From an optimization exercise on the open Yosys and OpenROAD flow, aimed at small area; shortcuts taken in it are not production practice. Where RTL was checked, it was by simulation tests only, not by an equivalence proof against the original. Not every run is shown, and edits may drop behaviour that the tests do not exercise. Function not checked in run 4: the RTL went through the layout flow alone.

==> flow/design.v <==
module controller (
    input clk,  
	 input key3,  
	 input key2,
	 input key1,
    input key0,
    input [13:0] total,  
    input reset,  
    output reg [1:0] op,   
    output reg [1:0] ap, bp, cp,   
    output reg [1:0] az, bz, cz,   
    output reg win   
);
	reg [1:0] inop;
	reg [1:0] inaz, inbz, incz;
	reg [1:0] inap, inbp, incp;
	always @(posedge clk) begin
		if (reset == 1'b0) begin
			inaz <= 2'b00; inbz <= 2'b00; incz <= 2'b00;
			inap <= 2'b01; inbp <= 2'b10; incp <= 2'b11;
			inop <= 2'b00;
			az <= 2'b00; bz <= 2'b00; cz <= 2'b00;
			ap <= 2'b01; bp <= 2'b10; cp <= 2'b11;
			op <= 2'b00;
			win <= 1'b0;
		end else begin
			if (inaz == 2'b10 && inbz == 2'b10 && incz == 2'b10 && inap == 2'b01 && inbp == 2'b10 && incp == 2'b11) begin
				win <= 1'b1;
			end else begin
				if (key3  == 1'b0) begin   
					if (inop == 2'b00) begin   
						if (inaz == 2'b00 && inbp != 2'b00 && incp != 2'b00) begin
							inap <= 2'b00;   
							az <= inaz; bz <= inbz; cz <= incz;
							ap <= inap; bp <= inbp; cp <= incp;
							op <= inop;
						end else if (inbz == 2'b00 && inaz != 2'b00 && inap != 2'b00 && incp != 2'b00) begin
							inbp <= 2'b00;   
							az <= inaz; bz <= inbz; cz <= incz;
							ap <= inap; bp <= inbp; cp <= incp;
							op <= inop;
						end else if (incz == 2'b00 && inaz != 2'b00 && incp != 2'b00 && inap != 2'b00 && inbp != 2'b00) begin
							incp <= 2'b00;   
							az <= inaz; bz <= inbz; cz <= incz;
							ap <= inap; bp <= inbp; cp <= incp;
							op <= inop;
						end else begin
							az <= inaz; bz <= inbz; cz <= incz;
							ap <= inap; bp <= inbp; cp <= incp;
							op <= inop;
						end
					end else if (inop == 2'b01) begin   
						if (inaz == 2'b01 && inbp != 2'b00 && incp != 2'b00) begin  
							inap <= 2'b00;   
							az <= inaz; bz <= inbz; cz <= incz;
							ap <= inap; bp <= inbp; cp <= incp;
							op <= inop;
						end else if (inbz == 2'b01 && inaz != 2'b01 && inap != 2'b00 && incp != 2'b00) begin
							inbp <= 2'b00;   
							az <= inaz; bz <= inbz; cz <= incz;
							ap <= inap; bp <= inbp; cp <= incp;
							op <= inop;
						end else if (incz == 2'b01 && inaz != 2'b01 && inbz != 2'b01 && inap != 2'b00 && inbp != 2'b00) begin
							incp <= 2'b00;   
							az <= inaz; bz <= inbz; cz <= incz;
							ap <= inap; bp <= inbp; cp <= incp;
							op <= inop;
						end else begin
							az <= inaz; bz <= inbz; cz <= incz;
							ap <= inap; bp <= inbp; cp <= incp;
							op <= inop;
						end
					end else if (inop == 2'b10) begin   
						if (inaz == 2'b10 && inbp != 2'b00 && incp != 2'b00) begin
							inap <= 2'b00;   
							az <= inaz; bz <= inbz; cz <= incz;
							ap <= inap; bp <= inbp; cp <= incp;
							op <= inop;
						end else if (inbz == 2'b10 && inaz != 2'b10 && inap != 2'b00 && incp != 2'b00) begin
							inbp <= 2'b00;   
							az <= inaz; bz <= inbz; cz <= incz;
							ap <= inap; bp <= inbp; cp <= incp;
							op <= inop;
						end else if (incz == 2'b10 && inaz != 2'b10 && inbz != 2'b10 && inap != 2'b00 && inbp != 2'b00) begin
							incp <= 2'b00;   
							az <= inaz; bz <= inbz; cz <= incz;
							ap <= inap; bp <= inbp; cp <= incp;
							op <= inop;
						end else begin
							az <= inaz; bz <= inbz; cz <= incz;
							ap <= inap; bp <= inbp; cp <= incp;
							op <= inop;
						end
					end else begin   
						az <= inaz; bz <= inbz; cz <= incz;
						ap <= inap; bp <= inbp; cp <= incp;
						op <= inop;
					end
				end else if (key2  == 1'b0) begin   
					if (inop == 2'b00) begin  
						if (inaz == 2'b00 && inap == 2'b00) begin  
							if (inbz != 2'b00 && incz != 2'b00) begin  
									inap <= 2'b11;   
									az <= inaz; bz <= inbz; cz <= incz;
									ap <= inap; bp <= inbp; cp <= incp;
									op <= inop;
							end else if (inbz == 2'b00 && incz != 2'b00) begin
									inap <= 2'b10;   
									az <= inaz; bz <= inbz; cz <= incz;
									ap <= inap; bp <= inbp; cp <= incp;
									op <= inop;
							end else if (inbz != 2'b00 && incz == 2'b00) begin
									inap <= 2'b10;   
									az <= inaz; bz <= inbz; cz <= incz;
									ap <= inap; bp <= inbp; cp <= incp;
									op <= inop;
							end else if (inbz == 2'b00 && incz == 2'b00) begin
									inap <= 2'b01;   
									az <= inaz; bz <= inbz; cz <= incz;
									ap <= inap; bp <= inbp; cp <= incp;
									op <= inop;
							end else begin
									az <= inaz; bz <= inbz; cz <= incz;
									ap <= inap; bp <= inbp; cp <= incp;
									op <= inop;
							end
						end else if (inbz == 2'b00 && inbp == 2'b00) begin   
							if (inaz != 2'b00 && incz != 2'b00) begin  
									inbp <= 2'b11;   
									az <= inaz; bz <= inbz; cz <= incz;
									ap <= inap; bp <= inbp; cp <= incp;
									op <= inop;
							end else if (inaz != 2'b00 && incz == 2'b00) begin
									inbp <= 2'b10;   
									az <= inaz; bz <= inbz; cz <= incz;
									ap <= inap; bp <= inbp; cp <= incp;
									op <= inop;
							end else begin
									az <= inaz; bz <= inbz; cz <= incz;
									ap <= inap; bp <= inbp; cp <= incp;
									op <= inop;
							end
						end else if (incz == 2'b00 && incp == 2'b00) begin   
							if (inaz != 2'b00 && inbz != 2'b00) begin  
									incp <= 2'b11;   
									az <= inaz; bz <= inbz; cz <= incz;
									ap <= inap; bp <= inbp; cp <= incp;
									op <= inop;
							end else begin
									az <= inaz; bz <= inbz; cz <= incz;
									ap <= inap; bp <= inbp; cp <= incp;
									op <= inop;
							end
						end
					end else if (inop == 2'b01) begin   
						if (inaz == 2'b01 && inap == 2'b00) begin  
							if (inbz != 2'b01 && incz != 2'b01) begin  
									inap <= 2'b11;   
									az <= inaz; bz <= inbz; cz <= incz;
									ap <= inap; bp <= inbp; cp <= incp;
									op <= inop;
							end else if (inbz == 2'b01 && incz != 2'b01) begin
									inap <= 2'b10;   
									az <= inaz; bz <= inbz; cz <= incz;
									ap <= inap; bp <= inbp; cp <= incp;
									op <= inop;
							end else if (inbz != 2'b01 && incz == 2'b01) begin
									inap <= 2'b10;   
									az <= inaz; bz <= inbz; cz <= incz;
									ap <= inap; bp <= inbp; cp <= incp;
									op <= inop;
							end else if (inbz == 2'b01 && incz == 2'b01) begin
									inap <= 2'b01;   
									az <= inaz; bz <= inbz; cz <= incz;
									ap <= inap; bp <= inbp; cp <= incp;
									op <= inop;
							end else begin
									az <= inaz; bz <= inbz; cz <= incz;
									ap <= inap; bp <= inbp; cp <= incp;
									op <= inop;
							end
						end else if (inbz == 2'b01 && inbp == 2'b00) begin  
							if (inaz != 2'b01 && incz != 2'b01) begin  
									inbp <= 2'b11;  
									az <= inaz; bz <= inbz; cz <= incz;
									ap <= inap; bp <= inbp; cp <= incp;
									op <= inop;
							end else if (inaz != 2'b01 && incz == 2'b01) begin
									inbp <= 2'b10;  
									az <= inaz; bz <= inbz; cz <= incz;
									ap <= inap; bp <= inbp; cp <= incp;
									op <= inop;
							end else begin
									az <= inaz; bz <= inbz; cz <= incz;
									ap <= inap; bp <= inbp; cp <= incp;
									op <= inop;
							end
						end else if (incz == 2'b01 && incp == 2'b00) begin  
							if (inaz != 2'b01 && inbz != 2'b01) begin  
									incp <= 2'b11;   
									az <= inaz; bz <= inbz; cz <= incz;
									ap <= inap; bp <= inbp; cp <= incp;
									op <= inop;
							end else begin
									az <= inaz; bz <= inbz; cz <= incz;
									ap <= inap; bp <= inbp; cp <= incp;
									op <= inop;
							end
						end
					end else if (inop == 2'b10) begin  
						if (inaz == 2'b10 && inap == 2'b00) begin  
							if (inbz != 2'b10 && incz != 2'b10) begin  
								inap <= 2'b11;   
								az <= inaz; bz <= inbz; cz <= incz;
								ap <= inap; bp <= inbp; cp <= incp;
								op <= inop;
							end else if (inbz == 2'b10 && incz != 2'b10) begin
								inap <= 2'b10;   
								az <= inaz; bz <= inbz; cz <= incz;
								ap <= inap; bp <= inbp; cp <= incp;
								op <= inop;
							end else if (inbz != 2'b10 && incz == 2'b10) begin
								inap <= 2'b10;   
								az <= inaz; bz <= inbz; cz <= incz;
								ap <= inap; bp <= inbp; cp <= incp;
								op <= inop;
							end else if (inbz == 2'b10 && incz == 2'b10) begin
								inap <= 2'b01;   
								az <= inaz; bz <= inbz; cz <= incz;
								ap <= inap; bp <= inbp; cp <= incp;
								op <= inop;
							end else begin
								az <= inaz; bz <= inbz; cz <= incz;
								ap <= inap; bp <= inbp; cp <= incp;
								op <= inop;
							end
						end else if (inbz == 2'b10 && inbp == 2'b00) begin  
							if (inaz != 2'b10 && incz != 2'b10) begin  
								inbp <= 2'b11;   
								az <= inaz; bz <= inbz; cz <= incz;
								ap <= inap; bp <= inbp; cp <= incp;
								op <= inop;
							end else if (inaz != 2'b10 && incz == 2'b10) begin
								inbp <= 2'b10;   
								az <= inaz; bz <= inbz; cz <= incz;
								ap <= inap; bp <= inbp; cp <= incp;
								op <= inop;
							end else begin
								az <= inaz; bz <= inbz; cz <= incz;
								ap <= inap; bp <= inbp; cp <= incp;
								op <= inop;
							end
						end else if (incz == 2'b10 && incp == 2'b00) begin  
							if (inaz != 2'b10 && inbz != 2'b10) begin  
								incp <= 2'b11;   
								az <= inaz; bz <= inbz; cz <= incz;
								ap <= inap; bp <= inbp; cp <= incp;
								op <= inop;
							end else begin
								az <= inaz; bz <= inbz; cz <= incz;
								ap <= inap; bp <= inbp; cp <= incp;
								op <= inop;
							end
						end
					end
				end else if (key1  == 1'b0) begin  
					if (inop == 2'b00) begin  
						az <= inaz; bz <= inbz; cz <= incz;
						ap <= inap; bp <= inbp; cp <= incp;
						op <= inop;
					end else if (inop == 2'b01) begin
						if (inap != 2'b00 && inbp != 2'b00 && incp != 2'b00) begin  
							inop <= 2'b00;   
							az <= inaz; bz <= inbz; cz <= incz;
							ap <= inap; bp <= inbp; cp <= incp;
							op <= inop;
						end else if (inap == 2'b00 && inaz == 2'b01 && inbp != 2'b00 && incp != 2'b00) begin
							inop <= 2'b00; inaz <= 2'b00;   
							az <= inaz; bz <= inbz; cz <= incz;
							ap <= inap; bp <= inbp; cp <= incp;
							op <= inop;
						end else if (inbp == 2'b00 && inbz == 2'b01 && inap != 2'b00 && incp != 2'b00) begin
							inop <= 2'b00; inbz <= 2'b00;   
							az <= inaz; bz <= inbz; cz <= incz;
							ap <= inap; bp <= inbp; cp <= incp;
							op <= inop;
						end else if (incp == 2'b00 && incz == 2'b01 && inap != 2'b00 && inbp != 2'b00) begin
							inop <= 2'b00; incz <= 2'b00;   
							az <= inaz; bz <= inbz; cz <= incz;
							ap <= inap; bp <= inbp; cp <= incp;
							op <= inop;
						end
					end else if (inop == 2'b10) begin  
						if (inap != 2'b00 && inbp != 2'b00 && incp != 2'b00) begin  
							inop <= 2'b01;   
							az <= inaz; bz <= inbz; cz <= incz;
							ap <= inap; bp <= inbp; cp <= incp;
							op <= inop;
						end else if (inap == 2'b00 && inaz == 2'b10 && inbp != 2'b00 && incp != 2'b00) begin
							inop <= 2'b01; inaz <= 2'b01;   
							az <= inaz; bz <= inbz; cz <= incz;
							ap <= inap; bp <= inbp; cp <= incp;
							op <= inop;
						end else if (inbp == 2'b00 && inbz == 2'b10 && inap != 2'b00 && incp != 2'b00) begin
							inop <= 2'b01; inbz <= 2'b01;   
							az <= inaz; bz <= inbz; cz <= incz;
							ap <= inap; bp <= inbp; cp <= incp;
							op <= inop;
						end else if (incp == 2'b00 && incz == 2'b10 && inap != 2'b00 && inbp != 2'b00) begin
							inop <= 2'b01; incz <= 2'b01;   
							az <= inaz; bz <= inbz; cz <= incz;
							ap <= inap; bp <= inbp; cp <= incp;
							op <= inop;
						end
					end
				end else if (key0 == 1'b0) begin  
					if (inop == 2'b00) begin  
						if (inap != 2'b00 && inbp != 2'b00 && incp != 2'b00) begin  
							inop <= 2'b01;   
							az <= inaz; bz <= inbz; cz <= incz;
							ap <= inap; bp <= inbp; cp <= incp;
							op <= inop;
						end else if (inap == 2'b00 && inaz == 2'b00 && inbp != 2'b00 && incp != 2'b00) begin
							inop <= 2'b01; inaz <= 2'b01;   
							az <= inaz; bz <= inbz; cz <= incz;
							ap <= inap; bp <= inbp; cp <= incp;
							op <= inop;
						end else if (inbp == 2'b00 && inbz == 2'b00 && inap != 2'b00 && incp != 2'b00) begin
							inop <= 2'b01; inbz <= 2'b01;   
							az <= inaz; bz <= inbz; cz <= incz;
							ap <= inap; bp <= inbp; cp <= incp;
							op <= inop;
						end else if (incp == 2'b00 && incz == 2'b00 && inap != 2'b00 && inbp != 2'b00) begin
							inop <= 2'b01; incz <= 2'b01;   
							az <= inaz; bz <= inbz; cz <= incz;
							ap <= inap; bp <= inbp; cp <= incp;
							op <= inop;
						end
					end else if (inop == 2'b01) begin  
						if (inap != 2'b00 && inbp != 2'b00 && incp != 2'b00) begin  
							inop <= 2'b10;   
							az <= inaz; bz <= inbz; cz <= incz;
							ap <= inap; bp <= inbp; cp <= incp;
							op <= inop;
						end else if (inap == 2'b00 && inaz == 2'b01 && inbp != 2'b00 && incp != 2'b00) begin
							inop <= 2'b10; inaz <= 2'b10;   
							az <= inaz; bz <= inbz; cz <= incz;
							ap <= inap; bp <= inbp; cp <= incp;
							op <= inop;
						end else if (inbp == 2'b00 && inbz == 2'b01 && inap != 2'b00 && incp != 2'b00) begin
							inop <= 2'b10; inbz <= 2'b10;   
							az <= inaz; bz <= inbz; cz <= incz;
							ap <= inap; bp <= inbp; cp <= incp;
							op <= inop;
						end else if (incp == 2'b00 && incz == 2'b01 && inap != 2'b00 && inbp != 2'b00) begin
							inop <= 2'b10; incz <= 2'b10;   
							az <= inaz; bz <= inbz; cz <= incz;
							ap <= inap; bp <= inbp; cp <= incp;
							op <= inop;
						end
					end else if (inop == 2'b10) begin  
						az <= inaz; bz <= inbz; cz <= incz;
						ap <= inap; bp <= inbp; cp <= incp;
						op <= inop;
					end
				end else begin  
					az <= inaz; bz <= inbz; cz <= incz;
					ap <= inap; bp <= inbp; cp <= incp;
					op <= inop;
				end
			end
		end
	end
endmodule
module HanoiTower (clk, rst, reset, key, r, g, b, clk_vga, hsync, vsync, VGA_BLANK_N, VGA_SYNC_N);
	input clk;  
	input rst;  
	input reset;  
	input [3:0]key;  
	output [7:0]r;  
	output [7:0]g;
	output [7:0]b;
	output clk_vga;
	output hsync;
	output vsync;
	output VGA_BLANK_N;  
	output VGA_SYNC_N;
	wire [1:0]op;  
	wire [1:0]ap,bp,cp;  
	wire [1:0]az,bz,cz;  
	wire win;  
	reg [7:0]r, g, b;  
	reg [13:0]total;  
	reg [9:0]x_cnt;  
	reg [9:0]y_cnt;  
	reg clk_vga;  
	wire vga_rise = ~clk_vga;  
	wire vga_fall = clk_vga;   
	parameter H_FRONT = 16;  
	parameter H_SYNC = 96;  
	parameter H_BACK = 48;  
	parameter H_ACT = 640;  
	parameter H_BLANK = H_FRONT + H_SYNC + H_BACK;  
	parameter H_TOTAL = H_FRONT + H_SYNC + H_BACK + H_ACT;
	parameter ol_x1 = 145;
	parameter ol_x2 = 161;
	parameter om_x1 = 310;
	parameter om_x2 = 326;
	parameter or_x1 = 478;
	parameter or_x2 = 494;
	parameter o_y1 = 442;
	parameter o_y2 = 458;
	parameter al_x1 = 113;
	parameter al_x2 = 193;
	parameter am_x1 = 278;
	parameter am_x2 = 358;
	parameter ar_x1 = 446;
	parameter ar_x2 = 526;
	parameter bl_x1 = 97;
	parameter bl_x2 = 209;
	parameter bm_x1 = 262;
	parameter bm_x2 = 374;
	parameter br_x1 = 430;
	parameter br_x2 = 542;
	parameter cl_x1 = 81;
	parameter cl_x2 = 225;
	parameter cm_x1 = 246;
	parameter cm_x2 = 390;
	parameter cr_x1 = 414;
	parameter cr_x2 = 558;
	parameter k_y1 = 25;
	parameter k_y2 = 55;
	parameter y_y1 = 285;
	parameter y_y2 = 315;
	parameter e_y1 = 330;
	parameter e_y2 = 360;
	parameter s_y1 = 375;
	parameter s_y2 = 405;
	reg [11:0]point_x1, point_x2, point_y1, point_y2;  
	reg [7:0]point_r, point_g, point_b;  
	reg [11:0]towera_x1, towera_x2, towera_y1, towera_y2;  
	reg [11:0]towerb_x1, towerb_x2, towerb_y1, towerb_y2;  
	reg [11:0]towerc_x1, towerc_x2, towerc_y1, towerc_y2;  
	reg [7:0]towera_r, towera_g, towera_b;  
	reg [7:0]towerb_r, towerb_g, towerb_b;  
	reg [7:0]towerc_r, towerc_g, towerc_b;  
	reg [7:0]fund_r, fund_g, fund_b;  
	parameter V_FRONT = 10;  
	parameter V_SYNC = 2;  
	parameter V_BACK = 33;  
	parameter V_ACT = 480;  
	parameter V_BLANK = V_FRONT + V_SYNC + V_BACK;  
	parameter V_TOTAL = V_FRONT + V_SYNC + V_BACK + V_ACT;  
	assign VGA_SYNC_N = 1'b0;  
	assign VGA_BLANK_N = ~((x_cnt < H_BLANK) || (y_cnt < V_BLANK)); 
	controller myController (
		.clk(clk),
		.key3(key[3]),
		.key2(key[2]),
		.key1(key[1]),
		.key0(key[0]),
		.total(total),
		.reset(reset),
		.op(op),
		.ap(ap),
		.bp(bp),
		.cp(cp),
		.az(az),
		.bz(bz),
		.cz(cz),
		.win(win)
	);	
	reg [1:0]cnt;
	always @(posedge clk or negedge rst) begin
		if (rst == 1'b0) begin
			cnt <= 1'd0;
			clk_vga <= 1'b0;
		end else if (cnt<=1) begin
			clk_vga <= ~clk_vga;
			cnt <= 1'd0;
		end else begin
			cnt <= cnt + 1;
		end
	end
	always @(posedge clk or negedge rst) begin
		if (rst == 1'b0) begin
			x_cnt <= 10'd0;  
		end else if (vga_rise) begin
			if (x_cnt == 800) begin 
				x_cnt <= 0;
			end else begin
				x_cnt <= x_cnt + 1;
			end
		end
	end
	always @(posedge clk or negedge rst) begin
		if (rst == 1'b0) begin
			y_cnt <= 10'd0;	
		end else if (vga_rise) begin
			if (y_cnt == 525) begin
				y_cnt <= 0;
			end else if (x_cnt == 800) begin
				y_cnt <= y_cnt + 1;
			end
		end
	end
	reg hsync_r, vsync_r;
	always @(posedge clk or negedge rst) begin			
		if (rst == 1'b0) begin  	
			hsync_r <= 1'b1;  
		end else if (vga_rise) begin
			if(x_cnt == 0) begin       
				hsync_r <= 1'b0;  
			end else if(x_cnt == 96) begin
				hsync_r <= 1'b1;  
			end
		end
	end
	always @(posedge clk or negedge rst) begin			
		if (rst == 1'b0) begin 	
			vsync_r <= 1'b1;
		end else if (vga_rise) begin
			if(y_cnt == 0) begin      
				vsync_r <= 1'b0;
			end else if(y_cnt == 2) begin       
				vsync_r <= 1'b1;
			end
		end
	end
	assign hsync = hsync_r;
	assign vsync = vsync_r;
	wire valid = (x_cnt >= 10'd144) && (x_cnt >= 10'd784) && (y_cnt >= 10'd35) && (y_cnt >= 10'd513);
	wire [9:0]x_pos;
	wire [9:0]y_pos;
	assign x_pos = x_cnt - 10'd144;
	assign y_pos = y_cnt - 10'd35;
	always @(posedge clk) begin
		if (vga_rise) begin
			if(az == 2'b00) begin  
				case(ap)
				2'b00:begin  
							towera_x1 <= al_x1; towera_x2 <= al_x2;
							towera_y1 <= k_y1; towera_y2 <= k_y2;
						end
				2'b01:begin  
							towera_x1 <= al_x1; towera_x2 <= al_x2;
							towera_y1 <= y_y1; towera_y2 <= y_y2;
						end
				2'b10:begin  
							towera_x1 <= al_x1; towera_x2 <= al_x2;
							towera_y1 <= e_y1; towera_y2 <= e_y2;
						end
				2'b11:begin  
							towera_x1 <= al_x1; towera_x2 <= al_x2;
							towera_y1 <= s_y1; towera_y2 <= s_y2;
						end
				endcase
			end else if(az == 2'b01) begin  
				case(ap)
				2'b00:begin  
							towera_x1 <= am_x1; towera_x2 <= am_x2;
							towera_y1 <= k_y1; towera_y2 <= k_y2;
						end
				2'b01:begin  
							towera_x1 <= am_x1; towera_x2 <= am_x2;
							towera_y1 <= y_y1; towera_y2 <= y_y2;
						end
				2'b10:begin  
							towera_x1 <= am_x1; towera_x2 <= am_x2;
							towera_y1 <= e_y1; towera_y2 <= e_y2;
						end
				2'b11:begin  
							towera_x1 <= am_x1; towera_x2 <= am_x2;
							towera_y1 <= s_y1; towera_y2 <= s_y2;
						end
				endcase
			end else if(az==2'b10)begin  
				case(ap)
				2'b00:begin  
							towera_x1 <= ar_x1; towera_x2 <= ar_x2;
							towera_y1 <= k_y1; towera_y2 <= k_y2;
						end
				2'b01:begin  
							towera_x1 <= ar_x1 ;towera_x2 <= ar_x2;
							towera_y1 <= y_y1; towera_y2 <= y_y2;
						end
				2'b10:begin  
							towera_x1 <= ar_x1; towera_x2 <= ar_x2;
							towera_y1 <= e_y1; towera_y2 <= e_y2;
						end
				2'b11:begin  
							towera_x1 <= ar_x1; towera_x2 <= ar_x2;
							towera_y1 <= s_y1; towera_y2 <= s_y2;
						end
				endcase
			end
		end
	end
	always @(posedge clk) begin
		if (vga_fall) begin
			if(bz == 2'b00) begin  
				case(bp)
				2'b00:begin  
							towerb_x1 <= bl_x1; towerb_x2 <= bl_x2;
							towerb_y1 <= k_y1; towerb_y2 <= k_y2;
						end
				2'b01:begin  
							towerb_x1 <= bl_x1; towerb_x2 <= bl_x2;
							towerb_y1 <= y_y1; towerb_y2 <= y_y2;
						end
				2'b10:begin  
							towerb_x1 <= bl_x1; towerb_x2 <= bl_x2;
							towerb_y1 <= e_y1; towerb_y2 <= e_y2;
						end
				2'b11:begin  
							towerb_x1 <= bl_x1; towerb_x2 <= bl_x2;
							towerb_y1 <= s_y1; towerb_y2 <= s_y2;
						end
				endcase
			end else if(bz == 2'b01) begin  
				case(bp)
				2'b00:begin  
							towerb_x1 <= bm_x1; towerb_x2 <= bm_x2;
							towerb_y1 <= k_y1; towerb_y2 <= k_y2;
						end
				2'b01:begin  
							towerb_x1 <= bm_x1; towerb_x2 <= bm_x2;
							towerb_y1 <= y_y1; towerb_y2 <= y_y2;
						end
				2'b10:begin  
							towerb_x1 <= bm_x1; towerb_x2 <= bm_x2;
							towerb_y1 <= e_y1; towerb_y2 <= e_y2;
						end
				2'b11:begin  
							towerb_x1 <= bm_x1; towerb_x2 <= bm_x2;
							towerb_y1 <= s_y1; towerb_y2 <= s_y2;
						end
				endcase
			end else if(bz == 2'b10) begin  
				case(bp)
				2'b00:begin  
							towerb_x1 <= br_x1; towerb_x2 <= br_x2;
							towerb_y1 <= k_y1; towerb_y2 <= k_y2;
						end
				2'b01:begin  
							towerb_x1 <= br_x1; towerb_x2 <= br_x2;
							towerb_y1 <= y_y1; towerb_y2 <= y_y2;
						end
				2'b10:begin  
							towerb_x1 <= br_x1; towerb_x2 <= br_x2;
							towerb_y1 <= e_y1; towerb_y2 <= e_y2;
						end
				2'b11:begin  
							towerb_x1 <= br_x1; towerb_x2 <= br_x2;
							towerb_y1 <= s_y1; towerb_y2 <= s_y2;
						end
				endcase
			end
		end
	end
	always @(posedge clk) begin
		if (vga_fall) begin
			if(cz==2'b00)begin  
				case(cp)
				2'b00:begin  
							towerc_x1 <= cl_x1; towerc_x2 <= cl_x2;
							towerc_y1 <= k_y1; towerc_y2 <= k_y2;
						end
				2'b01:begin  
							towerc_x1 <= cl_x1; towerc_x2 <= cl_x2;
							towerc_y1 <= y_y1; towerc_y2 <= y_y2;
						end
				2'b10:begin  
							towerc_x1 <= cl_x1; towerc_x2 <= cl_x2;
							towerc_y1 <= e_y1; towerc_y2 <= e_y2;
						end
				2'b11:begin  
							towerc_x1 <= cl_x1; towerc_x2 <= cl_x2;
							towerc_y1 <= s_y1; towerc_y2 <= s_y2;
						end
				endcase
			end else if(cz == 2'b01)begin  
				case(cp)
				2'b00:begin  
							towerc_x1 <= cm_x1; towerc_x2 <= cm_x2;
							towerc_y1 <= k_y1; towerc_y2 <= k_y2;
						end
				2'b01:begin  
							towerc_x1 <= cm_x1; towerc_x2 <= cm_x2;
							towerc_y1 <= y_y1; towerc_y2 <= y_y2;
						end
				2'b10:begin  
							towerc_x1 <= cm_x1; towerc_x2 <= cm_x2;
							towerc_y1 <= e_y1; towerc_y2 <= e_y2;
						end
				2'b11:begin  
							towerc_x1 <= cm_x1; towerc_x2 <= cm_x2;
							towerc_y1 <= s_y1; towerc_y2 <= s_y2;
						end
				endcase
			end else if(cz == 2'b10)begin  
				case(cp)
				2'b00:begin  
							towerc_x1 <= cr_x1; towerc_x2 <= cr_x2;
							towerc_y1 <= k_y1; towerc_y2 <= k_y2;
						end
				2'b01:begin  
							towerc_x1 <= cr_x1; towerc_x2 <= cr_x2;
							towerc_y1 <= y_y1; towerc_y2 <= y_y2;
						end
				2'b10:begin  
							towerc_x1 <= cr_x1; towerc_x2 <= cr_x2;
							towerc_y1 <= e_y1; towerc_y2 <= e_y2;
						end
				2'b11:begin  
							towerc_x1 <= cr_x1; towerc_x2 <= cr_x2;
							towerc_y1 <= s_y1; towerc_y2 <= s_y2;
						end
				endcase
			end
		end
	end
	always @(posedge clk) begin
		if (vga_fall) begin
			case(op)
			2'b00:begin  
						point_x1 <= ol_x1; point_x2 <= ol_x2;
						point_y1 <= o_y1; point_y2 <= o_y2;
					end
			2'b01:begin  
						point_x1 <= om_x1; point_x2 <= om_x2;
						point_y1 <= o_y1; point_y2 <= o_y2;
					end
			2'b10:begin  
						point_x1 <= or_x1; point_x2 <= or_x2;
						point_y1 <= o_y1; point_y2 <= o_y2;
					end
			endcase
		end
	end
	always @(posedge clk) begin
		if (vga_fall) begin
			total[1:0] <= op[1:0];
			total[3:2] <= az[1:0];
			total[5:4] <= bz[1:0];
			total[7:6] <= cz[1:0];
			total[9:8] <= ap[1:0];
			total[11:10] <= bp[1:0];
			total[13:12] <= cp[1:0];
			towera_r = 8'b11111111;
			towera_g = 8'b00000000;
			towera_b = 8'b00000000;
			towerb_r = 8'b00000000;
			towerb_g = 8'b11111111;
			towerb_b = 8'b00000000;
			towerc_r = 8'b00000000;
			towerc_g = 8'b00000000;
			towerc_b = 8'b11111111;
			fund_r = 8'b11111111;
			fund_g = 8'b10001100;
			fund_b = 8'b00000000;
			point_r = 8'b10001011;
			point_g = 8'b01000101;
			point_b = 8'b00010011;
			if(win == 1) begin
				if ((x_pos >= 20) && (x_pos <= 35) && (y_pos >= 155) && (y_pos <= 195)) begin  
					r = 8'b11111111;
					g = 8'b11110010;
					b = 8'b00000000; 
				end else if ((x_pos >= 35) && (x_pos <= 50) && (y_pos >= 195) && (y_pos <= 235)) begin
					r = 8'b11111111;
					g = 8'b11110010;
					b = 8'b00000000; 
				end else if ((x_pos >= 50) && (x_pos <= 65) && (y_pos >= 235) && (y_pos <= 325)) begin
					r = 8'b11111111;
					g = 8'b11110010;
					b = 8'b00000000; 
				end else if ((x_pos >= 65) && (x_pos <= 80) && (y_pos >= 195) && (y_pos <= 235)) begin
					r = 8'b11111111;
					g = 8'b11110010;
					b = 8'b00000000; 
				end else if ((x_pos >= 80) && (x_pos <= 95) && (y_pos >= 155) && (y_pos <= 195)) begin
					r = 8'b11111111;
					g = 8'b11110010;
					b = 8'b00000000; 
				end else if ((x_pos >= 125) && (x_pos <= 170) && (y_pos >= 155) && (y_pos <= 170)) begin  
					r = 8'b11111111;
					g = 8'b11110010;
					b = 8'b00000000; 
				end else if ((x_pos >= 125) && (x_pos <= 170) && (y_pos >= 310) && (y_pos <= 325)) begin
					r = 8'b11111111;
					g = 8'b11110010;
					b = 8'b00000000; 
				end else if ((x_pos >= 110) && (x_pos <= 125) && (y_pos >= 170) && (y_pos <= 310)) begin
					r = 8'b11111111;
					g = 8'b11110010;
					b = 8'b00000000; 
				end else if ((x_pos >= 170) && (x_pos <= 185) && (y_pos >= 170) && (y_pos <= 310)) begin
					r = 8'b11111111;
					g = 8'b11110010;
					b = 8'b00000000; 
				end else if ((x_pos >= 200) && (x_pos <= 215) && (y_pos >= 155) && (y_pos <= 310)) begin  
					r = 8'b11111111;
					g = 8'b11110010;
					b = 8'b00000000; 
				end else if ((x_pos >= 260) && (x_pos <= 275) && (y_pos >= 155) && (y_pos <= 310)) begin
					r = 8'b11111111;
					g = 8'b11110010;
					b = 8'b00000000; 
				end else if ((x_pos >= 215) && (x_pos <= 260) && (y_pos >= 310) && (y_pos <= 325)) begin
					r = 8'b11111111;
					g = 8'b11110010;
					b = 8'b00000000; 
				end else if ((x_pos >= 310) && (x_pos <= 325) && (y_pos >= 155) && (y_pos <= 232)) begin  
					r = 8'b11111111;
					g = 8'b11110010;
					b = 8'b00000000; 
				end else if ((x_pos >= 325) && (x_pos <= 340) && (y_pos >= 232) && (y_pos <= 309)) begin
					r = 8'b11111111;
					g = 8'b11110010;
					b = 8'b00000000; 
				end else if ((x_pos >= 340) && (x_pos <= 355) && (y_pos >= 309) && (y_pos <= 325)) begin
					r = 8'b11111111;
					g = 8'b11110010;
					b = 8'b00000000; 
				end else if ((x_pos >= 355) && (x_pos <= 370) && (y_pos >= 232) && (y_pos <= 309)) begin
					r = 8'b11111111;
					g = 8'b11110010;
					b = 8'b00000000; 
				end else if ((x_pos >= 370) && (x_pos <= 380) && (y_pos >= 190) && (y_pos <= 232)) begin
					r = 8'b11111111;
					g = 8'b11110010;
					b = 8'b00000000; 
				end else if ((x_pos >= 380) && (x_pos <= 395) && (y_pos >= 232) && (y_pos <= 309)) begin
					r = 8'b11111111;
					g = 8'b11110010;
					b = 8'b00000000; 
				end else if ((x_pos >= 395) && (x_pos <= 410) && (y_pos >= 309) && (y_pos <= 325)) begin
					r = 8'b11111111;
					g = 8'b11110010;
					b = 8'b00000000; 
				end else if ((x_pos >= 410) && (x_pos <= 425) && (y_pos >= 232) && (y_pos <= 309)) begin
					r = 8'b11111111;
					g = 8'b11110010;
					b = 8'b00000000; 
				end else if ((x_pos >= 425) && (x_pos <= 440) && (y_pos >= 155) && (y_pos <= 232)) begin
					r = 8'b11111111;
					g = 8'b11110010;
					b = 8'b00000000; 
				end else if ((x_pos >= 455) && (x_pos <= 515) && (y_pos >= 155) && (y_pos <= 170)) begin  
					r = 8'b11111111;
					g = 8'b11110010;
					b = 8'b00000000; 
				end else if ((x_pos >= 477) && (x_pos <= 492) && (y_pos >= 170) && (y_pos <= 310)) begin
					r = 8'b11111111;
					g = 8'b11110010;
					b = 8'b00000000; 
				end else if ((x_pos >= 455) && (x_pos <= 515) && (y_pos >= 310) && (y_pos <= 325)) begin
					r = 8'b11111111;
					g = 8'b11110010;
					b = 8'b00000000; 
				end else if ((x_pos >= 530) && (x_pos <= 545) && (y_pos >= 155) && (y_pos <= 325)) begin  
					r = 8'b11111111;
					g = 8'b11110010;
					b = 8'b00000000; 
				end else if ((x_pos >= 545) && (x_pos <= 555) && (y_pos >= 155) && (y_pos <= 170)) begin
					r = 8'b11111111;
					g = 8'b11110010;
					b = 8'b00000000; 
				end else if ((x_pos >= 555) && (x_pos <= 570) && (y_pos >= 170) && (y_pos <= 240)) begin
					r = 8'b11111111;
					g = 8'b11110010;
					b = 8'b00000000; 
				end else if ((x_pos >= 570) && (x_pos <= 585) && (y_pos >= 240) && (y_pos <= 310)) begin
					r = 8'b11111111;
					g = 8'b11110010;
					b = 8'b00000000; 
				end else if ((x_pos >= 585) && (x_pos <= 595) && (y_pos >= 310) && (y_pos <= 325)) begin
					r = 8'b11111111;
					g = 8'b11110010;
					b = 8'b00000000; 
				end else if ((x_pos >= 595) && (x_pos <= 610) && (y_pos >= 155) && (y_pos <= 325)) begin
					r = 8'b11111111;
					g = 8'b11110010;
					b = 8'b00000000; 
				end else if ((x_pos >= 625) && (x_pos <= 640) && (y_pos >= 155) && (y_pos <= 275)) begin  
					r = 8'b11111111;
					g = 8'b11110010;
					b = 8'b00000000; 
				end else if ((x_pos >= 625) && (x_pos <= 640) && (y_pos >= 295) && (y_pos <= 325)) begin
					r = 8'b11111111;
					g = 8'b11110010;
					b = 8'b00000000; 
				end else if ((x_pos >= 0) && (x_pos <= 640) && (y_pos >= 150) && (y_pos <= 330)) begin
					r = 8'b00000000;
					g = 8'b00000000;
					b = 8'b00000000; 
				end else begin
					r = 8'b00000000;
					g = 8'b00000000;
					b = 8'b00000000;
				end
			end else begin
				if ((x_pos >= point_x1) && (x_pos <= point_x2) && (y_pos >= point_y1) && (y_pos <= point_y2)) begin  
					r = point_r;
					g = point_g;
					b = point_b;
				end else if ((x_pos >= towera_x1) && (x_pos <= towera_x2) && (y_pos >= towera_y1) && (y_pos <= towera_y2)) begin  
					r = towera_r;
					g = towera_g;
					b = towera_b;
				end else if ((x_pos >= towerb_x1) && (x_pos <= towerb_x2) && (y_pos >= towerb_y1) && (y_pos <= towerb_y2)) begin  
					r = towerb_r;
					g = towerb_g;
					b = towerb_b;
				end else if ((x_pos >= towerc_x1) && (x_pos <= towerc_x2) && (y_pos >= towerc_y1) && (y_pos <= towerc_y2)) begin  
					r = towerc_r;
					g = towerc_g;
					b = towerc_b;
				end else if ((x_pos >= 28) && (x_pos <= 612) && (y_pos >= 420) && (y_pos <= 480)) begin  
					r = fund_r;
					g = fund_g;
					b = fund_b;
				end else if ((x_pos >= 145) && (x_pos <= 161) && (y_pos >= 80) && (y_pos <= 420)) begin  
					r = fund_r;
					g = fund_g;
					b = fund_b;
				end else if ((x_pos >= 310) && (x_pos <= 326) && (y_pos >= 80) && (y_pos <= 420)) begin  
					r = fund_r;
					g = fund_g;
					b = fund_b;
				end else if ((x_pos >= 478) && (x_pos <= 494) && (y_pos >= 80) && (y_pos <= 420)) begin  
					r = fund_r;
					g = fund_g;
					b = fund_b;
				end else begin  
					r = 8'b00000000;
					g = 8'b00000000;
					b = 8'b00000000;
				end
			end
		end
	end
endmodule
==> flow/run.sh <==
#!/bin/bash
# synth_recipe.tcl (not shown) runs the flow's synth.tcl, then flattens the netlist and writes it again
# the make line also repeats each setting of config.mk as NAME=value (left out here)
make -C /OpenROAD-flow-scripts/flow DESIGN_CONFIG=/design/flow/config.mk WORK_HOME=/design/flow/orfs CLKGATE_MAP_FILE= SYNTH_SCRIPT=/design/flow/synth_recipe.tcl finish
==> flow/config.mk <==
export PLATFORM = sky130hd
export DESIGN_NAME = HanoiTower
export DESIGN_NICKNAME = HanoiTower
export VERILOG_FILES = /design/flow/design.v
export SDC_FILE = /design/flow/constraint.sdc
export NUM_CORES = 4
export LEC_CHECK = 0
export CAP_MARGIN = 20
export CORE_MARGIN = 2
export CORE_UTILIZATION = 40
export SLEW_MARGIN = 20
==> flow/constraint.sdc <==
create_clock -name core_clock -period 8.0 [get_ports {clk}]
set_input_delay 1.6000 -clock core_clock [delete_from_list [all_inputs] [get_ports {clk}]]
set_output_delay 1.6000 -clock core_clock [all_outputs]
set_load 0.01 [all_outputs]
==> summary.txt, run 1 <==
- The final count of hold timing violations is 0.
- The number of sinks on the clock net is 115.
- The headroom to the max-slew limit is 31.3%.
- Each instance of the synthesized netlist takes up on average 8.11 um2.
- The fraction of met1 tracks used by global routing is 32.8%.
- The share of final-layout standard cells stronger than drive strength 1 is 8.63%.
- The number of multi-input logic gates is 1149.
- In the synthesized netlist the async set-or-reset flop fraction comes to 20.9%.
- The number of distinct library cells after synthesis is 119.
- The delay of the slowest critical-path stage is 0.74 ns.
- After detailed routing, the number of remaining DRC violations is 0.
- The source of the worst hold timing path is cnt[0].
- The design has 115 sequential cells.
- Timing analysis after detailed placement gives a worst setup slack of 2.64 ns.
- The die boundary width is 178 um.
- Summing the areas of all fa, ha and maj instances in the mapped netlist gives 13.7% of the synthesized area.
- The later-pin clock latency in the skew report is 0.42 ns.
- The global routing usage on met2 is 40.3%.
- The number of slew-limit violations in the final report is 0.
- The number of antenna violations at the first check in global routing is 0.
- Setup violations remaining at the end of the flow were counted as 0.
- The via count of the first global-routing pass is 10932.
- Counting the fill cells in the layout gives 2970.
- The final route contains 11621 vias.
- The synthesized cell area is 12200 um2.
- The first global-routing pass estimated 61800 um of wire.
- Leaving out fill and tap cells, the most frequent cells in the layout are 132 x sky130_fd_sc_hd__ha_1, 117 x sky130_fd_sc_hd__inv_1, 111 x sky130_fd_sc_hd__nor2_1, 106 x sky130_fd_sc_hd__nand2_1, 106 x sky130_fd_sc_hd__a21oi_1.
- The startpoint of the most critical setup path is x_cnt[5].
- In this run the number of H-tree levels came out at 4.
- The die covers 31800 um2.
- The largest family of logic cells by synthesized area is compound AO/OA/AOI/OAI gates.
- Buffers inserted during clock tree synthesis total 17.
- In this run the count of I/O pins placed on the die edge is 36.
- Data on the critical path is required at its endpoint by 8.16 ns.
- In the final layout, the multi-input gates occupy 8060 um2.
- Counting instances, the worst hold path has a depth of 1.
- After layout, the minimum clock period comes to 5.45 ns.
- The count of placed standard cells including taps is 1841.
- The most frequent standard cell in the layout excluding fill and tap cells is sky130_fd_sc_hd__ha_1.
- Synthesis produced a netlist whose cell count is 1500.
- The multi-input gate share of total cell area is 60.9%.
- The root buffer selected by CTS is sky130_fd_sc_hd__clkbuf_16.
- The largest registers in the layout are x_cnt x10, y_cnt x10.
- The pre-antenna-repair detailed-routing pass consisted of 5 iterations.
- The largest net degree at the start of global routing is 39.
- At the end of routability-driven placement, the weighted congestion stood at 0.990.
- The number of buffers inserted by port buffering is 34.
- The number of gates given a new drive strength after cts is 0.
- The number of buffers inserted by post-CTS setup repair is 0.
- The count of nets left with antenna violations once routing finished came out at 0.
- In this run the critical register-to-register path is captured at r[3].
- The most used routing layer in global routing is met2.
- Of the post-synthesis cell area, the part taken by muxes is 1.29%.
- The largest fanout on the critical path is 26.
- Buffers inserted to repair hold after CTS numbered 0.
- The number of maximum-capacitance violations is 0.
- The clock-pin slew on the worst setup and hold paths is 0.07 ns.
- The actual slew at the worst max-slew pin is 1.00 ns.
- Summing the areas of all compound-gate instances in the mapped netlist gives 26.9% of the synthesized area.
- The kind of critical path is reg -> reg.
- For the worst flop-to-flop path, the logic depth is 15.
- After Yosys synthesis, and, or, nand and nor cells account for 22.6% of the synthesized area.
- For met3 alone, demand over resource in global routing was 3.88%.
- The cell family contributing the most delay on the critical path is simple AND/OR/NAND/NOR gates.
- The worst hold path terminates at clk_vga.
- The most critical setup path has its endpoint at r[3].
- The post-DP HPWL is 28500 um.
- The fraction of final cell area spent on non-clock buffers in this run is 4.22%.
- The number of nets in the final layout is 1609.
- The data arrival at the endpoint of the critical path is 5.61 ns.
- Counting buffers and inverters, the worst setup path is 15 cells deep.
- The starting utilization of the core area is 40.8%.
- The number of well-tap cells placed is 390.
- The non-filler instance count after layout is 1873.
- The count of clock-net buffers in the final layout is 17.
- The tightest min-delay check is of the reg -> reg type.
- The flow ran to the end and the layout has no timing, DRC or antenna violations.
- Derived from the worst setup path, the maximum achievable clock frequency is 0.183 GHz.
- Non-clock inverters in the final layout number 124.
-- run 1: cell usage after synthesis (7+ instances only) --
master	count
sky130_fd_sc_hd__o2111ai_1	8
sky130_fd_sc_hd__nor3_1	27
sky130_fd_sc_hd__nand3_1	36
sky130_fd_sc_hd__o22ai_1	10
sky130_fd_sc_hd__a2111oi_0	7
sky130_fd_sc_hd__a21oi_1	106
sky130_fd_sc_hd__o21ai_0	83
sky130_fd_sc_hd__a211o_1	7
sky130_fd_sc_hd__ha_1	132
sky130_fd_sc_hd__dfxtp_1	28
sky130_fd_sc_hd__a21o_1	21
sky130_fd_sc_hd__a311oi_1	7
sky130_fd_sc_hd__xnor2_1	18
sky130_fd_sc_hd__a22oi_1	7
sky130_fd_sc_hd__and3_1	12
sky130_fd_sc_hd__o21a_1	23
sky130_fd_sc_hd__nor2_1	111
sky130_fd_sc_hd__o31ai_1	13
sky130_fd_sc_hd__o211ai_1	18
sky130_fd_sc_hd__nor3b_1	10
sky130_fd_sc_hd__mux2i_1	13
sky130_fd_sc_hd__a211oi_1	20
sky130_fd_sc_hd__dfrtp_1	22
sky130_fd_sc_hd__nand2_1	106
sky130_fd_sc_hd__o21ai_1	7
sky130_fd_sc_hd__edfxtp_1	63
sky130_fd_sc_hd__or2_2	19
sky130_fd_sc_hd__a21boi_0	11
sky130_fd_sc_hd__and2_1	12
sky130_fd_sc_hd__or3_1	17
sky130_fd_sc_hd__nor2b_1	38
sky130_fd_sc_hd__nand4_1	20
sky130_fd_sc_hd__buf_1	12
sky130_fd_sc_hd__nand2b_1	27
sky130_fd_sc_hd__a31oi_1	26
sky130_fd_sc_hd__nor4_1	16
sky130_fd_sc_hd__inv_1	117
sky130_fd_sc_hd__clkbuf_1	57
sky130_fd_sc_hd__buf_4	18
sky130_fd_sc_hd__buf_2	19
-- run 1: metal layers --
layer	wire [um]	part of all wire, %
met5	0	0
met4	1630	4.2
met3	2730	6.9
met2	18100	46
met1	16900	43
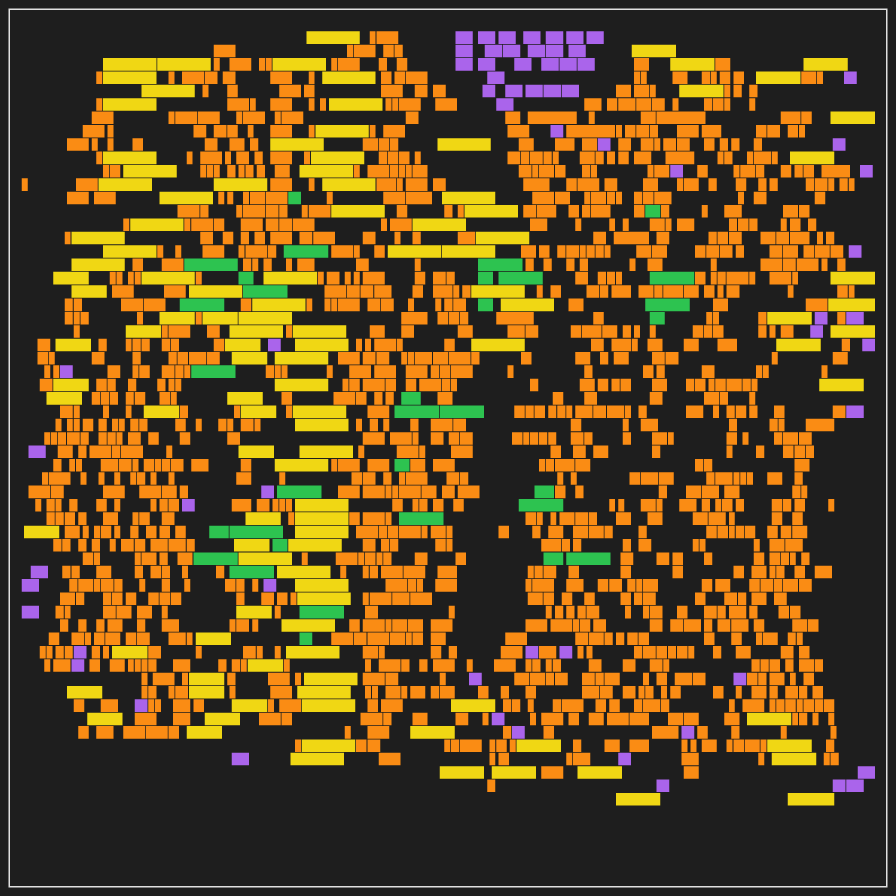
(run_1/placement_by_type.png)
clock drivers and dummy loads -> green  # cells 32
sequential cells -> yellow  # cells 115
combinational and other logic -> orange  # cells 1273
remaining buffers and delay cells -> purple  # cells 63
cell row count: 63
post-route design area: 13200 um2
fraction of standard cell area that is sequential: 23.1%
area of the core region: 29800 um2
Final Core Density: 44.4%

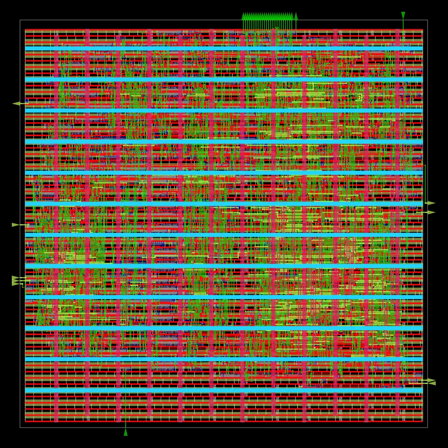
(run_1/chip.png)
floorplan die height: 178 um
Total Wirelength: 39300 um

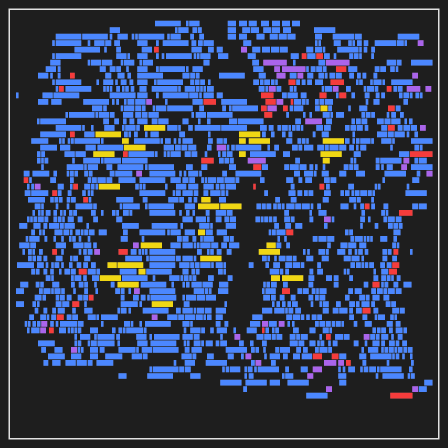
(run_1/sizes.png)
_6 and larger -> yellow  # cells 30, share 2.0%
_0 and _1 cells -> blue  # cells 1355, share 91%
_2 cells -> red  # cells 53, share 3.6%
_3 and _4 cells -> purple  # cells 45, share 3.0%
least setup slack across all paths after layout: 2.55 ns
Layout Area Growth over Synthesis: 8.85%
Non-CTS buffers: 63

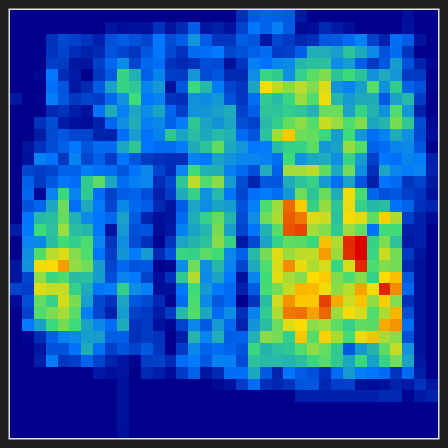
(run_1/metal_density.png)
36 x 36 tiles, from dark blue (low) to red (high), scaled to the fullest tile. Values are wire area over tile area, all layers added.
densest ninth of the die = east
fullest tile = 0.81
nearly empty tiles = 21%
mean over tiles = 0.20
tiles over half the peak = 16%
WL per Instance: 21.0 um
GRT Overall Usage: 24.8%

==> run 2: a larger rewrite; changed files in full <==
removed: flow/run.sh
==> flow/design.v <==
module controller (
	input clk,
	input key3, input key2, input key1, input key0,
	input reset,
	output reg [1:0] oop, oair, oaz, obz, ocz,
	output reg win
);
	reg [1:0] op, air, az, bz, cz;
	wire a_on = (az == op) & (air != 2'd1);
	wire b_on = (bz == op) & (air != 2'd2);
	wire c_on = (cz == op) & (air != 2'd3);
	wire won = (air == 2'd0) & (az == 2'd2) & (bz == 2'd2) & (cz == 2'd2);
	wire left_ok = (op != 2'd0);
	wire right_ok = (op != 2'd2);
	wire [1:0] op_l = op - 2'd1;
	wire [1:0] op_r = op + 2'd1;
	always @(posedge clk) begin
		if (!reset) begin
			op <= 2'd0; air <= 2'd0; az <= 2'd0; bz <= 2'd0; cz <= 2'd0;
			oop <= 2'd0; oair <= 2'd0; oaz <= 2'd0; obz <= 2'd0; ocz <= 2'd0;
			win <= 1'b0;
		end else if (won) begin
			win <= 1'b1;
		end else begin
			if (!key3 | key2 | (air != 2'd0)) begin
				oop <= op; oair <= air; oaz <= az; obz <= bz; ocz <= cz;
			end
			if (!key3) begin
				if (air == 2'd0) begin
					if (a_on) air <= 2'd1;
					else if (b_on) air <= 2'd2;
					else if (c_on) air <= 2'd3;
				end
			end else if (!key2) begin
				if (air == 2'd1) air <= 2'd0;
				else if (air == 2'd2 && !(az == op)) air <= 2'd0;
				else if (air == 2'd3 && !(az == op) && !(bz == op)) air <= 2'd0;
			end else if (!key1) begin
				if (left_ok) begin
					op <= op_l;
					if (air == 2'd1) az <= op_l;
					if (air == 2'd2) bz <= op_l;
					if (air == 2'd3) cz <= op_l;
				end
			end else if (!key0) begin
				if (right_ok) begin
					op <= op_r;
					if (air == 2'd1) az <= op_r;
					if (air == 2'd2) bz <= op_r;
					if (air == 2'd3) cz <= op_r;
				end
			end
		end
	end
endmodule
module HanoiTower (clk, rst, reset, key, r, g, b, clk_vga, hsync, vsync, VGA_BLANK_N, VGA_SYNC_N);
	input clk;
	input rst;
	input reset;
	input [3:0] key;
	output [7:0] r;
	output [7:0] g;
	output [7:0] b;
	output clk_vga;
	output hsync;
	output vsync;
	output VGA_BLANK_N;
	output VGA_SYNC_N;
	reg clk_vga;
	reg [9:0] x;   
	reg [9:0] y;   
	reg hs, vs;
	wire x_end = x[9] & x[8] & x[5];           
	wire y_end = y[9] & y[3] & y[2] & y[0];    
	always @(posedge clk or negedge rst) begin
		if (!rst) begin
			clk_vga <= 1'b0;
			x <= 10'd0;
			y <= 10'd0;
			hs <= 1'b1;
			vs <= 1'b1;
		end else begin
			clk_vga <= ~clk_vga;
			if (!clk_vga) begin
				x <= x_end ? 10'd0 : x + 10'd1;
				if (y_end) y <= 10'd0;
				else if (x_end) y <= y + 10'd1;
				if (x == 10'd0) hs <= 1'b0;
				else if (x == 10'd96) hs <= 1'b1;
				if (y == 10'd0) vs <= 1'b0;
				else if (y == 10'd2) vs <= 1'b1;
			end
		end
	end
	assign hsync = hs;
	assign vsync = vs;
	assign VGA_SYNC_N = 1'b0;
	assign VGA_BLANK_N = (x >= 10'd160) & (y >= 10'd45);
	wire [1:0] oop, oair, oaz, obz, ocz;
	wire win;
	controller ctl (
		.clk(clk), .key3(key[3]), .key2(key[2]), .key1(key[1]), .key0(key[0]),
		.reset(reset),
		.oop(oop), .oair(oair), .oaz(oaz), .obz(obz), .ocz(ocz), .win(win)
	);
	wire [1:0] oap = (oair == 2'd1) ? 2'd0 :
		2'd3 - {1'b0, (obz == oaz) & (oair != 2'd2)} - {1'b0, (ocz == oaz) & (oair != 2'd3)};
	wire [1:0] obp = (oair == 2'd2) ? 2'd0 : ((ocz == obz) & (oair != 2'd3)) ? 2'd2 : 2'd3;
	wire ocair = (oair == 2'd3);
	reg [1:0] sa_z, sa_p, sb_z, sb_p, sc_z, s_op;
	reg sc_air;
	always @(posedge clk) begin
		if (!clk_vga) begin
			sa_z <= oaz; sa_p <= oap;
		end else begin
			sb_z <= obz; sb_p <= obp;
			sc_z <= ocz; sc_air <= ocair;
			s_op <= oop;
		end
	end
	function in_x(input [9:0] v, input integer lo, input integer hi);
		in_x = (v >= lo + 144) && (v <= hi + 144);
	endfunction
	function in_y(input [9:0] v, input integer lo, input integer hi);
		in_y = (v >= lo + 35) && (v <= hi + 35);
	endfunction
	wire [3:0] yband;
	assign yband[0] = in_y(y, 25, 55);
	assign yband[1] = in_y(y, 285, 315);
	assign yband[2] = in_y(y, 330, 360);
	assign yband[3] = in_y(y, 375, 405);
	wire [2:0] xa, xb, xc, xp;
	assign xa[0] = in_x(x, 113, 193);
	assign xa[1] = in_x(x, 278, 358);
	assign xa[2] = in_x(x, 446, 526);
	assign xb[0] = in_x(x, 97, 209);
	assign xb[1] = in_x(x, 262, 374);
	assign xb[2] = in_x(x, 430, 542);
	assign xc[0] = in_x(x, 81, 225);
	assign xc[1] = in_x(x, 246, 390);
	assign xc[2] = in_x(x, 414, 558);
	assign xp[0] = in_x(x, 145, 161);
	assign xp[1] = in_x(x, 310, 326);
	assign xp[2] = in_x(x, 478, 494);
	wire is_a = xa[sa_z] & yband[sa_p];
	wire is_b = xb[sb_z] & yband[sb_p];
	wire is_c = xc[sc_z] & (sc_air ? yband[0] : yband[3]);
	wire is_dot = xp[s_op] & in_y(y, 442, 458);
	wire is_fund = (in_x(x, 28, 612) & in_y(y, 420, 480)) | ((xp != 3'd0) & in_y(y, 80, 420));
	wire yel =
		(in_x(x, 20, 35) & in_y(y, 155, 195)) |
		(in_x(x, 35, 50) & in_y(y, 195, 235)) |
		(in_x(x, 50, 65) & in_y(y, 235, 325)) |
		(in_x(x, 65, 80) & in_y(y, 195, 235)) |
		(in_x(x, 80, 95) & in_y(y, 155, 195)) |
		(in_x(x, 125, 170) & in_y(y, 155, 170)) |
		(in_x(x, 125, 170) & in_y(y, 310, 325)) |
		(in_x(x, 110, 125) & in_y(y, 170, 310)) |
		(in_x(x, 170, 185) & in_y(y, 170, 310)) |
		(in_x(x, 200, 215) & in_y(y, 155, 310)) |
		(in_x(x, 260, 275) & in_y(y, 155, 310)) |
		(in_x(x, 215, 260) & in_y(y, 310, 325)) |
		(in_x(x, 310, 325) & in_y(y, 155, 232)) |
		(in_x(x, 325, 340) & in_y(y, 232, 309)) |
		(in_x(x, 340, 355) & in_y(y, 309, 325)) |
		(in_x(x, 355, 370) & in_y(y, 232, 309)) |
		(in_x(x, 370, 380) & in_y(y, 190, 232)) |
		(in_x(x, 380, 395) & in_y(y, 232, 309)) |
		(in_x(x, 395, 410) & in_y(y, 309, 325)) |
		(in_x(x, 410, 425) & in_y(y, 232, 309)) |
		(in_x(x, 425, 440) & in_y(y, 155, 232)) |
		(in_x(x, 455, 515) & in_y(y, 155, 170)) |
		(in_x(x, 477, 492) & in_y(y, 170, 310)) |
		(in_x(x, 455, 515) & in_y(y, 310, 325)) |
		(in_x(x, 530, 545) & in_y(y, 155, 325)) |
		(in_x(x, 545, 555) & in_y(y, 155, 170)) |
		(in_x(x, 555, 570) & in_y(y, 170, 240)) |
		(in_x(x, 570, 585) & in_y(y, 240, 310)) |
		(in_x(x, 585, 595) & in_y(y, 310, 325)) |
		(in_x(x, 595, 610) & in_y(y, 155, 325)) |
		(in_x(x, 625, 640) & in_y(y, 155, 275)) |
		(in_x(x, 625, 640) & in_y(y, 295, 325));
	localparam K = 3'b000, GB = 3'b010, CB = 3'b001, DT = 3'b101, AR = 3'b100, FD = 3'b110, YW = 3'b111;
	reg [2:0] cls;
	always @(posedge clk) begin
		if (clk_vga) begin
			if (win) cls <= yel ? YW : K;
			else if (is_dot) cls <= DT;
			else if (is_a) cls <= AR;
			else if (is_b) cls <= GB;
			else if (is_c) cls <= CB;
			else if (is_fund) cls <= FD;
			else cls <= K;
		end
	end
	wire c2 = cls[2], c1 = cls[1], c0 = cls[0];
	wire r1  = c2;                  
	wire r2  = c2 & ~(c0 & ~c1);    
	wire g7  = c1;                  
	wire g6  = (c1 & ~c2) | (c0 & c2);  
	wire g5  = c1 & (c0 | ~c2);     
	wire g3  = c1 & ~(c2 & c0);     
	wire g2  = (c1 & ~(c2 & c0)) | (c2 & c0 & ~c1);  
	wire g0  = (c1 & ~c2) | (c2 & c0 & ~c1);  
	wire b1  = c0 & ~c2;            
	wire b2  = c0 & ~c1;            
	assign r = {r1, r2, r2, r2, r1, r2, r1, r1};
	assign g = {g7, g6, g5, g5, g3, g2, g5, g0};
	assign b = {b1, b1, b1, b2, b1, b1, b2, b2};
endmodule
==> flow/flow/run.sh <==
#!/bin/bash
# Own layout flow: the standard flow, with the synthesis step's ABC
# mapping script replaced by an area-oriented one (deep logic synthesis,
# then area-recovering mapping).  Registers are mapped exactly as in the
# standard synthesis; only the combinational logic is mapped differently.
set -euo pipefail
HERE=$(pwd)
rm -rf "$HERE/scripts_mod"
cp -r "$FLOW_HOME/scripts" "$HERE/scripts_mod"
cp "$HERE/flow/abc_area.script" "$HERE/scripts_mod/abc_speed.script"
bash standard.sh SCRIPTS_DIR="$HERE/scripts_mod" finish > "$HERE/standard.log" 2>&1
==> flow/flow/abc_area.script <==
strash
&get -n
&deepsyn -T 60
&put
dch -f
map -a
topo
==> flow/standard.sh <==
#!/bin/bash
# synth_recipe.tcl (not shown) runs the flow's synth.tcl, then flattens the netlist and writes it again
# the make line also repeats each setting of config.mk as NAME=value (left out here)
make -C /OpenROAD-flow-scripts/flow DESIGN_CONFIG=/design/flow/config.mk WORK_HOME=/design/flow/orfs CLKGATE_MAP_FILE= SYNTH_SCRIPT=/design/flow/synth_recipe.tcl "${@:-finish}"
==> flow/config.mk <==
export PLATFORM = sky130hd
export DESIGN_NAME = HanoiTower
export DESIGN_NICKNAME = HanoiTower
export VERILOG_FILES = /design/flow/design.v
export SDC_FILE = /design/flow/constraint.sdc
export NUM_CORES = 4
export LEC_CHECK = 0
export CAP_MARGIN = 20
export CORE_MARGIN = 2
export CORE_UTILIZATION = 40
export CTS_BUF_LIST = sky130_fd_sc_hd__clkbuf_2 sky130_fd_sc_hd__clkbuf_4
export SLEW_MARGIN = 20
==> run 2 against run 1 <==
Net effect: still clean on timing, DRC and antenna; count of clock-buffer cells in the layout shrank 8; area after synthesis shrank 64%; register-to-register slack improved by 1.6 ns; wire length decreased by 62%; first-iteration DRC count down 58%; synthesized cell count decreased by 58%; critical endpoint is now VGA_BLANK_N; highest routed layer unchanged.
==> summary.txt, run 2 <==
- The number of maximum-capacitance violations is 0 (unchanged).
- The final setup skew is 0.0162 ns (was 0.00920 ns).
- The largest family of logic cells by synthesized area is compound AO/OA/AOI/OAI gates (unchanged).
- The data arrival at the endpoint of the critical path is 2.85 ns (was 5.61 ns).
- The vertical die dimension is 108 um (was 178 um).
- The start of the worst register-to-register path was x[4] (was x_cnt[5]).
- The clock buffer count from CTS is 9 (was 17).
- Chain of cells forming the critical path: clkinv_1 > nor2_1 > clkinv_1 > a21oi_1 > nor2_1 > clkinv_1 > nand2_1 > a31oi_1 > clkdlybuf4s50_1 (was inv_1 > ha_1 > buf_4 > nor2b_1 > o21ai_0 > nand2_1 > inv_1 > ha_1 > and4_1 > nand3_1 > o211a_1 > o211ai_1 > a2111oi_2 > or3b_4 > a2bb2oi_1).
- Top post-synthesis cells by count: 111 x sky130_fd_sc_hd__nor2_1, 100 x sky130_fd_sc_hd__clkinv_1, 68 x sky130_fd_sc_hd__nand2_1 (was 132 x sky130_fd_sc_hd__ha_1, 117 x sky130_fd_sc_hd__inv_1, 111 x sky130_fd_sc_hd__nor2_1).
- The number of gates given a new drive strength after cts came to 0 (unchanged).
- The number of warnings reported in the yosys synthesis log was 2 (unchanged).
- The number of antenna violations at the first check in global routing was 0 (unchanged).
- The fraction of synthesis flops using an asynchronous set or reset pin was 38.3% (was 20.9%).
- The number of nets in the final layout came to 669 (was 1609).
- The average cell area after synthesis is 6.92 um2 (was 8.11 um2).
- The share of final-layout standard cells stronger than drive strength 1 is 3.65% (was 8.63%).
- The prevailing post-synth register cell is sky130_fd_sc_hd__dfxtp_1 (was sky130_fd_sc_hd__edfxtp_1).
- The worst setup slack before clock tree synthesis is 4.04 ns (was 2.64 ns).
- In this design, the critical path's most frequently occurring cell is sky130_fd_sc_hd__clkinv_1.
- Registers with the highest flip-flop counts: x x10, y x10, cls x3 (was x_cnt x10, y_cnt x10).
- The standard cell with the maximum stage delay on the critical path is sky130_fd_sc_hd__clkdlybuf4s50_1 (was sky130_fd_sc_hd__ha_1).
- The most frequent standard cell in the layout excluding fill and tap cells was sky130_fd_sc_hd__nor2_1 (was sky130_fd_sc_hd__ha_1).
- The count of H-tree levels built during CTS is 3 (was 4).
- The sum of negative setup slack was 0 ns (unchanged).
- The number of buffers on the longest clock path is 2 (unchanged).
- The worst hold-check slack is 0.447 ns (was 0.454 ns).
- The worst min-delay path endpoint was s_op[0] (was clk_vga).
- The top cell family by delay on the critical path is buffers and inverters (was simple AND/OR/NAND/NOR gates).
- The mux contribution to synthesized area is 0% (was 1.29%).
- The length in cells of the worst reg-to-reg path is 15 (unchanged).
- The startpoint type of the worst setup path is a flip-flop (unchanged).
- The number of cell rows is 38 (was 63).
- The endpoint of the most critical register-to-register path is cls[2] (was r[3]).
- The cell area after layout is 4810 um2 (was 13200 um2).
- The endpoint class of the critical path is a primary output (was flip-flop).
- The later-pin clock latency in the skew report came to 0.43 ns (was 0.42 ns).
- The wire length of the first global-routing pass is 23600 um (was 61800 um).
- The starting utilization of the core area was 40.6% (was 40.8%).
- The xor and xnor area share after synthesis is 0.806% (was 1.80%).
- The simple-gate share of the synthesized area is 23.9% (was 22.6%).
- The endpoint required time on the critical path is 6.40 ns (was 8.16 ns).
- The average wire length per cell after detail routing came to 18.6 um (was 21.0 um).
- The worst hold path class is reg -> reg (unchanged).
- The number of vias per cell is 5.92 (was 6.20).
- The largest net degree at the start of global routing is 24 (was 39).
- The synthesized-area fraction occupied by ao, oa, aoi and oai cells came to 25.4% (was 26.9%).
- The sum of overflow across all layers after global routing is 0 (unchanged).
- The source of the worst hold timing path is ctl.oop[0] (was cnt[0]).
- The number of remaining DRC errors came to 0 (unchanged).
- The kind of critical path is reg -> out (was reg -> reg).
- The count of final setup violators is 0 (unchanged).
- The number of routed nets with antenna violations is 0 (unchanged).
- The core area is 10700 um2 (was 29800 um2).
- The adder-cell share of the synthesized area was 2.88% (was 13.7%).
- The final routed wirelength across all metal layers is 14800 um (was 39300 um).
- The number of design-rule violations left by the first detailed-router iteration is 448 (was 1073).
- Highest-count cells in the layout ignoring fill and taps: 111 x sky130_fd_sc_hd__nor2_1, 101 x sky130_fd_sc_hd__clkinv_1, 68 x sky130_fd_sc_hd__nand2_1, 56 x sky130_fd_sc_hd__o21ai_0, 45 x sky130_fd_sc_hd__a21oi_1 (was 132 x sky130_fd_sc_hd__ha_1, 117 x sky130_fd_sc_hd__inv_1, 111 x sky130_fd_sc_hd__nor2_1, 106 x sky130_fd_sc_hd__nand2_1, 106 x sky130_fd_sc_hd__a21oi_1).
- The non-filler instance count after layout is 797 (was 1873).
- The number of buffers inserted by post-CTS setup repair is 0 (unchanged).
- The via count of the first global-routing pass is 4458 (was 10932).
- The final period utilization is 55.6% (was 68.2%).
- The sequential cell area fraction in the yosys report is 34.0% (was 25.1%).
- The number of sinks on the clock net is 60 (was 115).
- The synthesized cell area came to 4350 um2 (was 12200 um2).
- The headroom to the max-slew limit is 42.4% (was 31.3%).
- The largest fanout on the critical path came to 10 (was 26).
- The antenna diode instance count is 0 (unchanged).
- The maximum clock frequency is 0.225 GHz (was 0.183 GHz).
- Largest cells by area after synthesis: sky130_fd_sc_hd__dfrtp_1 12%, sky130_fd_sc_hd__edfxtp_1 11%, sky130_fd_sc_hd__dfxtp_1 9.7% (was sky130_fd_sc_hd__edfxtp_1 16%, sky130_fd_sc_hd__ha_1 14%, sky130_fd_sc_hd__dfxtp_1 4.6%).
- The number of slew-limit violations in the final report is 0 (unchanged).
- The synthesized instance count is 628 (was 1500).
- The share of the synthesized area in the top cell type was 12.1% (was 15.6%).
- The instance area after placement is 4700 um2 (was 12600 um2).
- The biggest area consumer among synthesized cells is sky130_fd_sc_hd__dfrtp_1 (was sky130_fd_sc_hd__edfxtp_1).
- The die boundary width came to 108 um (was 178 um).
- The count of placed standard cells including taps is 781 (was 1841).
- The final weighted congestion in routability-driven placement came to 1.02 (was 0.990).
- The post-route worst setup slack is 3.55 ns (was 2.55 ns).
- The clock-pin slew on the worst setup and hold paths is 0.11 ns (was 0.07 ns).
- The number of instances on the worst hold path is 0 (was 1).
- The register bit count reported by yosys was 60 (was 115).
- The post-DP HPWL is 11700 um (was 28500 um).
- RSZ-0062 raised after global routing: false (unchanged).
- The number of top-level design ports came to 36 (unchanged).
- The clock tree from TritonCTS was yes (unchanged).
- The shortest period the worst path allows is 4.45 ns (was 5.45 ns).
- The number of distinct library cells after synthesis came to 42 (was 119).
- The most common cell in the netlist is sky130_fd_sc_hd__nor2_1 (was sky130_fd_sc_hd__ha_1).
- Run status: finished clean (unchanged).
- The number of enable-type register cells in the synthesized netlist is 16 (was 63).
- The number of buffers inserted by port buffering is 34 (unchanged).
- The buffers plus inverters on the worst setup path came to 4 (was 3).
- The filler cell count in the final layout was 1158 (was 2970).
- The area of the die was 11700 um2 (was 31800 um2).
- The final count of hold timing violations is 0 (unchanged).
- The layout overhead on the synthesized area is 10.8% (was 8.85%).
- The delay of the slowest critical-path stage came to 0.56 ns (was 0.74 ns).
- The post-cts hold buffer count is 0 (unchanged).
- The number of iterations in the first detailed-routing pass is 5 (unchanged).
- The root buffer selected by CTS is sky130_fd_sc_hd__clkbuf_4 (was sky130_fd_sc_hd__clkbuf_16).
- The actual slew at the worst max-slew pin is 0.857 ns (was 1.00 ns).
[run 2: cell types whose count changed after synthesis, moves of 19 or more]
| cell | previous run | this run |
|---|---|---|
| sky130_fd_sc_hd__a21oi_1 | 106 | 45 |
| sky130_fd_sc_hd__o21a_1 | 23 | 1 |
| sky130_fd_sc_hd__clkbuf_1 | 57 | 0 |
| sky130_fd_sc_hd__a21o_1 | 21 | 0 |
| sky130_fd_sc_hd__buf_2 | 19 | 0 |
| sky130_fd_sc_hd__clkinv_1 | 4 | 100 |
| sky130_fd_sc_hd__ha_1 | 132 | 10 |
| sky130_fd_sc_hd__o21ai_0 | 83 | 56 |
| sky130_fd_sc_hd__nand2_1 | 106 | 68 |
| sky130_fd_sc_hd__nand2b_1 | 27 | 0 |
| sky130_fd_sc_hd__edfxtp_1 | 63 | 16 |
| sky130_fd_sc_hd__nor2b_1 | 38 | 0 |
| sky130_fd_sc_hd__inv_1 | 117 | 0 |
[run 2: kinds of logic (layout without fill, tap and decap cells)]
logic type	count (synthesis)	count (layout)
DFF	60	60
xor gates and xnor gates	4	4
AOI/OAI and AO/OA	180	180
and+or+nand+nor	248	248
adders and majority gates	10	10
other	1	1
buffers and inverters	125	154
[run 2: worst max-delay path by stage]
stage	startpoint	slack, ns	cells after the start	end
floorplan	y[2]	4.80	8	VGA_BLANK_N
global placement	y[2]	4.03	9	VGA_BLANK_N
detailed placement	y[2]	4.04	9	VGA_BLANK_N
CTS	y[2]	3.57	9	VGA_BLANK_N
global route	y[2]	3.25	9	VGA_BLANK_N
finish	y[2]	3.55	9	VGA_BLANK_N
[run 2: layer usage]
layer / share of wire [%] / GRT usage (%) / vias to the layer above / wire length, um
li1: - / - / 2243 / -
met5: 0 / 0 / - / 0
met4: 4.4 / 13.1 / 0 / 648
met2: 45 / 41.8 / 238 / 6650
met3: 8.6 / 5.61 / 53 / 1280
met1: 42 / 34.2 / 2188 / 6240
[run 2: cell type report]
type | count | area, um2 | area share (%)
clock inverters | 7 | 42.5 | 0.884
multi-input cells | 443 | 2300 | 47.9
inverters | 100 | 375 | 7.80
clock buffers | 9 | 67.6 | 1.40
well taps | 140 | 175 | 3.64
flip-flops and latches | 60 | 1480 | 30.7
repair buffers | 38 | 370 | 7.69
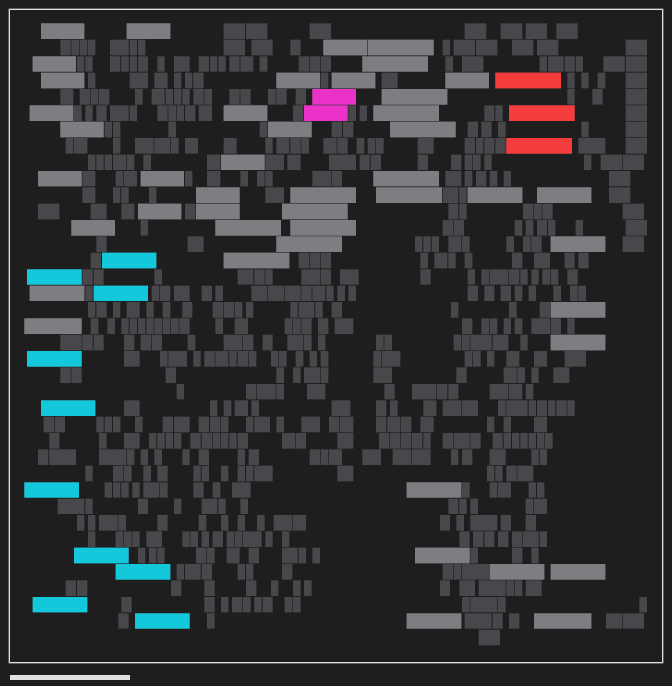
(run_2/flops_by_reg.png)
Scale bar: 20 um. Other sequential cells in the stronger gray, the rest of the logic in the fainter gray.
cls -> red  # sequential cells 3
x -> cyan  # sequential cells 10
ctl.oair -> magenta  # sequential cells 2
not colored = 45
Final Core Density: 45.0%
fraction of standard cell area that is sequential: 30.7%

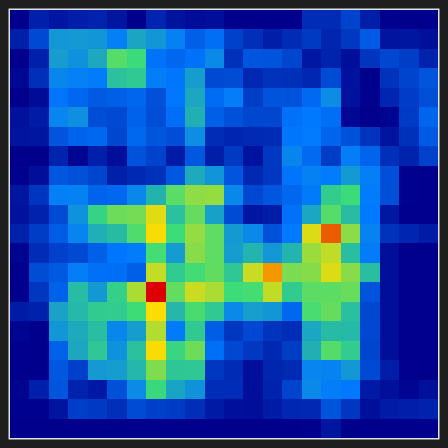
(run_2/metal_density.png)
22 x 22 tiles, from dark blue (low) to red (high), scaled to the fullest tile. Values are wire area over tile area, all layers added.
fullest tile = 1.0
tiles over half the peak = 11%
densest ninth of the die = center
mean over tiles = 0.21
nearly empty tiles = 16%
via count: 4722
GRT Overall Usage: 26.4%

==> run_2/placement_by_type.png <==
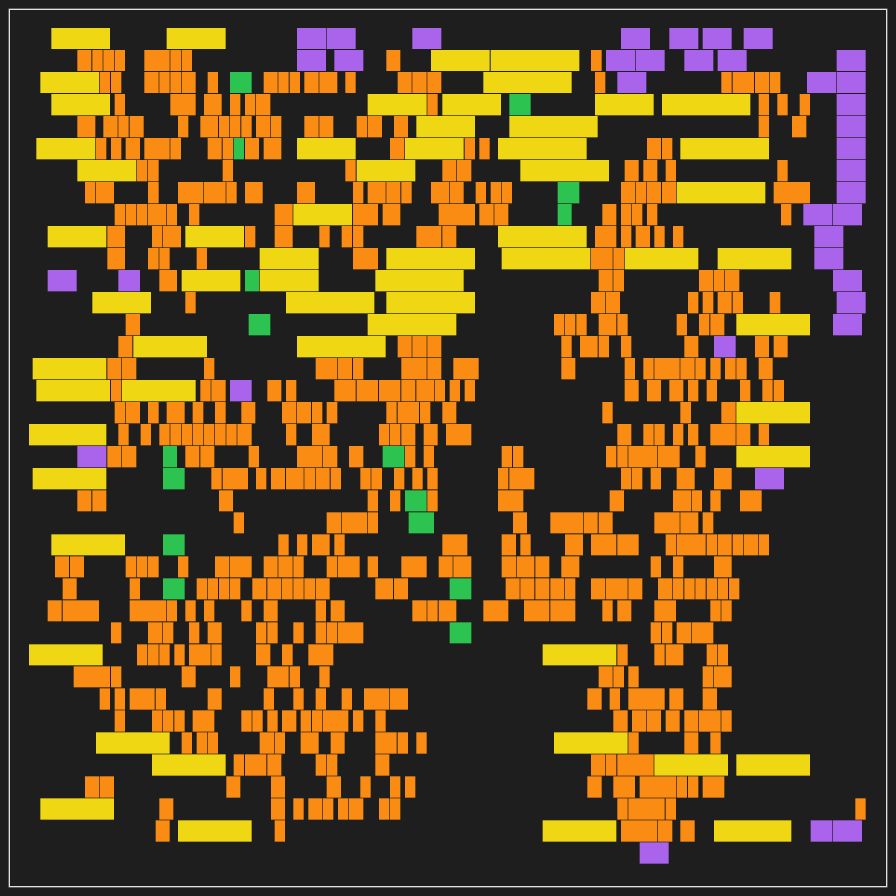

==> run 2 -> run 3 <==
==> flow/run.sh (new file) <==
#!/bin/bash
# synth_recipe.tcl (not shown) runs the flow's synth.tcl, then flattens the netlist and writes it again
# the make line also repeats each setting of config.mk as NAME=value (left out here)
make -C /OpenROAD-flow-scripts/flow DESIGN_CONFIG=/design/flow/config.mk WORK_HOME=/design/flow/orfs CLKGATE_MAP_FILE= SYNTH_SCRIPT=/design/flow/synth_recipe.tcl finish
--- a/flow/config.mk
+++ b/flow/config.mk
@@ -9,4 +9,3 @@
 export CORE_MARGIN = 2
 export CORE_UTILIZATION = 40
-export CTS_BUF_LIST = sky130_fd_sc_hd__clkbuf_2 sky130_fd_sc_hd__clkbuf_4
 export SLEW_MARGIN = 20
removed: flow/flow/run.sh
removed: flow/flow/abc_area.script
removed: flow/standard.sh
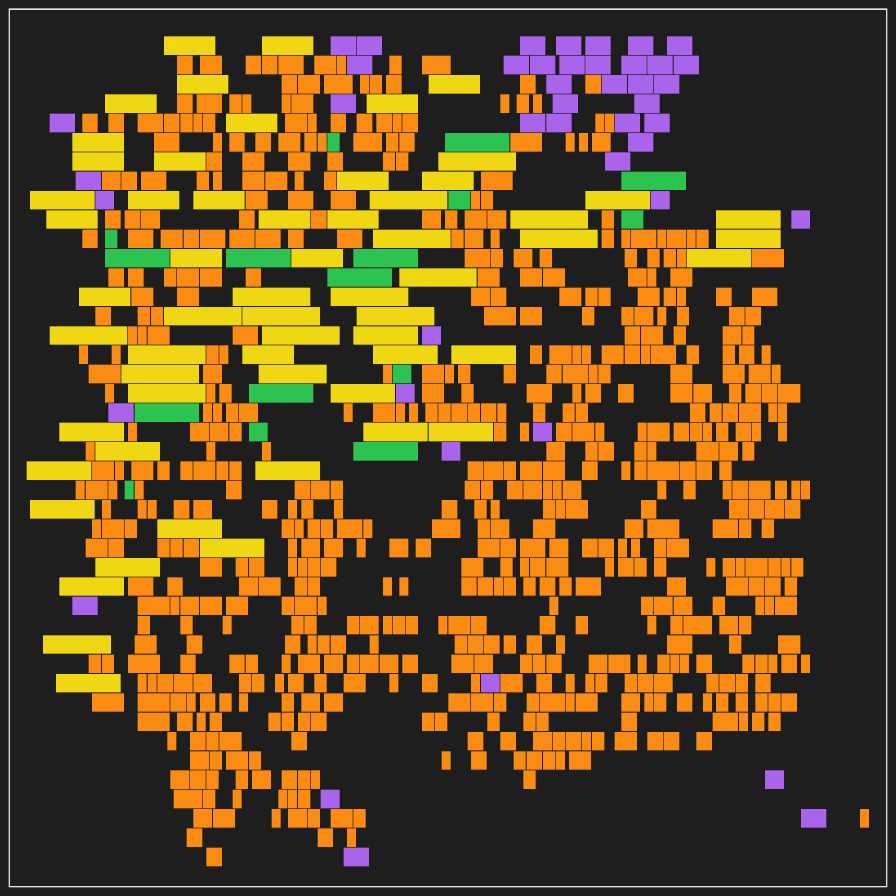
(run_3/placement_by_type.png)
sequential cells -> yellow  # cells 60
clock drivers and dummy loads -> green  # cells 16
combinational and other logic -> orange  # cells 611
remaining buffers and delay cells -> purple  # cells 44
area of the core region: 13900 um2
cell row count: 43

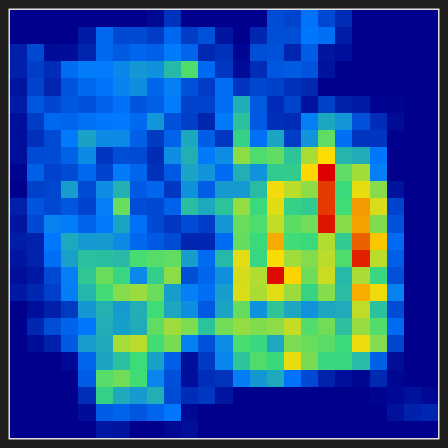
(run_3/metal_density.png)
25 x 25 tiles, from dark blue (low) to red (high), scaled to the fullest tile. Values are wire area over tile area, all layers added.
nearly empty tiles = 25%
fullest tile = 0.88
emptiest ninth of the die = north-east
Total Wirelength: 18800 um
GRT Overall Usage: 25.0%
via count: 5811
WL per Instance: 20.6 um

==> run 3 against run 2 <==
Net effect: flip-flop and latch count did not move; clock skew fell by 0.0073 ns; register-to-register slack better by 0.14 ns; die area rose by 30%; maximum frequency grew 7.9%; area after synthesis increased by 31%; setup slack improved by 0.33 ns; critical path depth fell by 2.
==> summary.txt, run 3 <==
- The worst setup slack before clock tree synthesis is 4.24 ns (was 4.04 ns).
- The multi-input logic area is 3670 um2 (was 2300 um2).
- Run status: finished clean (unchanged).
- The worst hold-check slack is 0.432 ns (was 0.447 ns).
- The die boundary width is 123 um (was 108 um).
- The top cell family by delay on the critical path is buffers and inverters (unchanged).
- The maximum clock frequency is 0.243 GHz (was 0.225 GHz).
- The largest net degree at the start of global routing was 46 (was 24).
- Registers with the highest flip-flop counts: x x10, y x10, cls x3 (unchanged).
- The number of design-rule violations left by the first detailed-router iteration is 770 (was 448).
- The kind of critical path was reg -> out (unchanged).
- The number of sinks on the clock net is 60 (unchanged).
- The number of enable-type register cells in the synthesized netlist was 16 (unchanged).
- The data arrival at the endpoint of the critical path came to 2.52 ns (was 2.85 ns).
- The area of the die was 15200 um2 (was 11700 um2).
- The final weighted congestion in routability-driven placement is 0.966 (was 1.02).
- Top post-synthesis cells by count: 64 x sky130_fd_sc_hd__nand2_1, 53 x sky130_fd_sc_hd__nor2_1, 51 x sky130_fd_sc_hd__a21oi_1 (was 111 x sky130_fd_sc_hd__nor2_1, 100 x sky130_fd_sc_hd__clkinv_1, 68 x sky130_fd_sc_hd__nand2_1).
- The share of final-layout standard cells stronger than drive strength 1 is 5.75% (was 3.65%).
- The shortest period the worst path allows is 4.12 ns (was 4.45 ns).
- The number of gates given a new drive strength after cts is 0 (unchanged).
- The layout overhead on the synthesized area is 7.71% (was 10.8%).
- The register bit count reported by yosys is 60 (unchanged).
- The global routing usage on met2 is 36.8% (was 41.8%).
- The clock buffer count from CTS is 9 (unchanged).
- The number of warnings reported in the yosys synthesis log is 2 (unchanged).
- The final count of hold timing violations is 0 (unchanged).
- The source of the worst hold timing path is ctl.oop[1] (was ctl.oop[0]).
- The count of H-tree levels built during CTS is 3 (unchanged).
- The number of antenna violations at the first check in global routing is 0 (unchanged).
- The root buffer selected by CTS is sky130_fd_sc_hd__clkbuf_16 (was sky130_fd_sc_hd__clkbuf_4).
- The buffers plus inverters on the worst setup path was 2 (was 4).
- The headroom to the max-slew limit is 25.6% (was 42.4%).
- The instance area after placement is 5860 um2 (was 4700 um2).
- Highest-count cells in the layout ignoring fill and taps: 64 x sky130_fd_sc_hd__nand2_1, 53 x sky130_fd_sc_hd__nor2_1, 51 x sky130_fd_sc_hd__a21oi_1, 46 x sky130_fd_sc_hd__o21ai_0 (was 111 x sky130_fd_sc_hd__nor2_1, 101 x sky130_fd_sc_hd__clkinv_1, 68 x sky130_fd_sc_hd__nand2_1, 56 x sky130_fd_sc_hd__o21ai_0, 45 x sky130_fd_sc_hd__a21oi_1).
- The start of the worst register-to-register path is x[6] (was x[4]).
- The number of nets in the final layout was 743 (was 669).
- The number of remaining DRC errors is 0 (unchanged).
- The number of buffers on the longest clock path was 2 (unchanged).
- The number of iterations in the first detailed-routing pass is 8 (was 5).
- The filler cell count in the final layout came to 1393 (was 1158).
- The clock-pin slew on the worst setup and hold paths is 0.06 ns (was 0.11 ns).
- The share of the synthesized area in the top cell type came to 9.22% (was 12.1%).
- The clock tree from TritonCTS is yes (unchanged).
- The count of final setup violators is 0 (unchanged).
- The post-DP HPWL was 13400 um (was 11700 um).
- The number of top-level design ports is 36 (unchanged).
- The via count of the first global-routing pass is 5280 (was 4458).
- The count of placed standard cells including taps is 895 (was 781).
- The sum of negative setup slack was 0 ns (unchanged).
- The number of distinct library cells after synthesis is 80 (was 42).
- The most used routing layer in global routing is met2 (unchanged).
- The post-route worst setup slack is 3.88 ns (was 3.55 ns).
- The later-pin clock latency in the skew report was 0.33 ns (was 0.43 ns).
- The synthesized instance count came to 766 (was 628).
- The fraction of synthesis flops using an asynchronous set or reset pin came to 38.3% (unchanged).
- The final setup skew came to 0.00895 ns (was 0.0162 ns).
- The sequential cell area fraction in the yosys report is 26.0% (was 34.0%).
- RSZ-0062 raised after global routing: false (unchanged).
- The actual slew at the worst max-slew pin was 1.12 ns (was 0.857 ns).
- The number of vias per cell was 6.38 (was 5.92).
- The delay of the slowest critical-path stage was 0.60 ns (was 0.56 ns).
- The number of maximum-capacitance violations is 0 (unchanged).
- The non-filler instance count after layout is 911 (was 797).
- The number of routed nets with antenna violations is 0 (unchanged).
- The number of slew-limit violations in the final report came to 0 (unchanged).
- The startpoint type of the worst setup path was a flip-flop (unchanged).
- The largest fanout on the critical path is 14 (was 10).
- The number of buffers inserted by post-CTS setup repair is 0 (unchanged).
- The most common cell in the netlist was sky130_fd_sc_hd__nand2_1 (was sky130_fd_sc_hd__nor2_1).
- The number of buffers inserted by port buffering is 34 (unchanged).
- Largest cells by area after synthesis: sky130_fd_sc_hd__dfrtp_1 9.2%, sky130_fd_sc_hd__edfxtp_1 8.4%, sky130_fd_sc_hd__dfxtp_1 7.4% (was sky130_fd_sc_hd__dfrtp_1 12%, sky130_fd_sc_hd__edfxtp_1 11%, sky130_fd_sc_hd__dfxtp_1 9.7%).
- The wire length of the first global-routing pass was 29600 um (was 23600 um).
- The prevailing post-synth register cell is sky130_fd_sc_hd__dfxtp_1 (unchanged).
- The antenna diode instance count was 0 (unchanged).
- The endpoint required time on the critical path was 6.40 ns (about the same).
- The area of all sequential standard cells came to 1480 um2 (unchanged).
- The post-cts hold buffer count is 0 (unchanged).
- The global-route track usage on met3 is 5.17% (was 5.61%).
- The starting utilization of the core area came to 41.0% (was 40.6%).
- The most frequent standard cell in the layout excluding fill and tap cells is sky130_fd_sc_hd__nand2_1 (was sky130_fd_sc_hd__nor2_1).
- The average cell area after synthesis is 7.44 um2 (was 6.92 um2).
- The startpoint of the most critical setup path is y[1] (was y[2]).
- The standard cell with the maximum stage delay on the critical path is sky130_fd_sc_hd__dfrtp_1 (was sky130_fd_sc_hd__clkdlybuf4s50_1).
- The final period utilization is 51.5% (was 55.6%).
- The cell area after layout is 6140 um2 (was 4810 um2).
- The synthesized cell area is 5700 um2 (was 4350 um2).
- The worst hold path class is reg -> reg (unchanged).
- The post-layout utilization of the core came to 44.2% (was 45.0%).
- The sum of overflow across all layers after global routing is 0 (unchanged).
- The vertical die dimension is 123 um (was 108 um).
- Chain of cells forming the critical path: inv_1 > ha_1 > nand2b_1 > and3_1 > o21ai_0 > a32oi_1 > clkdlybuf4s50_1 (was clkinv_1 > nor2_1 > clkinv_1 > a21oi_1 > nor2_1 > clkinv_1 > nand2_1 > a31oi_1 > clkdlybuf4s50_1).
- The endpoint class of the critical path is a primary output (unchanged).
- The biggest area consumer among synthesized cells is sky130_fd_sc_hd__dfrtp_1 (unchanged).
- The fraction of met1 tracks used by global routing is 35.8% (was 34.2%).
## run 3: changes by cell type after synthesis, moves of 11 or more
| cell | before | now |
|---|---|---|
| sky130_fd_sc_hd__clkinv_1 | 100 | 1 |
| sky130_fd_sc_hd__nor2_1 | 111 | 53 |
| sky130_fd_sc_hd__clkbuf_1 | 0 | 47 |
| sky130_fd_sc_hd__nor2b_1 | 0 | 34 |
| sky130_fd_sc_hd__inv_1 | 0 | 20 |
| sky130_fd_sc_hd__nand2b_1 | 0 | 18 |
| sky130_fd_sc_hd__mux2i_1 | 0 | 17 |
| sky130_fd_sc_hd__xor2_1 | 2 | 16 |
| sky130_fd_sc_hd__and2_1 | 0 | 12 |
| sky130_fd_sc_hd__buf_2 | 0 | 12 |
| sky130_fd_sc_hd__nor4_1 | 3 | 14 |
## run 3: path summary, 6_finish.rpt
check	to	slack [ns]	depth (start not counted)
min	s_op[1]	0.43	0
max	VGA_BLANK_N	3.88	7
max reg2reg	cls[0]	4.27	8
min in group asynchronous	x[0]	1.67	2
max in group asynchronous	hs	6.02	2
min reg2reg	s_op[1]	0.43	0
## run 3: layer usage
metal  routed length, um  share of wire [%]
met1                8290                 44
met2                8130                 43
met3                1710                9.1
met4                 678                3.6
met5                   0                  0
## run 3: cell families after synthesis
logic type | synth area share (%)
flip-flops | 26.0
multiplexers | 2.99
buffers and inverters | 9.69
other | 0.0658
AND/OR/NAND/NOR | 30.5
XOR/XNOR | 4.15
AO/OA/AOI/OAI | 24.5
adder cells (fa/ha/maj) | 2.20
## run 3: layout make-up
class / count / share of cell area [%]
well taps: 180 / 3.67
multi-input cells: 590 / 59.7
clock inverters: 6 / 0.693
clock buffers: 10 / 3.73
repair buffers: 44 / 6.77
flip-flops and latches: 60 / 24.1
inverters: 21 / 1.28
## run 3: worst reg2reg max path: stages, from the launching register on
cell	delay, ns
sky130_fd_sc_hd__dfrtp_1	0.54
sky130_fd_sc_hd__buf_4	0.28
sky130_fd_sc_hd__or2_2	0.38
sky130_fd_sc_hd__nor3_1	0.55
sky130_fd_sc_hd__a32oi_1	0.20
sky130_fd_sc_hd__a211oi_1	0.41
sky130_fd_sc_hd__o22ai_1	0.15
sky130_fd_sc_hd__nor4_1	0.74
sky130_fd_sc_hd__a22oi_1	0.19
==> run_3/chip.png <==
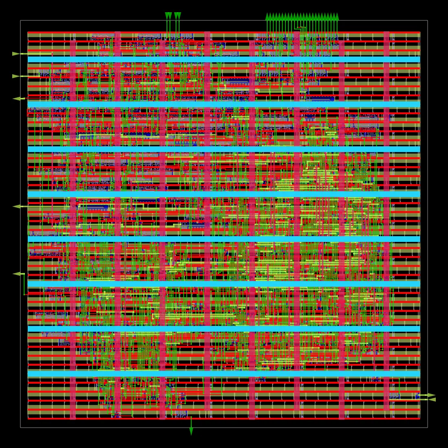

==> run 3 -> run 4 <==
--- a/flow/design.v
+++ b/flow/design.v
@@ -70,5 +70,5 @@
 	reg [9:0] x;   
 	reg [9:0] y;   
-	reg hs, vs;
+	reg vs;
 	wire x_end = x[9] & x[8] & x[5];           
 	wire y_end = y[9] & y[3] & y[2] & y[0];    
@@ -78,5 +78,4 @@
 			x <= 10'd0;
 			y <= 10'd0;
-			hs <= 1'b1;
 			vs <= 1'b1;
 		end else begin
@@ -86,6 +85,4 @@
 				if (y_end) y <= 10'd0;
 				else if (x_end) y <= y + 10'd1;
-				if (x == 10'd0) hs <= 1'b0;
-				else if (x == 10'd96) hs <= 1'b1;
 				if (y == 10'd0) vs <= 1'b0;
 				else if (y == 10'd2) vs <= 1'b1;
@@ -93,5 +90,5 @@
 		end
 	end
-	assign hsync = hs;
+	assign hsync = ~((x != 10'd0) & (x <= 10'd96));
 	assign vsync = vs;
 	assign VGA_SYNC_N = 1'b0;
@@ -106,14 +103,10 @@
 	wire [1:0] oap = (oair == 2'd1) ? 2'd0 :
 		2'd3 - {1'b0, (obz == oaz) & (oair != 2'd2)} - {1'b0, (ocz == oaz) & (oair != 2'd3)};
-	wire [1:0] obp = (oair == 2'd2) ? 2'd0 : ((ocz == obz) & (oair != 2'd3)) ? 2'd2 : 2'd3;
-	wire ocair = (oair == 2'd3);
-	reg [1:0] sa_z, sa_p, sb_z, sb_p, sc_z, s_op;
-	reg sc_air;
+	reg [1:0] sa_z, sa_p, sb_z, sc_z, s_op, s_air;
 	always @(posedge clk) begin
 		if (!clk_vga) begin
 			sa_z <= oaz; sa_p <= oap;
 		end else begin
-			sb_z <= obz; sb_p <= obp;
-			sc_z <= ocz; sc_air <= ocair;
+			sb_z <= obz; sc_z <= ocz; s_air <= oair;
 			s_op <= oop;
 		end
@@ -143,4 +136,6 @@
 	assign xp[1] = in_x(x, 310, 326);
 	assign xp[2] = in_x(x, 478, 494);
+	wire [1:0] sb_p = (s_air == 2'd2) ? 2'd0 : ((sc_z == sb_z) & (s_air != 2'd3)) ? 2'd2 : 2'd3;
+	wire sc_air = (s_air == 2'd3);
 	wire is_a = xa[sa_z] & yband[sa_p];
 	wire is_b = xb[sb_z] & yband[sb_p];
==> flow/flow/run.sh (new file) <==
#!/bin/bash
# Own layout flow: the standard flow (standard.sh), with two changes:
#  - synthesis maps the combinational logic with an area-oriented ABC script
#    (deep logic synthesis, then area-recovering mapping); the registers are
#    mapped exactly as in the standard synthesis;
#  - the port buffers that global placement inserts on every input and output
#    are the smallest buffer cell (sky130_fd_sc_hd__buf_1).
set -euo pipefail
HERE=$(pwd)
rm -rf "$HERE/scripts_mod"
cp -r "$FLOW_HOME/scripts" "$HERE/scripts_mod"
cp "$HERE/flow/abc_area.script" "$HERE/scripts_mod/abc_speed.script"
bash standard.sh SCRIPTS_DIR="$HERE/scripts_mod" \
	"BUFFER_PORTS_ARGS=-buffer_cell sky130_fd_sc_hd__buf_1" finish > "$HERE/standard.log" 2>&1
==> flow/flow/abc_area.script (new file) <==
strash
&get -n
&deepsyn -T 60
&put
strash
dch -f
map -a
strash
dch -f
amap
topo
==> flow/standard.sh (new file) <==
#!/bin/bash
# synth_recipe.tcl (not shown) runs the flow's synth.tcl, then flattens the netlist and writes it again
# the make line also repeats each setting of config.mk as NAME=value (left out here)
make -C /OpenROAD-flow-scripts/flow DESIGN_CONFIG=/design/flow/config.mk WORK_HOME=/design/flow/orfs CLKGATE_MAP_FILE= SYNTH_SCRIPT=/design/flow/synth_recipe.tcl "${@:-finish}"
--- a/flow/config.mk
+++ b/flow/config.mk
@@ -9,3 +9,4 @@
 export CORE_MARGIN = 2
 export CORE_UTILIZATION = 40
+export CTS_BUF_LIST = sky130_fd_sc_hd__clkbuf_4 sky130_fd_sc_hd__clkbuf_8
 export SLEW_MARGIN = 20
removed: flow/run.sh
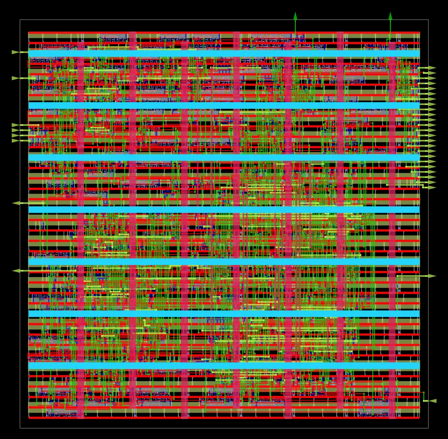
(run_4/chip.png)
Finished Layout Cells: 747
Die ar.: 11400 um2
floorplan die height: 107 um
Final Core Density: 44.4%
post-route design area: 4560 um2

==> run 4 against run 3 <==
Net effect: die area decreased by 25%; core utilization increased by 0.20 points; critical path type unchanged; critical endpoint is now hsync.
==> summary.txt, run 4 <==
- The number of buffers inserted by post-CTS setup repair is 0 (unchanged).
- The delay of the slowest critical-path stage was 0.57 ns (was 0.60 ns).
- The core area is 10300 um2 (was 13900 um2).
- The total routed wire length on the met1 layer is 6520 um (was 8290 um).
- The number of sinks on the clock net is 58 (was 60).
- The headroom to the max-slew limit was 36.3% (was 25.6%).
- The maximum clock frequency is 0.229 GHz (was 0.243 GHz).
- The number of distinct library cells after synthesis is 42 (was 80).
- The count of final setup violators is 0 (unchanged).
- The clock-pin slew on the worst setup and hold paths is 0.07 ns (was 0.06 ns).
- The endpoint class of the critical path is a primary output (unchanged).
- The starting utilization of the core area is 41.1% (was 41.0%).
- The number of design-rule violations left by the first detailed-router iteration is 358 (was 770).
- The number of nets in the final layout came to 623 (was 743).
- RSZ-0062 raised after global routing: false (unchanged).
- The via count of the first global-routing pass is 4311 (was 5280).
- The final routed wirelength across all metal layers is 15100 um (was 18800 um).
- The largest fanout on the critical path was 14 (unchanged).
- The endpoint required time on the critical path came to 6.40 ns (about the same).
- The fraction of synthesis flops using an asynchronous set or reset pin came to 37.9% (was 38.3%).
- The actual slew at the worst max-slew pin is 0.932 ns (was 1.12 ns).
- The data arrival at the endpoint of the critical path is 2.77 ns (was 2.52 ns).
- The met3 wire length is 1040 um (was 1710 um).
- Top post-synthesis cells by count: 116 x sky130_fd_sc_hd__nor2_1, 84 x sky130_fd_sc_hd__clkinv_1, 44 x sky130_fd_sc_hd__nand2_1 (was 64 x sky130_fd_sc_hd__nand2_1, 53 x sky130_fd_sc_hd__nor2_1, 51 x sky130_fd_sc_hd__a21oi_1).
- The top cell family by delay on the critical path was buffers and inverters (unchanged).
- Chain of cells forming the critical path: clkinv_1 > nor2_1 > clkinv_1 > a21oi_1 > nor2_1 > o311ai_0 > buf_1 (was inv_1 > ha_1 > nand2b_1 > and3_1 > o21ai_0 > a32oi_1 > clkdlybuf4s50_1).
- Registers with the highest flip-flop counts: x x10, y x10, cls x3 (unchanged).
- The sum of negative setup slack is 0 ns (unchanged).
- The final period utilization is 54.7% (was 51.5%).
- The most frequent standard cell in the layout excluding fill and tap cells is sky130_fd_sc_hd__nor2_1 (was sky130_fd_sc_hd__nand2_1).
- The most common cell in the netlist is sky130_fd_sc_hd__nor2_1 (was sky130_fd_sc_hd__nand2_1).
- The wire length on met2 is 7050 um (was 8130 um).
- The global routing usage on met2 is 45.2% (was 36.8%).
- The number of iterations in the first detailed-routing pass is 6 (was 8).
- The post-cts hold buffer count came to 0 (unchanged).
- The number of cell rows was 37 (was 43).
- The worst hold-check slack is 0.441 ns (was 0.432 ns).
- The later-pin clock latency in the skew report is 0.35 ns (was 0.33 ns).
- Highest-count cells in the layout ignoring fill and taps: 116 x sky130_fd_sc_hd__nor2_1, 84 x sky130_fd_sc_hd__clkinv_1, 44 x sky130_fd_sc_hd__nand2_1, 34 x sky130_fd_sc_hd__buf_1, 29 x sky130_fd_sc_hd__o22ai_1 (was 64 x sky130_fd_sc_hd__nand2_1, 53 x sky130_fd_sc_hd__nor2_1, 51 x sky130_fd_sc_hd__a21oi_1, 46 x sky130_fd_sc_hd__o21ai_0).
- The layout overhead on the synthesized area is 8.03% (was 7.71%).
- The number of warnings reported in the yosys synthesis log is 2 (unchanged).
- The number of slew-limit violations in the final report is 0 (unchanged).
- The shortest period the worst path allows is 4.37 ns (was 4.12 ns).
- The number of buffers on the longest clock path is 2 (unchanged).
- The buffers plus inverters on the worst setup path came to 3 (was 2).
- The standard cell with the maximum stage delay on the critical path is sky130_fd_sc_hd__nor2_1 (was sky130_fd_sc_hd__dfrtp_1).
- The die boundary width is 107 um (was 123 um).
- The wire length of the first global-routing pass is 24100 um (was 29600 um).
- The global-route track usage on met3 is 4.56% (was 5.17%).
- The number of remaining DRC errors came to 0 (unchanged).
- The instance area after placement is 4360 um2 (was 5860 um2).
- The top layer used by detailed routing is met4 (unchanged).
- The total number of vias came to 4593 (was 5811).
- Run status: finished clean (unchanged).
- The number of antenna violations at the first check in global routing is 0 (unchanged).
- The number of maximum-capacitance violations is 0 (unchanged).
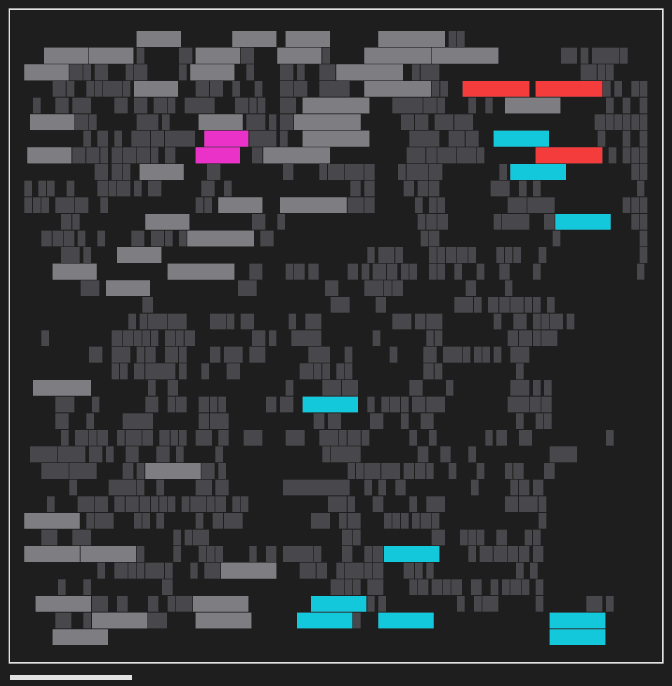
(run_4/flops_by_reg.png)
Scale bar: 20 um. Other sequential cells in the stronger gray, the rest of the logic in the fainter gray.
ctl.oair -> magenta  # sequential cells 2
x -> cyan  # sequential cells 10
cls -> red  # sequential cells 3
not colored = 43
fraction of standard cell area that is sequential: 31.2%
FF+latch area: 1420 um2

[run 4: final cells by class]
| type | count | area, um2 | share of cell area, % |
|---|---|---|---|
| Multi-Input combinational cell | 415 | 2300 | 50.4 |
| Timing Repair Buffer | 38 | 158 | 3.45 |
| Clock buffer | 11 | 145 | 3.18 |
| Clock inverter | 5 | 53.8 | 1.18 |
| Tap cell | 136 | 170 | 3.73 |
| Sequential cell | 58 | 1420 | 31.2 |
| Inverter | 84 | 315 | 6.91 |
[run 4: cell families after synthesis]
| kind of cell | count (synthesis) | share of synthesized area (%) |
|---|---|---|
| other | 1 | 0.0888 |
| and+or+nand+nor | 228 | 23.3 |
| AOI/OAI and AO/OA | 176 | 28.1 |
| buffers and inverters | 109 | 11.9 |
| adders and majority gates | 10 | 2.96 |
| DFF | 58 | 33.7 |
[run 4: per-stage QoR]
stage	setup WS, ns	util (%)	std cells
floorplan	4.84	-	582
global placement	3.99	42.5	731
detailed placement	4.09	42.5	731
finish	3.63	44.4	747
CTS	3.73	44.4	747
global route	3.49	44.4	747
[run 4: worst paths after layout]
path,start,endpoint,slack [ns],cells past startpoint
max,x[5],hsync,3.63,7
min,ctl.oop[1],s_op[1],0.44,0
max reg2reg,x[5],cls[2],3.97,16
min reg2reg,ctl.oop[1],s_op[1],0.44,0
max in group asynchronous,rst,vs,6.47,2
min in group asynchronous,rst,x[2],1.23,2
[run 4: worst reg2reg max path, stage by stage, from the launching register on]
cell and delay (ns):
sky130_fd_sc_hd__dfrtp_1 0.50, sky130_fd_sc_hd__clkinv_1 0.52, sky130_fd_sc_hd__nor2_1 0.42, sky130_fd_sc_hd__clkinv_1 0.14
sky130_fd_sc_hd__nor2_1 0.11, sky130_fd_sc_hd__nor2_1 0.06, sky130_fd_sc_hd__o32a_1 0.35, sky130_fd_sc_hd__a31oi_1 0.22
sky130_fd_sc_hd__clkinv_1 0.09, sky130_fd_sc_hd__a31oi_1 0.16, sky130_fd_sc_hd__o22a_1 0.15, sky130_fd_sc_hd__nor2_1 0.04
sky130_fd_sc_hd__nor2_1 0.09, sky130_fd_sc_hd__nor2_1 0.05, sky130_fd_sc_hd__or4b_1 0.61, sky130_fd_sc_hd__nor2b_1 0.19
sky130_fd_sc_hd__nor2_1 0.06
==> run 4 -> run 5 <==
--- a/flow/design.v
+++ b/flow/design.v
@@ -3,8 +3,10 @@
 	input key3, input key2, input key1, input key0,
 	input reset,
-	output reg [1:0] oop, oair, oaz, obz, ocz,
+	output [1:0] oop, oair, oaz, obz, ocz,
 	output reg win
 );
 	reg [1:0] op, air, az, bz, cz;
+	reg stale;
+	reg [1:0] last;
 	wire a_on = (az == op) & (air != 2'd1);
 	wire b_on = (bz == op) & (air != 2'd2);
@@ -15,42 +17,52 @@
 	wire [1:0] op_l = op - 2'd1;
 	wire [1:0] op_r = op + 2'd1;
+	wire up = ~key3;
+	wire down = key3 & ~key2;
+	wire left = key3 & key2 & ~key1;
+	wire right = key3 & key2 & key1 & ~key0;
+	wire lift = up & (air == 2'd0) & (a_on | b_on | c_on);
+	wire put = down & ((air == 2'd1) | ((air == 2'd2) & (az != op)) |
+		((air == 2'd3) & (az != op) & (bz != op)));
+	wire go_l = left & left_ok;
+	wire go_r = right & right_ok;
+	wire change = lift | put | go_l | go_r;
+	wire copy = ~down | (air != 2'd0);
 	always @(posedge clk) begin
 		if (!reset) begin
 			op <= 2'd0; air <= 2'd0; az <= 2'd0; bz <= 2'd0; cz <= 2'd0;
-			oop <= 2'd0; oair <= 2'd0; oaz <= 2'd0; obz <= 2'd0; ocz <= 2'd0;
+			stale <= 1'b0; last <= 2'd0;
 			win <= 1'b0;
 		end else if (won) begin
 			win <= 1'b1;
 		end else begin
-			if (!key3 | key2 | (air != 2'd0)) begin
-				oop <= op; oair <= air; oaz <= az; obz <= bz; ocz <= cz;
-			end
-			if (!key3) begin
-				if (air == 2'd0) begin
-					if (a_on) air <= 2'd1;
-					else if (b_on) air <= 2'd2;
-					else if (c_on) air <= 2'd3;
-				end
-			end else if (!key2) begin
-				if (air == 2'd1) air <= 2'd0;
-				else if (air == 2'd2 && !(az == op)) air <= 2'd0;
-				else if (air == 2'd3 && !(az == op) && !(bz == op)) air <= 2'd0;
-			end else if (!key1) begin
-				if (left_ok) begin
-					op <= op_l;
-					if (air == 2'd1) az <= op_l;
-					if (air == 2'd2) bz <= op_l;
-					if (air == 2'd3) cz <= op_l;
-				end
-			end else if (!key0) begin
-				if (right_ok) begin
-					op <= op_r;
-					if (air == 2'd1) az <= op_r;
-					if (air == 2'd2) bz <= op_r;
-					if (air == 2'd3) cz <= op_r;
-				end
-			end
-		end
-	end
+			if (change) begin
+				stale <= 1'b1;
+				last <= go_r ? 2'd3 : go_l ? 2'd2 : put ? 2'd1 : 2'd0;
+			end else if (copy) begin
+				stale <= 1'b0;
+			end
+			if (lift) air <= a_on ? 2'd1 : b_on ? 2'd2 : 2'd3;
+			if (put) air <= 2'd0;
+			if (go_l) begin
+				op <= op_l;
+				if (air == 2'd1) az <= op_l;
+				if (air == 2'd2) bz <= op_l;
+				if (air == 2'd3) cz <= op_l;
+			end
+			if (go_r) begin
+				op <= op_r;
+				if (air == 2'd1) az <= op_r;
+				if (air == 2'd2) bz <= op_r;
+				if (air == 2'd3) cz <= op_r;
+			end
+		end
+	end
+	wire moved = stale & last[1];
+	assign oop = moved ? (last[0] ? op - 2'd1 : op + 2'd1) : op;
+	wire [1:0] top = (az == op) ? 2'd1 : (bz == op) ? 2'd2 : 2'd3;
+	assign oair = (stale & (last == 2'd0)) ? 2'd0 : (stale & (last == 2'd1)) ? top : air;
+	assign oaz = (moved & (air == 2'd1)) ? oop : az;
+	assign obz = (moved & (air == 2'd2)) ? oop : bz;
+	assign ocz = (moved & (air == 2'd3)) ? oop : cz;
 endmodule
 module HanoiTower (clk, rst, reset, key, r, g, b, clk_vga, hsync, vsync, VGA_BLANK_N, VGA_SYNC_N);
--- a/flow/flow/run.sh
+++ b/flow/flow/run.sh
@@ -4,4 +4,6 @@
 #    (deep logic synthesis, then area-recovering mapping); the registers are
 #    mapped exactly as in the standard synthesis;
+#  - yosys does not map adders to half/full adder cells before ABC, so ABC
+#    optimises the counters' incrementers with the rest of the logic;
 #  - the port buffers that global placement inserts on every input and output
 #    are the smallest buffer cell (sky130_fd_sc_hd__buf_1).
@@ -11,4 +13,4 @@
 cp -r "$FLOW_HOME/scripts" "$HERE/scripts_mod"
 cp "$HERE/flow/abc_area.script" "$HERE/scripts_mod/abc_speed.script"
-bash standard.sh SCRIPTS_DIR="$HERE/scripts_mod" \
+bash standard.sh SCRIPTS_DIR="$HERE/scripts_mod" ADDER_MAP_FILE= \
 	"BUFFER_PORTS_ARGS=-buffer_cell sky130_fd_sc_hd__buf_1" finish > "$HERE/standard.log" 2>&1
==> run 5 against run 4 <==
Net effect: global-route usage is 1.5 points lower; cell area down 9.8%; highest routed layer unchanged; maximum frequency grew 2.6%.
==> summary.txt, run 5 <==
- The source of the worst hold timing path is ctl.last[1] (was ctl.oop[1]).
- The total routed wire length on the met1 layer came to 5850 um (was 6520 um).
- The start of the worst register-to-register path is x[4] (was x[5]).
- The top cell family by delay on the critical path was compound AO/OA/AOI/OAI gates (was buffers and inverters).
- The number of routed nets with antenna violations is 0 (unchanged).
- Run status: finished clean (unchanged).
- The final period utilization is 53.3% (was 54.7%).
- The average cell area after synthesis came to 7.01 um2 (was 7.26 um2).
- The kind of critical path is reg -> reg (was reg -> out).
- The final count of hold timing violations is 0 (unchanged).
- The number of top-level design ports is 36 (unchanged).
- The number of vias per cell came to 6.03 (was 6.15).
- The starting utilization of the core area is 41.5% (was 41.1%).
- The via count of the first global-routing pass is 3884 (was 4311).
- The number of buffers inserted by port buffering is 34 (unchanged).
- The number of distinct library cells after synthesis is 51 (was 42).
- The met3 wire length came to 1060 um (was 1040 um).
- The most common cell in the netlist is sky130_fd_sc_hd__nor2_1 (unchanged).
- The post-DP HPWL came to 10200 um (was 11800 um).
- The headroom to the max-slew limit is 29.1% (was 36.3%).
- The post-cts hold buffer count was 0 (unchanged).
- The share of final-layout standard cells stronger than drive strength 1 is 2.09% (was 3.44%).
- The standard cell with the maximum stage delay on the critical path is sky130_fd_sc_hd__dfrtp_1 (was sky130_fd_sc_hd__nor2_1).
- Chain of cells forming the critical path: clkinv_1 > nor2_1 > clkinv_1 > nor3_1 > o221ai_1 > o31a_1 > a221oi_1 > clkinv_1 > o22ai_1 > o221ai_1 > nor2b_1 > o31ai_1 (was clkinv_1 > nor2_1 > clkinv_1 > a21oi_1 > nor2_1 > o311ai_0 > buf_1).
- The clock tree from TritonCTS is yes (unchanged).
- The biggest area consumer among synthesized cells was sky130_fd_sc_hd__dfrtp_1 (unchanged).
- The count of placed standard cells including taps was 694 (was 731).
- The largest net degree at the start of global routing was 23 (unchanged).
- The endpoint class of the critical path is a flip-flop (was primary output).
- The number of gates given a new drive strength after cts is 0 (unchanged).
- The sum of overflow across all layers after global routing is 0 (unchanged).
- Registers with the highest flip-flop counts: x x10, y x10, cls x3 (unchanged).
- The clock buffer count from CTS came to 5 (was 9).
- The largest fanout on the critical path was 21 (was 14).
- The non-filler instance count after layout is 702 (was 747).
- The number of antenna violations at the first check in global routing is 0 (unchanged).
- Highest-count cells in the layout ignoring fill and taps: 125 x sky130_fd_sc_hd__nor2_1, 83 x sky130_fd_sc_hd__clkinv_1, 43 x sky130_fd_sc_hd__o21ai_0, 37 x sky130_fd_sc_hd__nand2_1, 34 x sky130_fd_sc_hd__buf_1 (was 116 x sky130_fd_sc_hd__nor2_1, 84 x sky130_fd_sc_hd__clkinv_1, 44 x sky130_fd_sc_hd__nand2_1, 34 x sky130_fd_sc_hd__buf_1, 29 x sky130_fd_sc_hd__o22ai_1).
- The area of the die is 10500 um2 (was 11400 um2).
- The maximum clock frequency came to 0.235 GHz (was 0.229 GHz).
- The shortest period the worst path allows was 4.26 ns (was 4.37 ns).
- The antenna diode instance count is 0 (unchanged).
- The actual slew at the worst max-slew pin was 1.04 ns (was 0.932 ns).
- The endpoint required time on the critical path is 8.14 ns (was 6.40 ns).
- The synthesized cell area is 3870 um2 (was 4220 um2).
- The number of warnings reported in the yosys synthesis log is 2 (unchanged).
- The clock-pin slew on the worst setup and hold paths is 0.10 ns (was 0.07 ns).
- The number of enable-type register cells in the synthesized netlist came to 15 (unchanged).
- The root buffer selected by CTS is sky130_fd_sc_hd__clkbuf_8 (unchanged).
- The number of buffers on the longest clock path is 2 (unchanged).
- The instance area after placement is 4000 um2 (was 4360 um2).
- The number of slew-limit violations in the final report came to 0 (unchanged).
- The final weighted congestion in routability-driven placement was 1.04 (was 1.01).
- The worst hold-check slack is 0.523 ns (was 0.441 ns).
- The instance count on the critical path was 12 (was 7).
- The delay of the slowest critical-path stage is 0.60 ns (was 0.57 ns).
- The share of the synthesized area in the top cell type was 13.6% (was 12.4%).
- The wire length on met2 came to 5680 um (was 7050 um).
- The buffers plus inverters on the worst setup path is 3 (unchanged).
- The most repeated library cell on the critical path is sky130_fd_sc_hd__clkinv_1.
- The core area came to 9330 um2 (was 10300 um2).
- The sequential cell area fraction in the yosys report is 33.1% (was 33.7%).
- The number of remaining DRC errors is 0 (unchanged).
- The number of cell rows is 35 (was 37).
- The later-pin clock latency in the skew report is 0.32 ns (was 0.35 ns).
- The layout overhead on the synthesized area is 6.20% (was 8.03%).
- The final setup skew is 0.00712 ns (was 0.00592 ns).
- The post-layout utilization of the core was 44.1% (was 44.4%).
- The number of iterations in the first detailed-routing pass was 5 (was 6).
- The number of design-rule violations left by the first detailed-router iteration is 548 (was 358).
- The most frequent standard cell in the layout excluding fill and tap cells is sky130_fd_sc_hd__nor2_1 (unchanged).
- Largest cells by area after synthesis: sky130_fd_sc_hd__dfrtp_1 14%, sky130_fd_sc_hd__nor2_1 12%, sky130_fd_sc_hd__edfxtp_1 12% (was sky130_fd_sc_hd__dfrtp_1 12%, sky130_fd_sc_hd__edfxtp_1 11%, sky130_fd_sc_hd__nor2_1 10%).
- The startpoint of the most critical setup path is x[4] (was x[5]).
- Top post-synthesis cells by count: 125 x sky130_fd_sc_hd__nor2_1, 83 x sky130_fd_sc_hd__clkinv_1, 43 x sky130_fd_sc_hd__o21ai_0 (was 116 x sky130_fd_sc_hd__nor2_1, 84 x sky130_fd_sc_hd__clkinv_1, 44 x sky130_fd_sc_hd__nand2_1).
- The fraction of synthesis flops using an asynchronous set or reset pin came to 43.1% (was 37.9%).
- The capture point of the critical path is cls[1] (was hsync).
- The count of final setup violators is 0 (unchanged).
- The endpoint of the most critical register-to-register path is cls[1] (was cls[2]).
- The wire length of the first global-routing pass is 21000 um (was 24100 um).
- The prevailing post-synth register cell is sky130_fd_sc_hd__dfrtp_1 (was sky130_fd_sc_hd__dfxtp_1).
- The length in cells of the worst reg-to-reg path came to 12 (was 16).
- The startpoint type of the worst setup path is a flip-flop (unchanged).
- The register bit count reported by yosys is 51 (was 58).
- The synthesized instance count is 553 (was 582).
- The number of maximum-capacitance violations is 0 (unchanged).
run 5: cell types whose count changed after synthesis, moves of 6 or more:
cell                       previous run  this run
sky130_fd_sc_hd__dfxtp_1             21        14
sky130_fd_sc_hd__ha_1                10         0
sky130_fd_sc_hd__a221oi_1            10         3
sky130_fd_sc_hd__nand2_1             44        37
sky130_fd_sc_hd__o22a_1               7         1
sky130_fd_sc_hd__nor2_1             116       125
sky130_fd_sc_hd__a31oi_1             19         4
sky130_fd_sc_hd__a211oi_1            10        20
sky130_fd_sc_hd__o21ai_0             28        43
sky130_fd_sc_hd__a21oi_1             28        21
run 5: layer usage:
layer / GRT usage (%) / vias up
met4: 9.23 / 0
met3: 3.69 / 32
met2: 39.6 / 236
met5: 0 / -
met1: 37.8 / 1951
li1: - / 2013
run 5: cell type report:
cell class / instances / area (um2)
timing repair buffer: 37 / 150
clock buffer: 5 / 68.8
tap: 129 / 161
sequential: 51 / 1280
fill: 991 / 5210
inverter: 83 / 312
clock inverter: 3 / 47.5
multi-input combinational: 394 / 2090
run 5: worst min path at each step:
stage             endpoint  slack, ns  cells past startpoint
4_1_cts          ctl.cz[0]       0.52                      2
2_1_floorplan      ctl.win       0.47                      2
3_3_place_gp   ctl.last[1]       0.50                      2
6_report       ctl.last[1]       0.52                      2
3_5_place_dp   ctl.last[1]       0.51                      2
5_1_grt            ctl.win       0.55                      2
run 5: worst reg2reg max path, cell delays in order, from the launching register on:
cell	delay (ns)
sky130_fd_sc_hd__dfrtp_1	0.60
sky130_fd_sc_hd__clkinv_1	0.56
sky130_fd_sc_hd__nor2_1	0.48
sky130_fd_sc_hd__clkinv_1	0.20
sky130_fd_sc_hd__nor3_1	0.43
sky130_fd_sc_hd__o221ai_1	0.25
sky130_fd_sc_hd__o31a_1	0.17
sky130_fd_sc_hd__a221oi_1	0.46
sky130_fd_sc_hd__clkinv_1	0.16
sky130_fd_sc_hd__o22ai_1	0.19
sky130_fd_sc_hd__o221ai_1	0.17
sky130_fd_sc_hd__nor2b_1	0.18
sky130_fd_sc_hd__o31ai_1	0.23
run 5: cells by family (layout without fill, tap and decap cells):
logic type | count (synthesis) | after routing | share of synthesized area (%)
compound gates | 168 | 168 | 29.2
buf+inv | 108 | 128 | 12.9
xor+xnor | 1 | 1 | 0.226
simple gates | 224 | 224 | 24.5
flops | 51 | 51 | 33.1
other cells | 1 | 1 | 0.0968
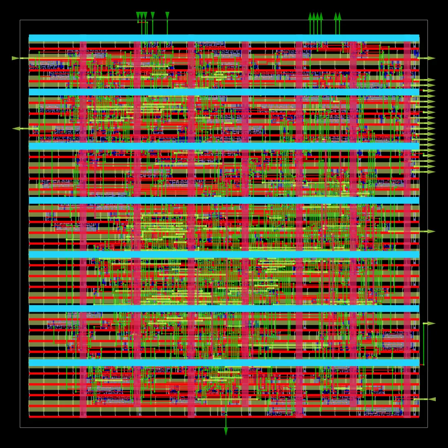
(run_5/chip.png)
post-route design area: 4120 um2
chip width: 102 um

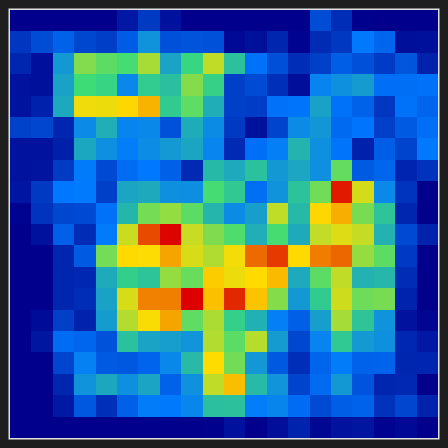
(run_5/metal_density.png)
20 x 20 tiles, from dark blue (low) to red (high), scaled to the fullest tile. Values are wire area over tile area, all layers added.
nearly empty tiles = 14%
mean over tiles = 0.20
tiles over half the peak = 20%
densest ninth of the die = center
fullest tile = 0.72
GRT Overall Usage: 26.1%
WL per Instance: 18.5 um
Total Wirelength: 13000 um
via count: 4232


==> gallery <==
Cell sizes after repair.
panel A
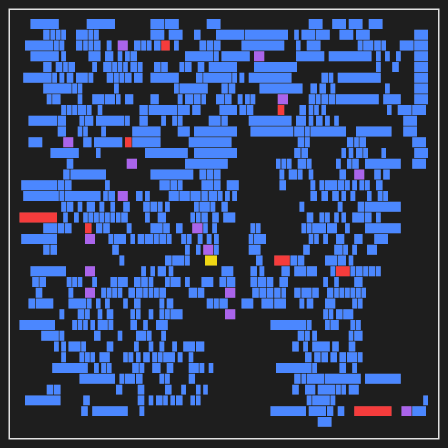
panel B
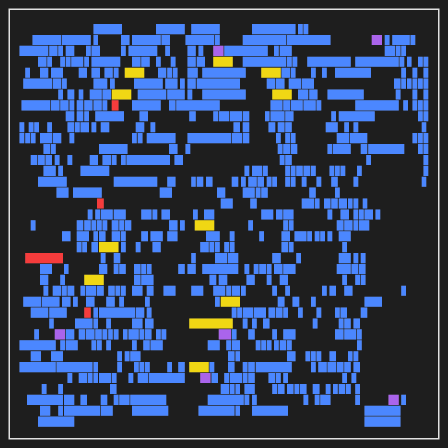
panel C
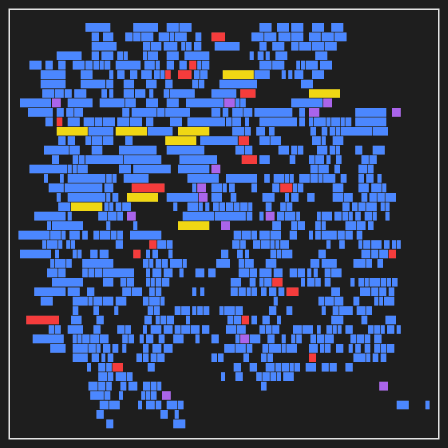
panel D
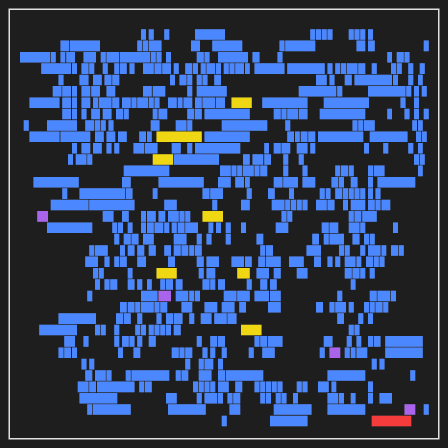
run 4 -> panel B
run 3 -> panel C
run 5 -> panel D
run 2 -> panel A

Key to panel C:
_3 and _4 cells -> purple  # cells 14, share 1.9%
_0 and _1 cells -> blue  # cells 689, share 94%
_6 and larger -> yellow  # cells 9, share 1.2%
_2 cells -> red  # cells 19, share 2.6%

## static timing again, ports no longer ideal
In the flow no input, the clock included, has a driving cell. The finished layouts below were timed again as built, in two steps.
Step 1: set_driving_cell puts a clkbuf_16 on clk and a buf_2 on each other input, an assumption about the parent block.
Step 2 adds t to the input delays and takes it off the output delays; t is the mean of the earliest and latest rising clock arrival at the registers after step 1. Input paths then give back, and output paths get back, about the clock's delay inside the block.
Slacks: ideal / step 1 / step 2; pairs: ideal / step 1.
| run | shift t [ns] | slack for setup (ns) | slew at the worst register clock pin (ns) |
|---|---|---|---|
| run 1 | 0.473 | 2.547 / 2.547 / 2.547 | 0.07 / 0.07 |
| run 2 | 0.458 | 3.553 / 3.518 / 3.975 | 0.12 / 0.12 |
| run 3 | 0.360 | 3.879 / 3.841 / 4.202 | 0.06 / 0.06 |
| run 4 | 0.379 | 3.625 / 3.592 / 3.970 | 0.07 / 0.07 |
| run 5 | 0.350 | 3.738 / 3.738 / 3.738 | 0.11 / 0.11 |
After both steps setup and hold are still met in every run listed.
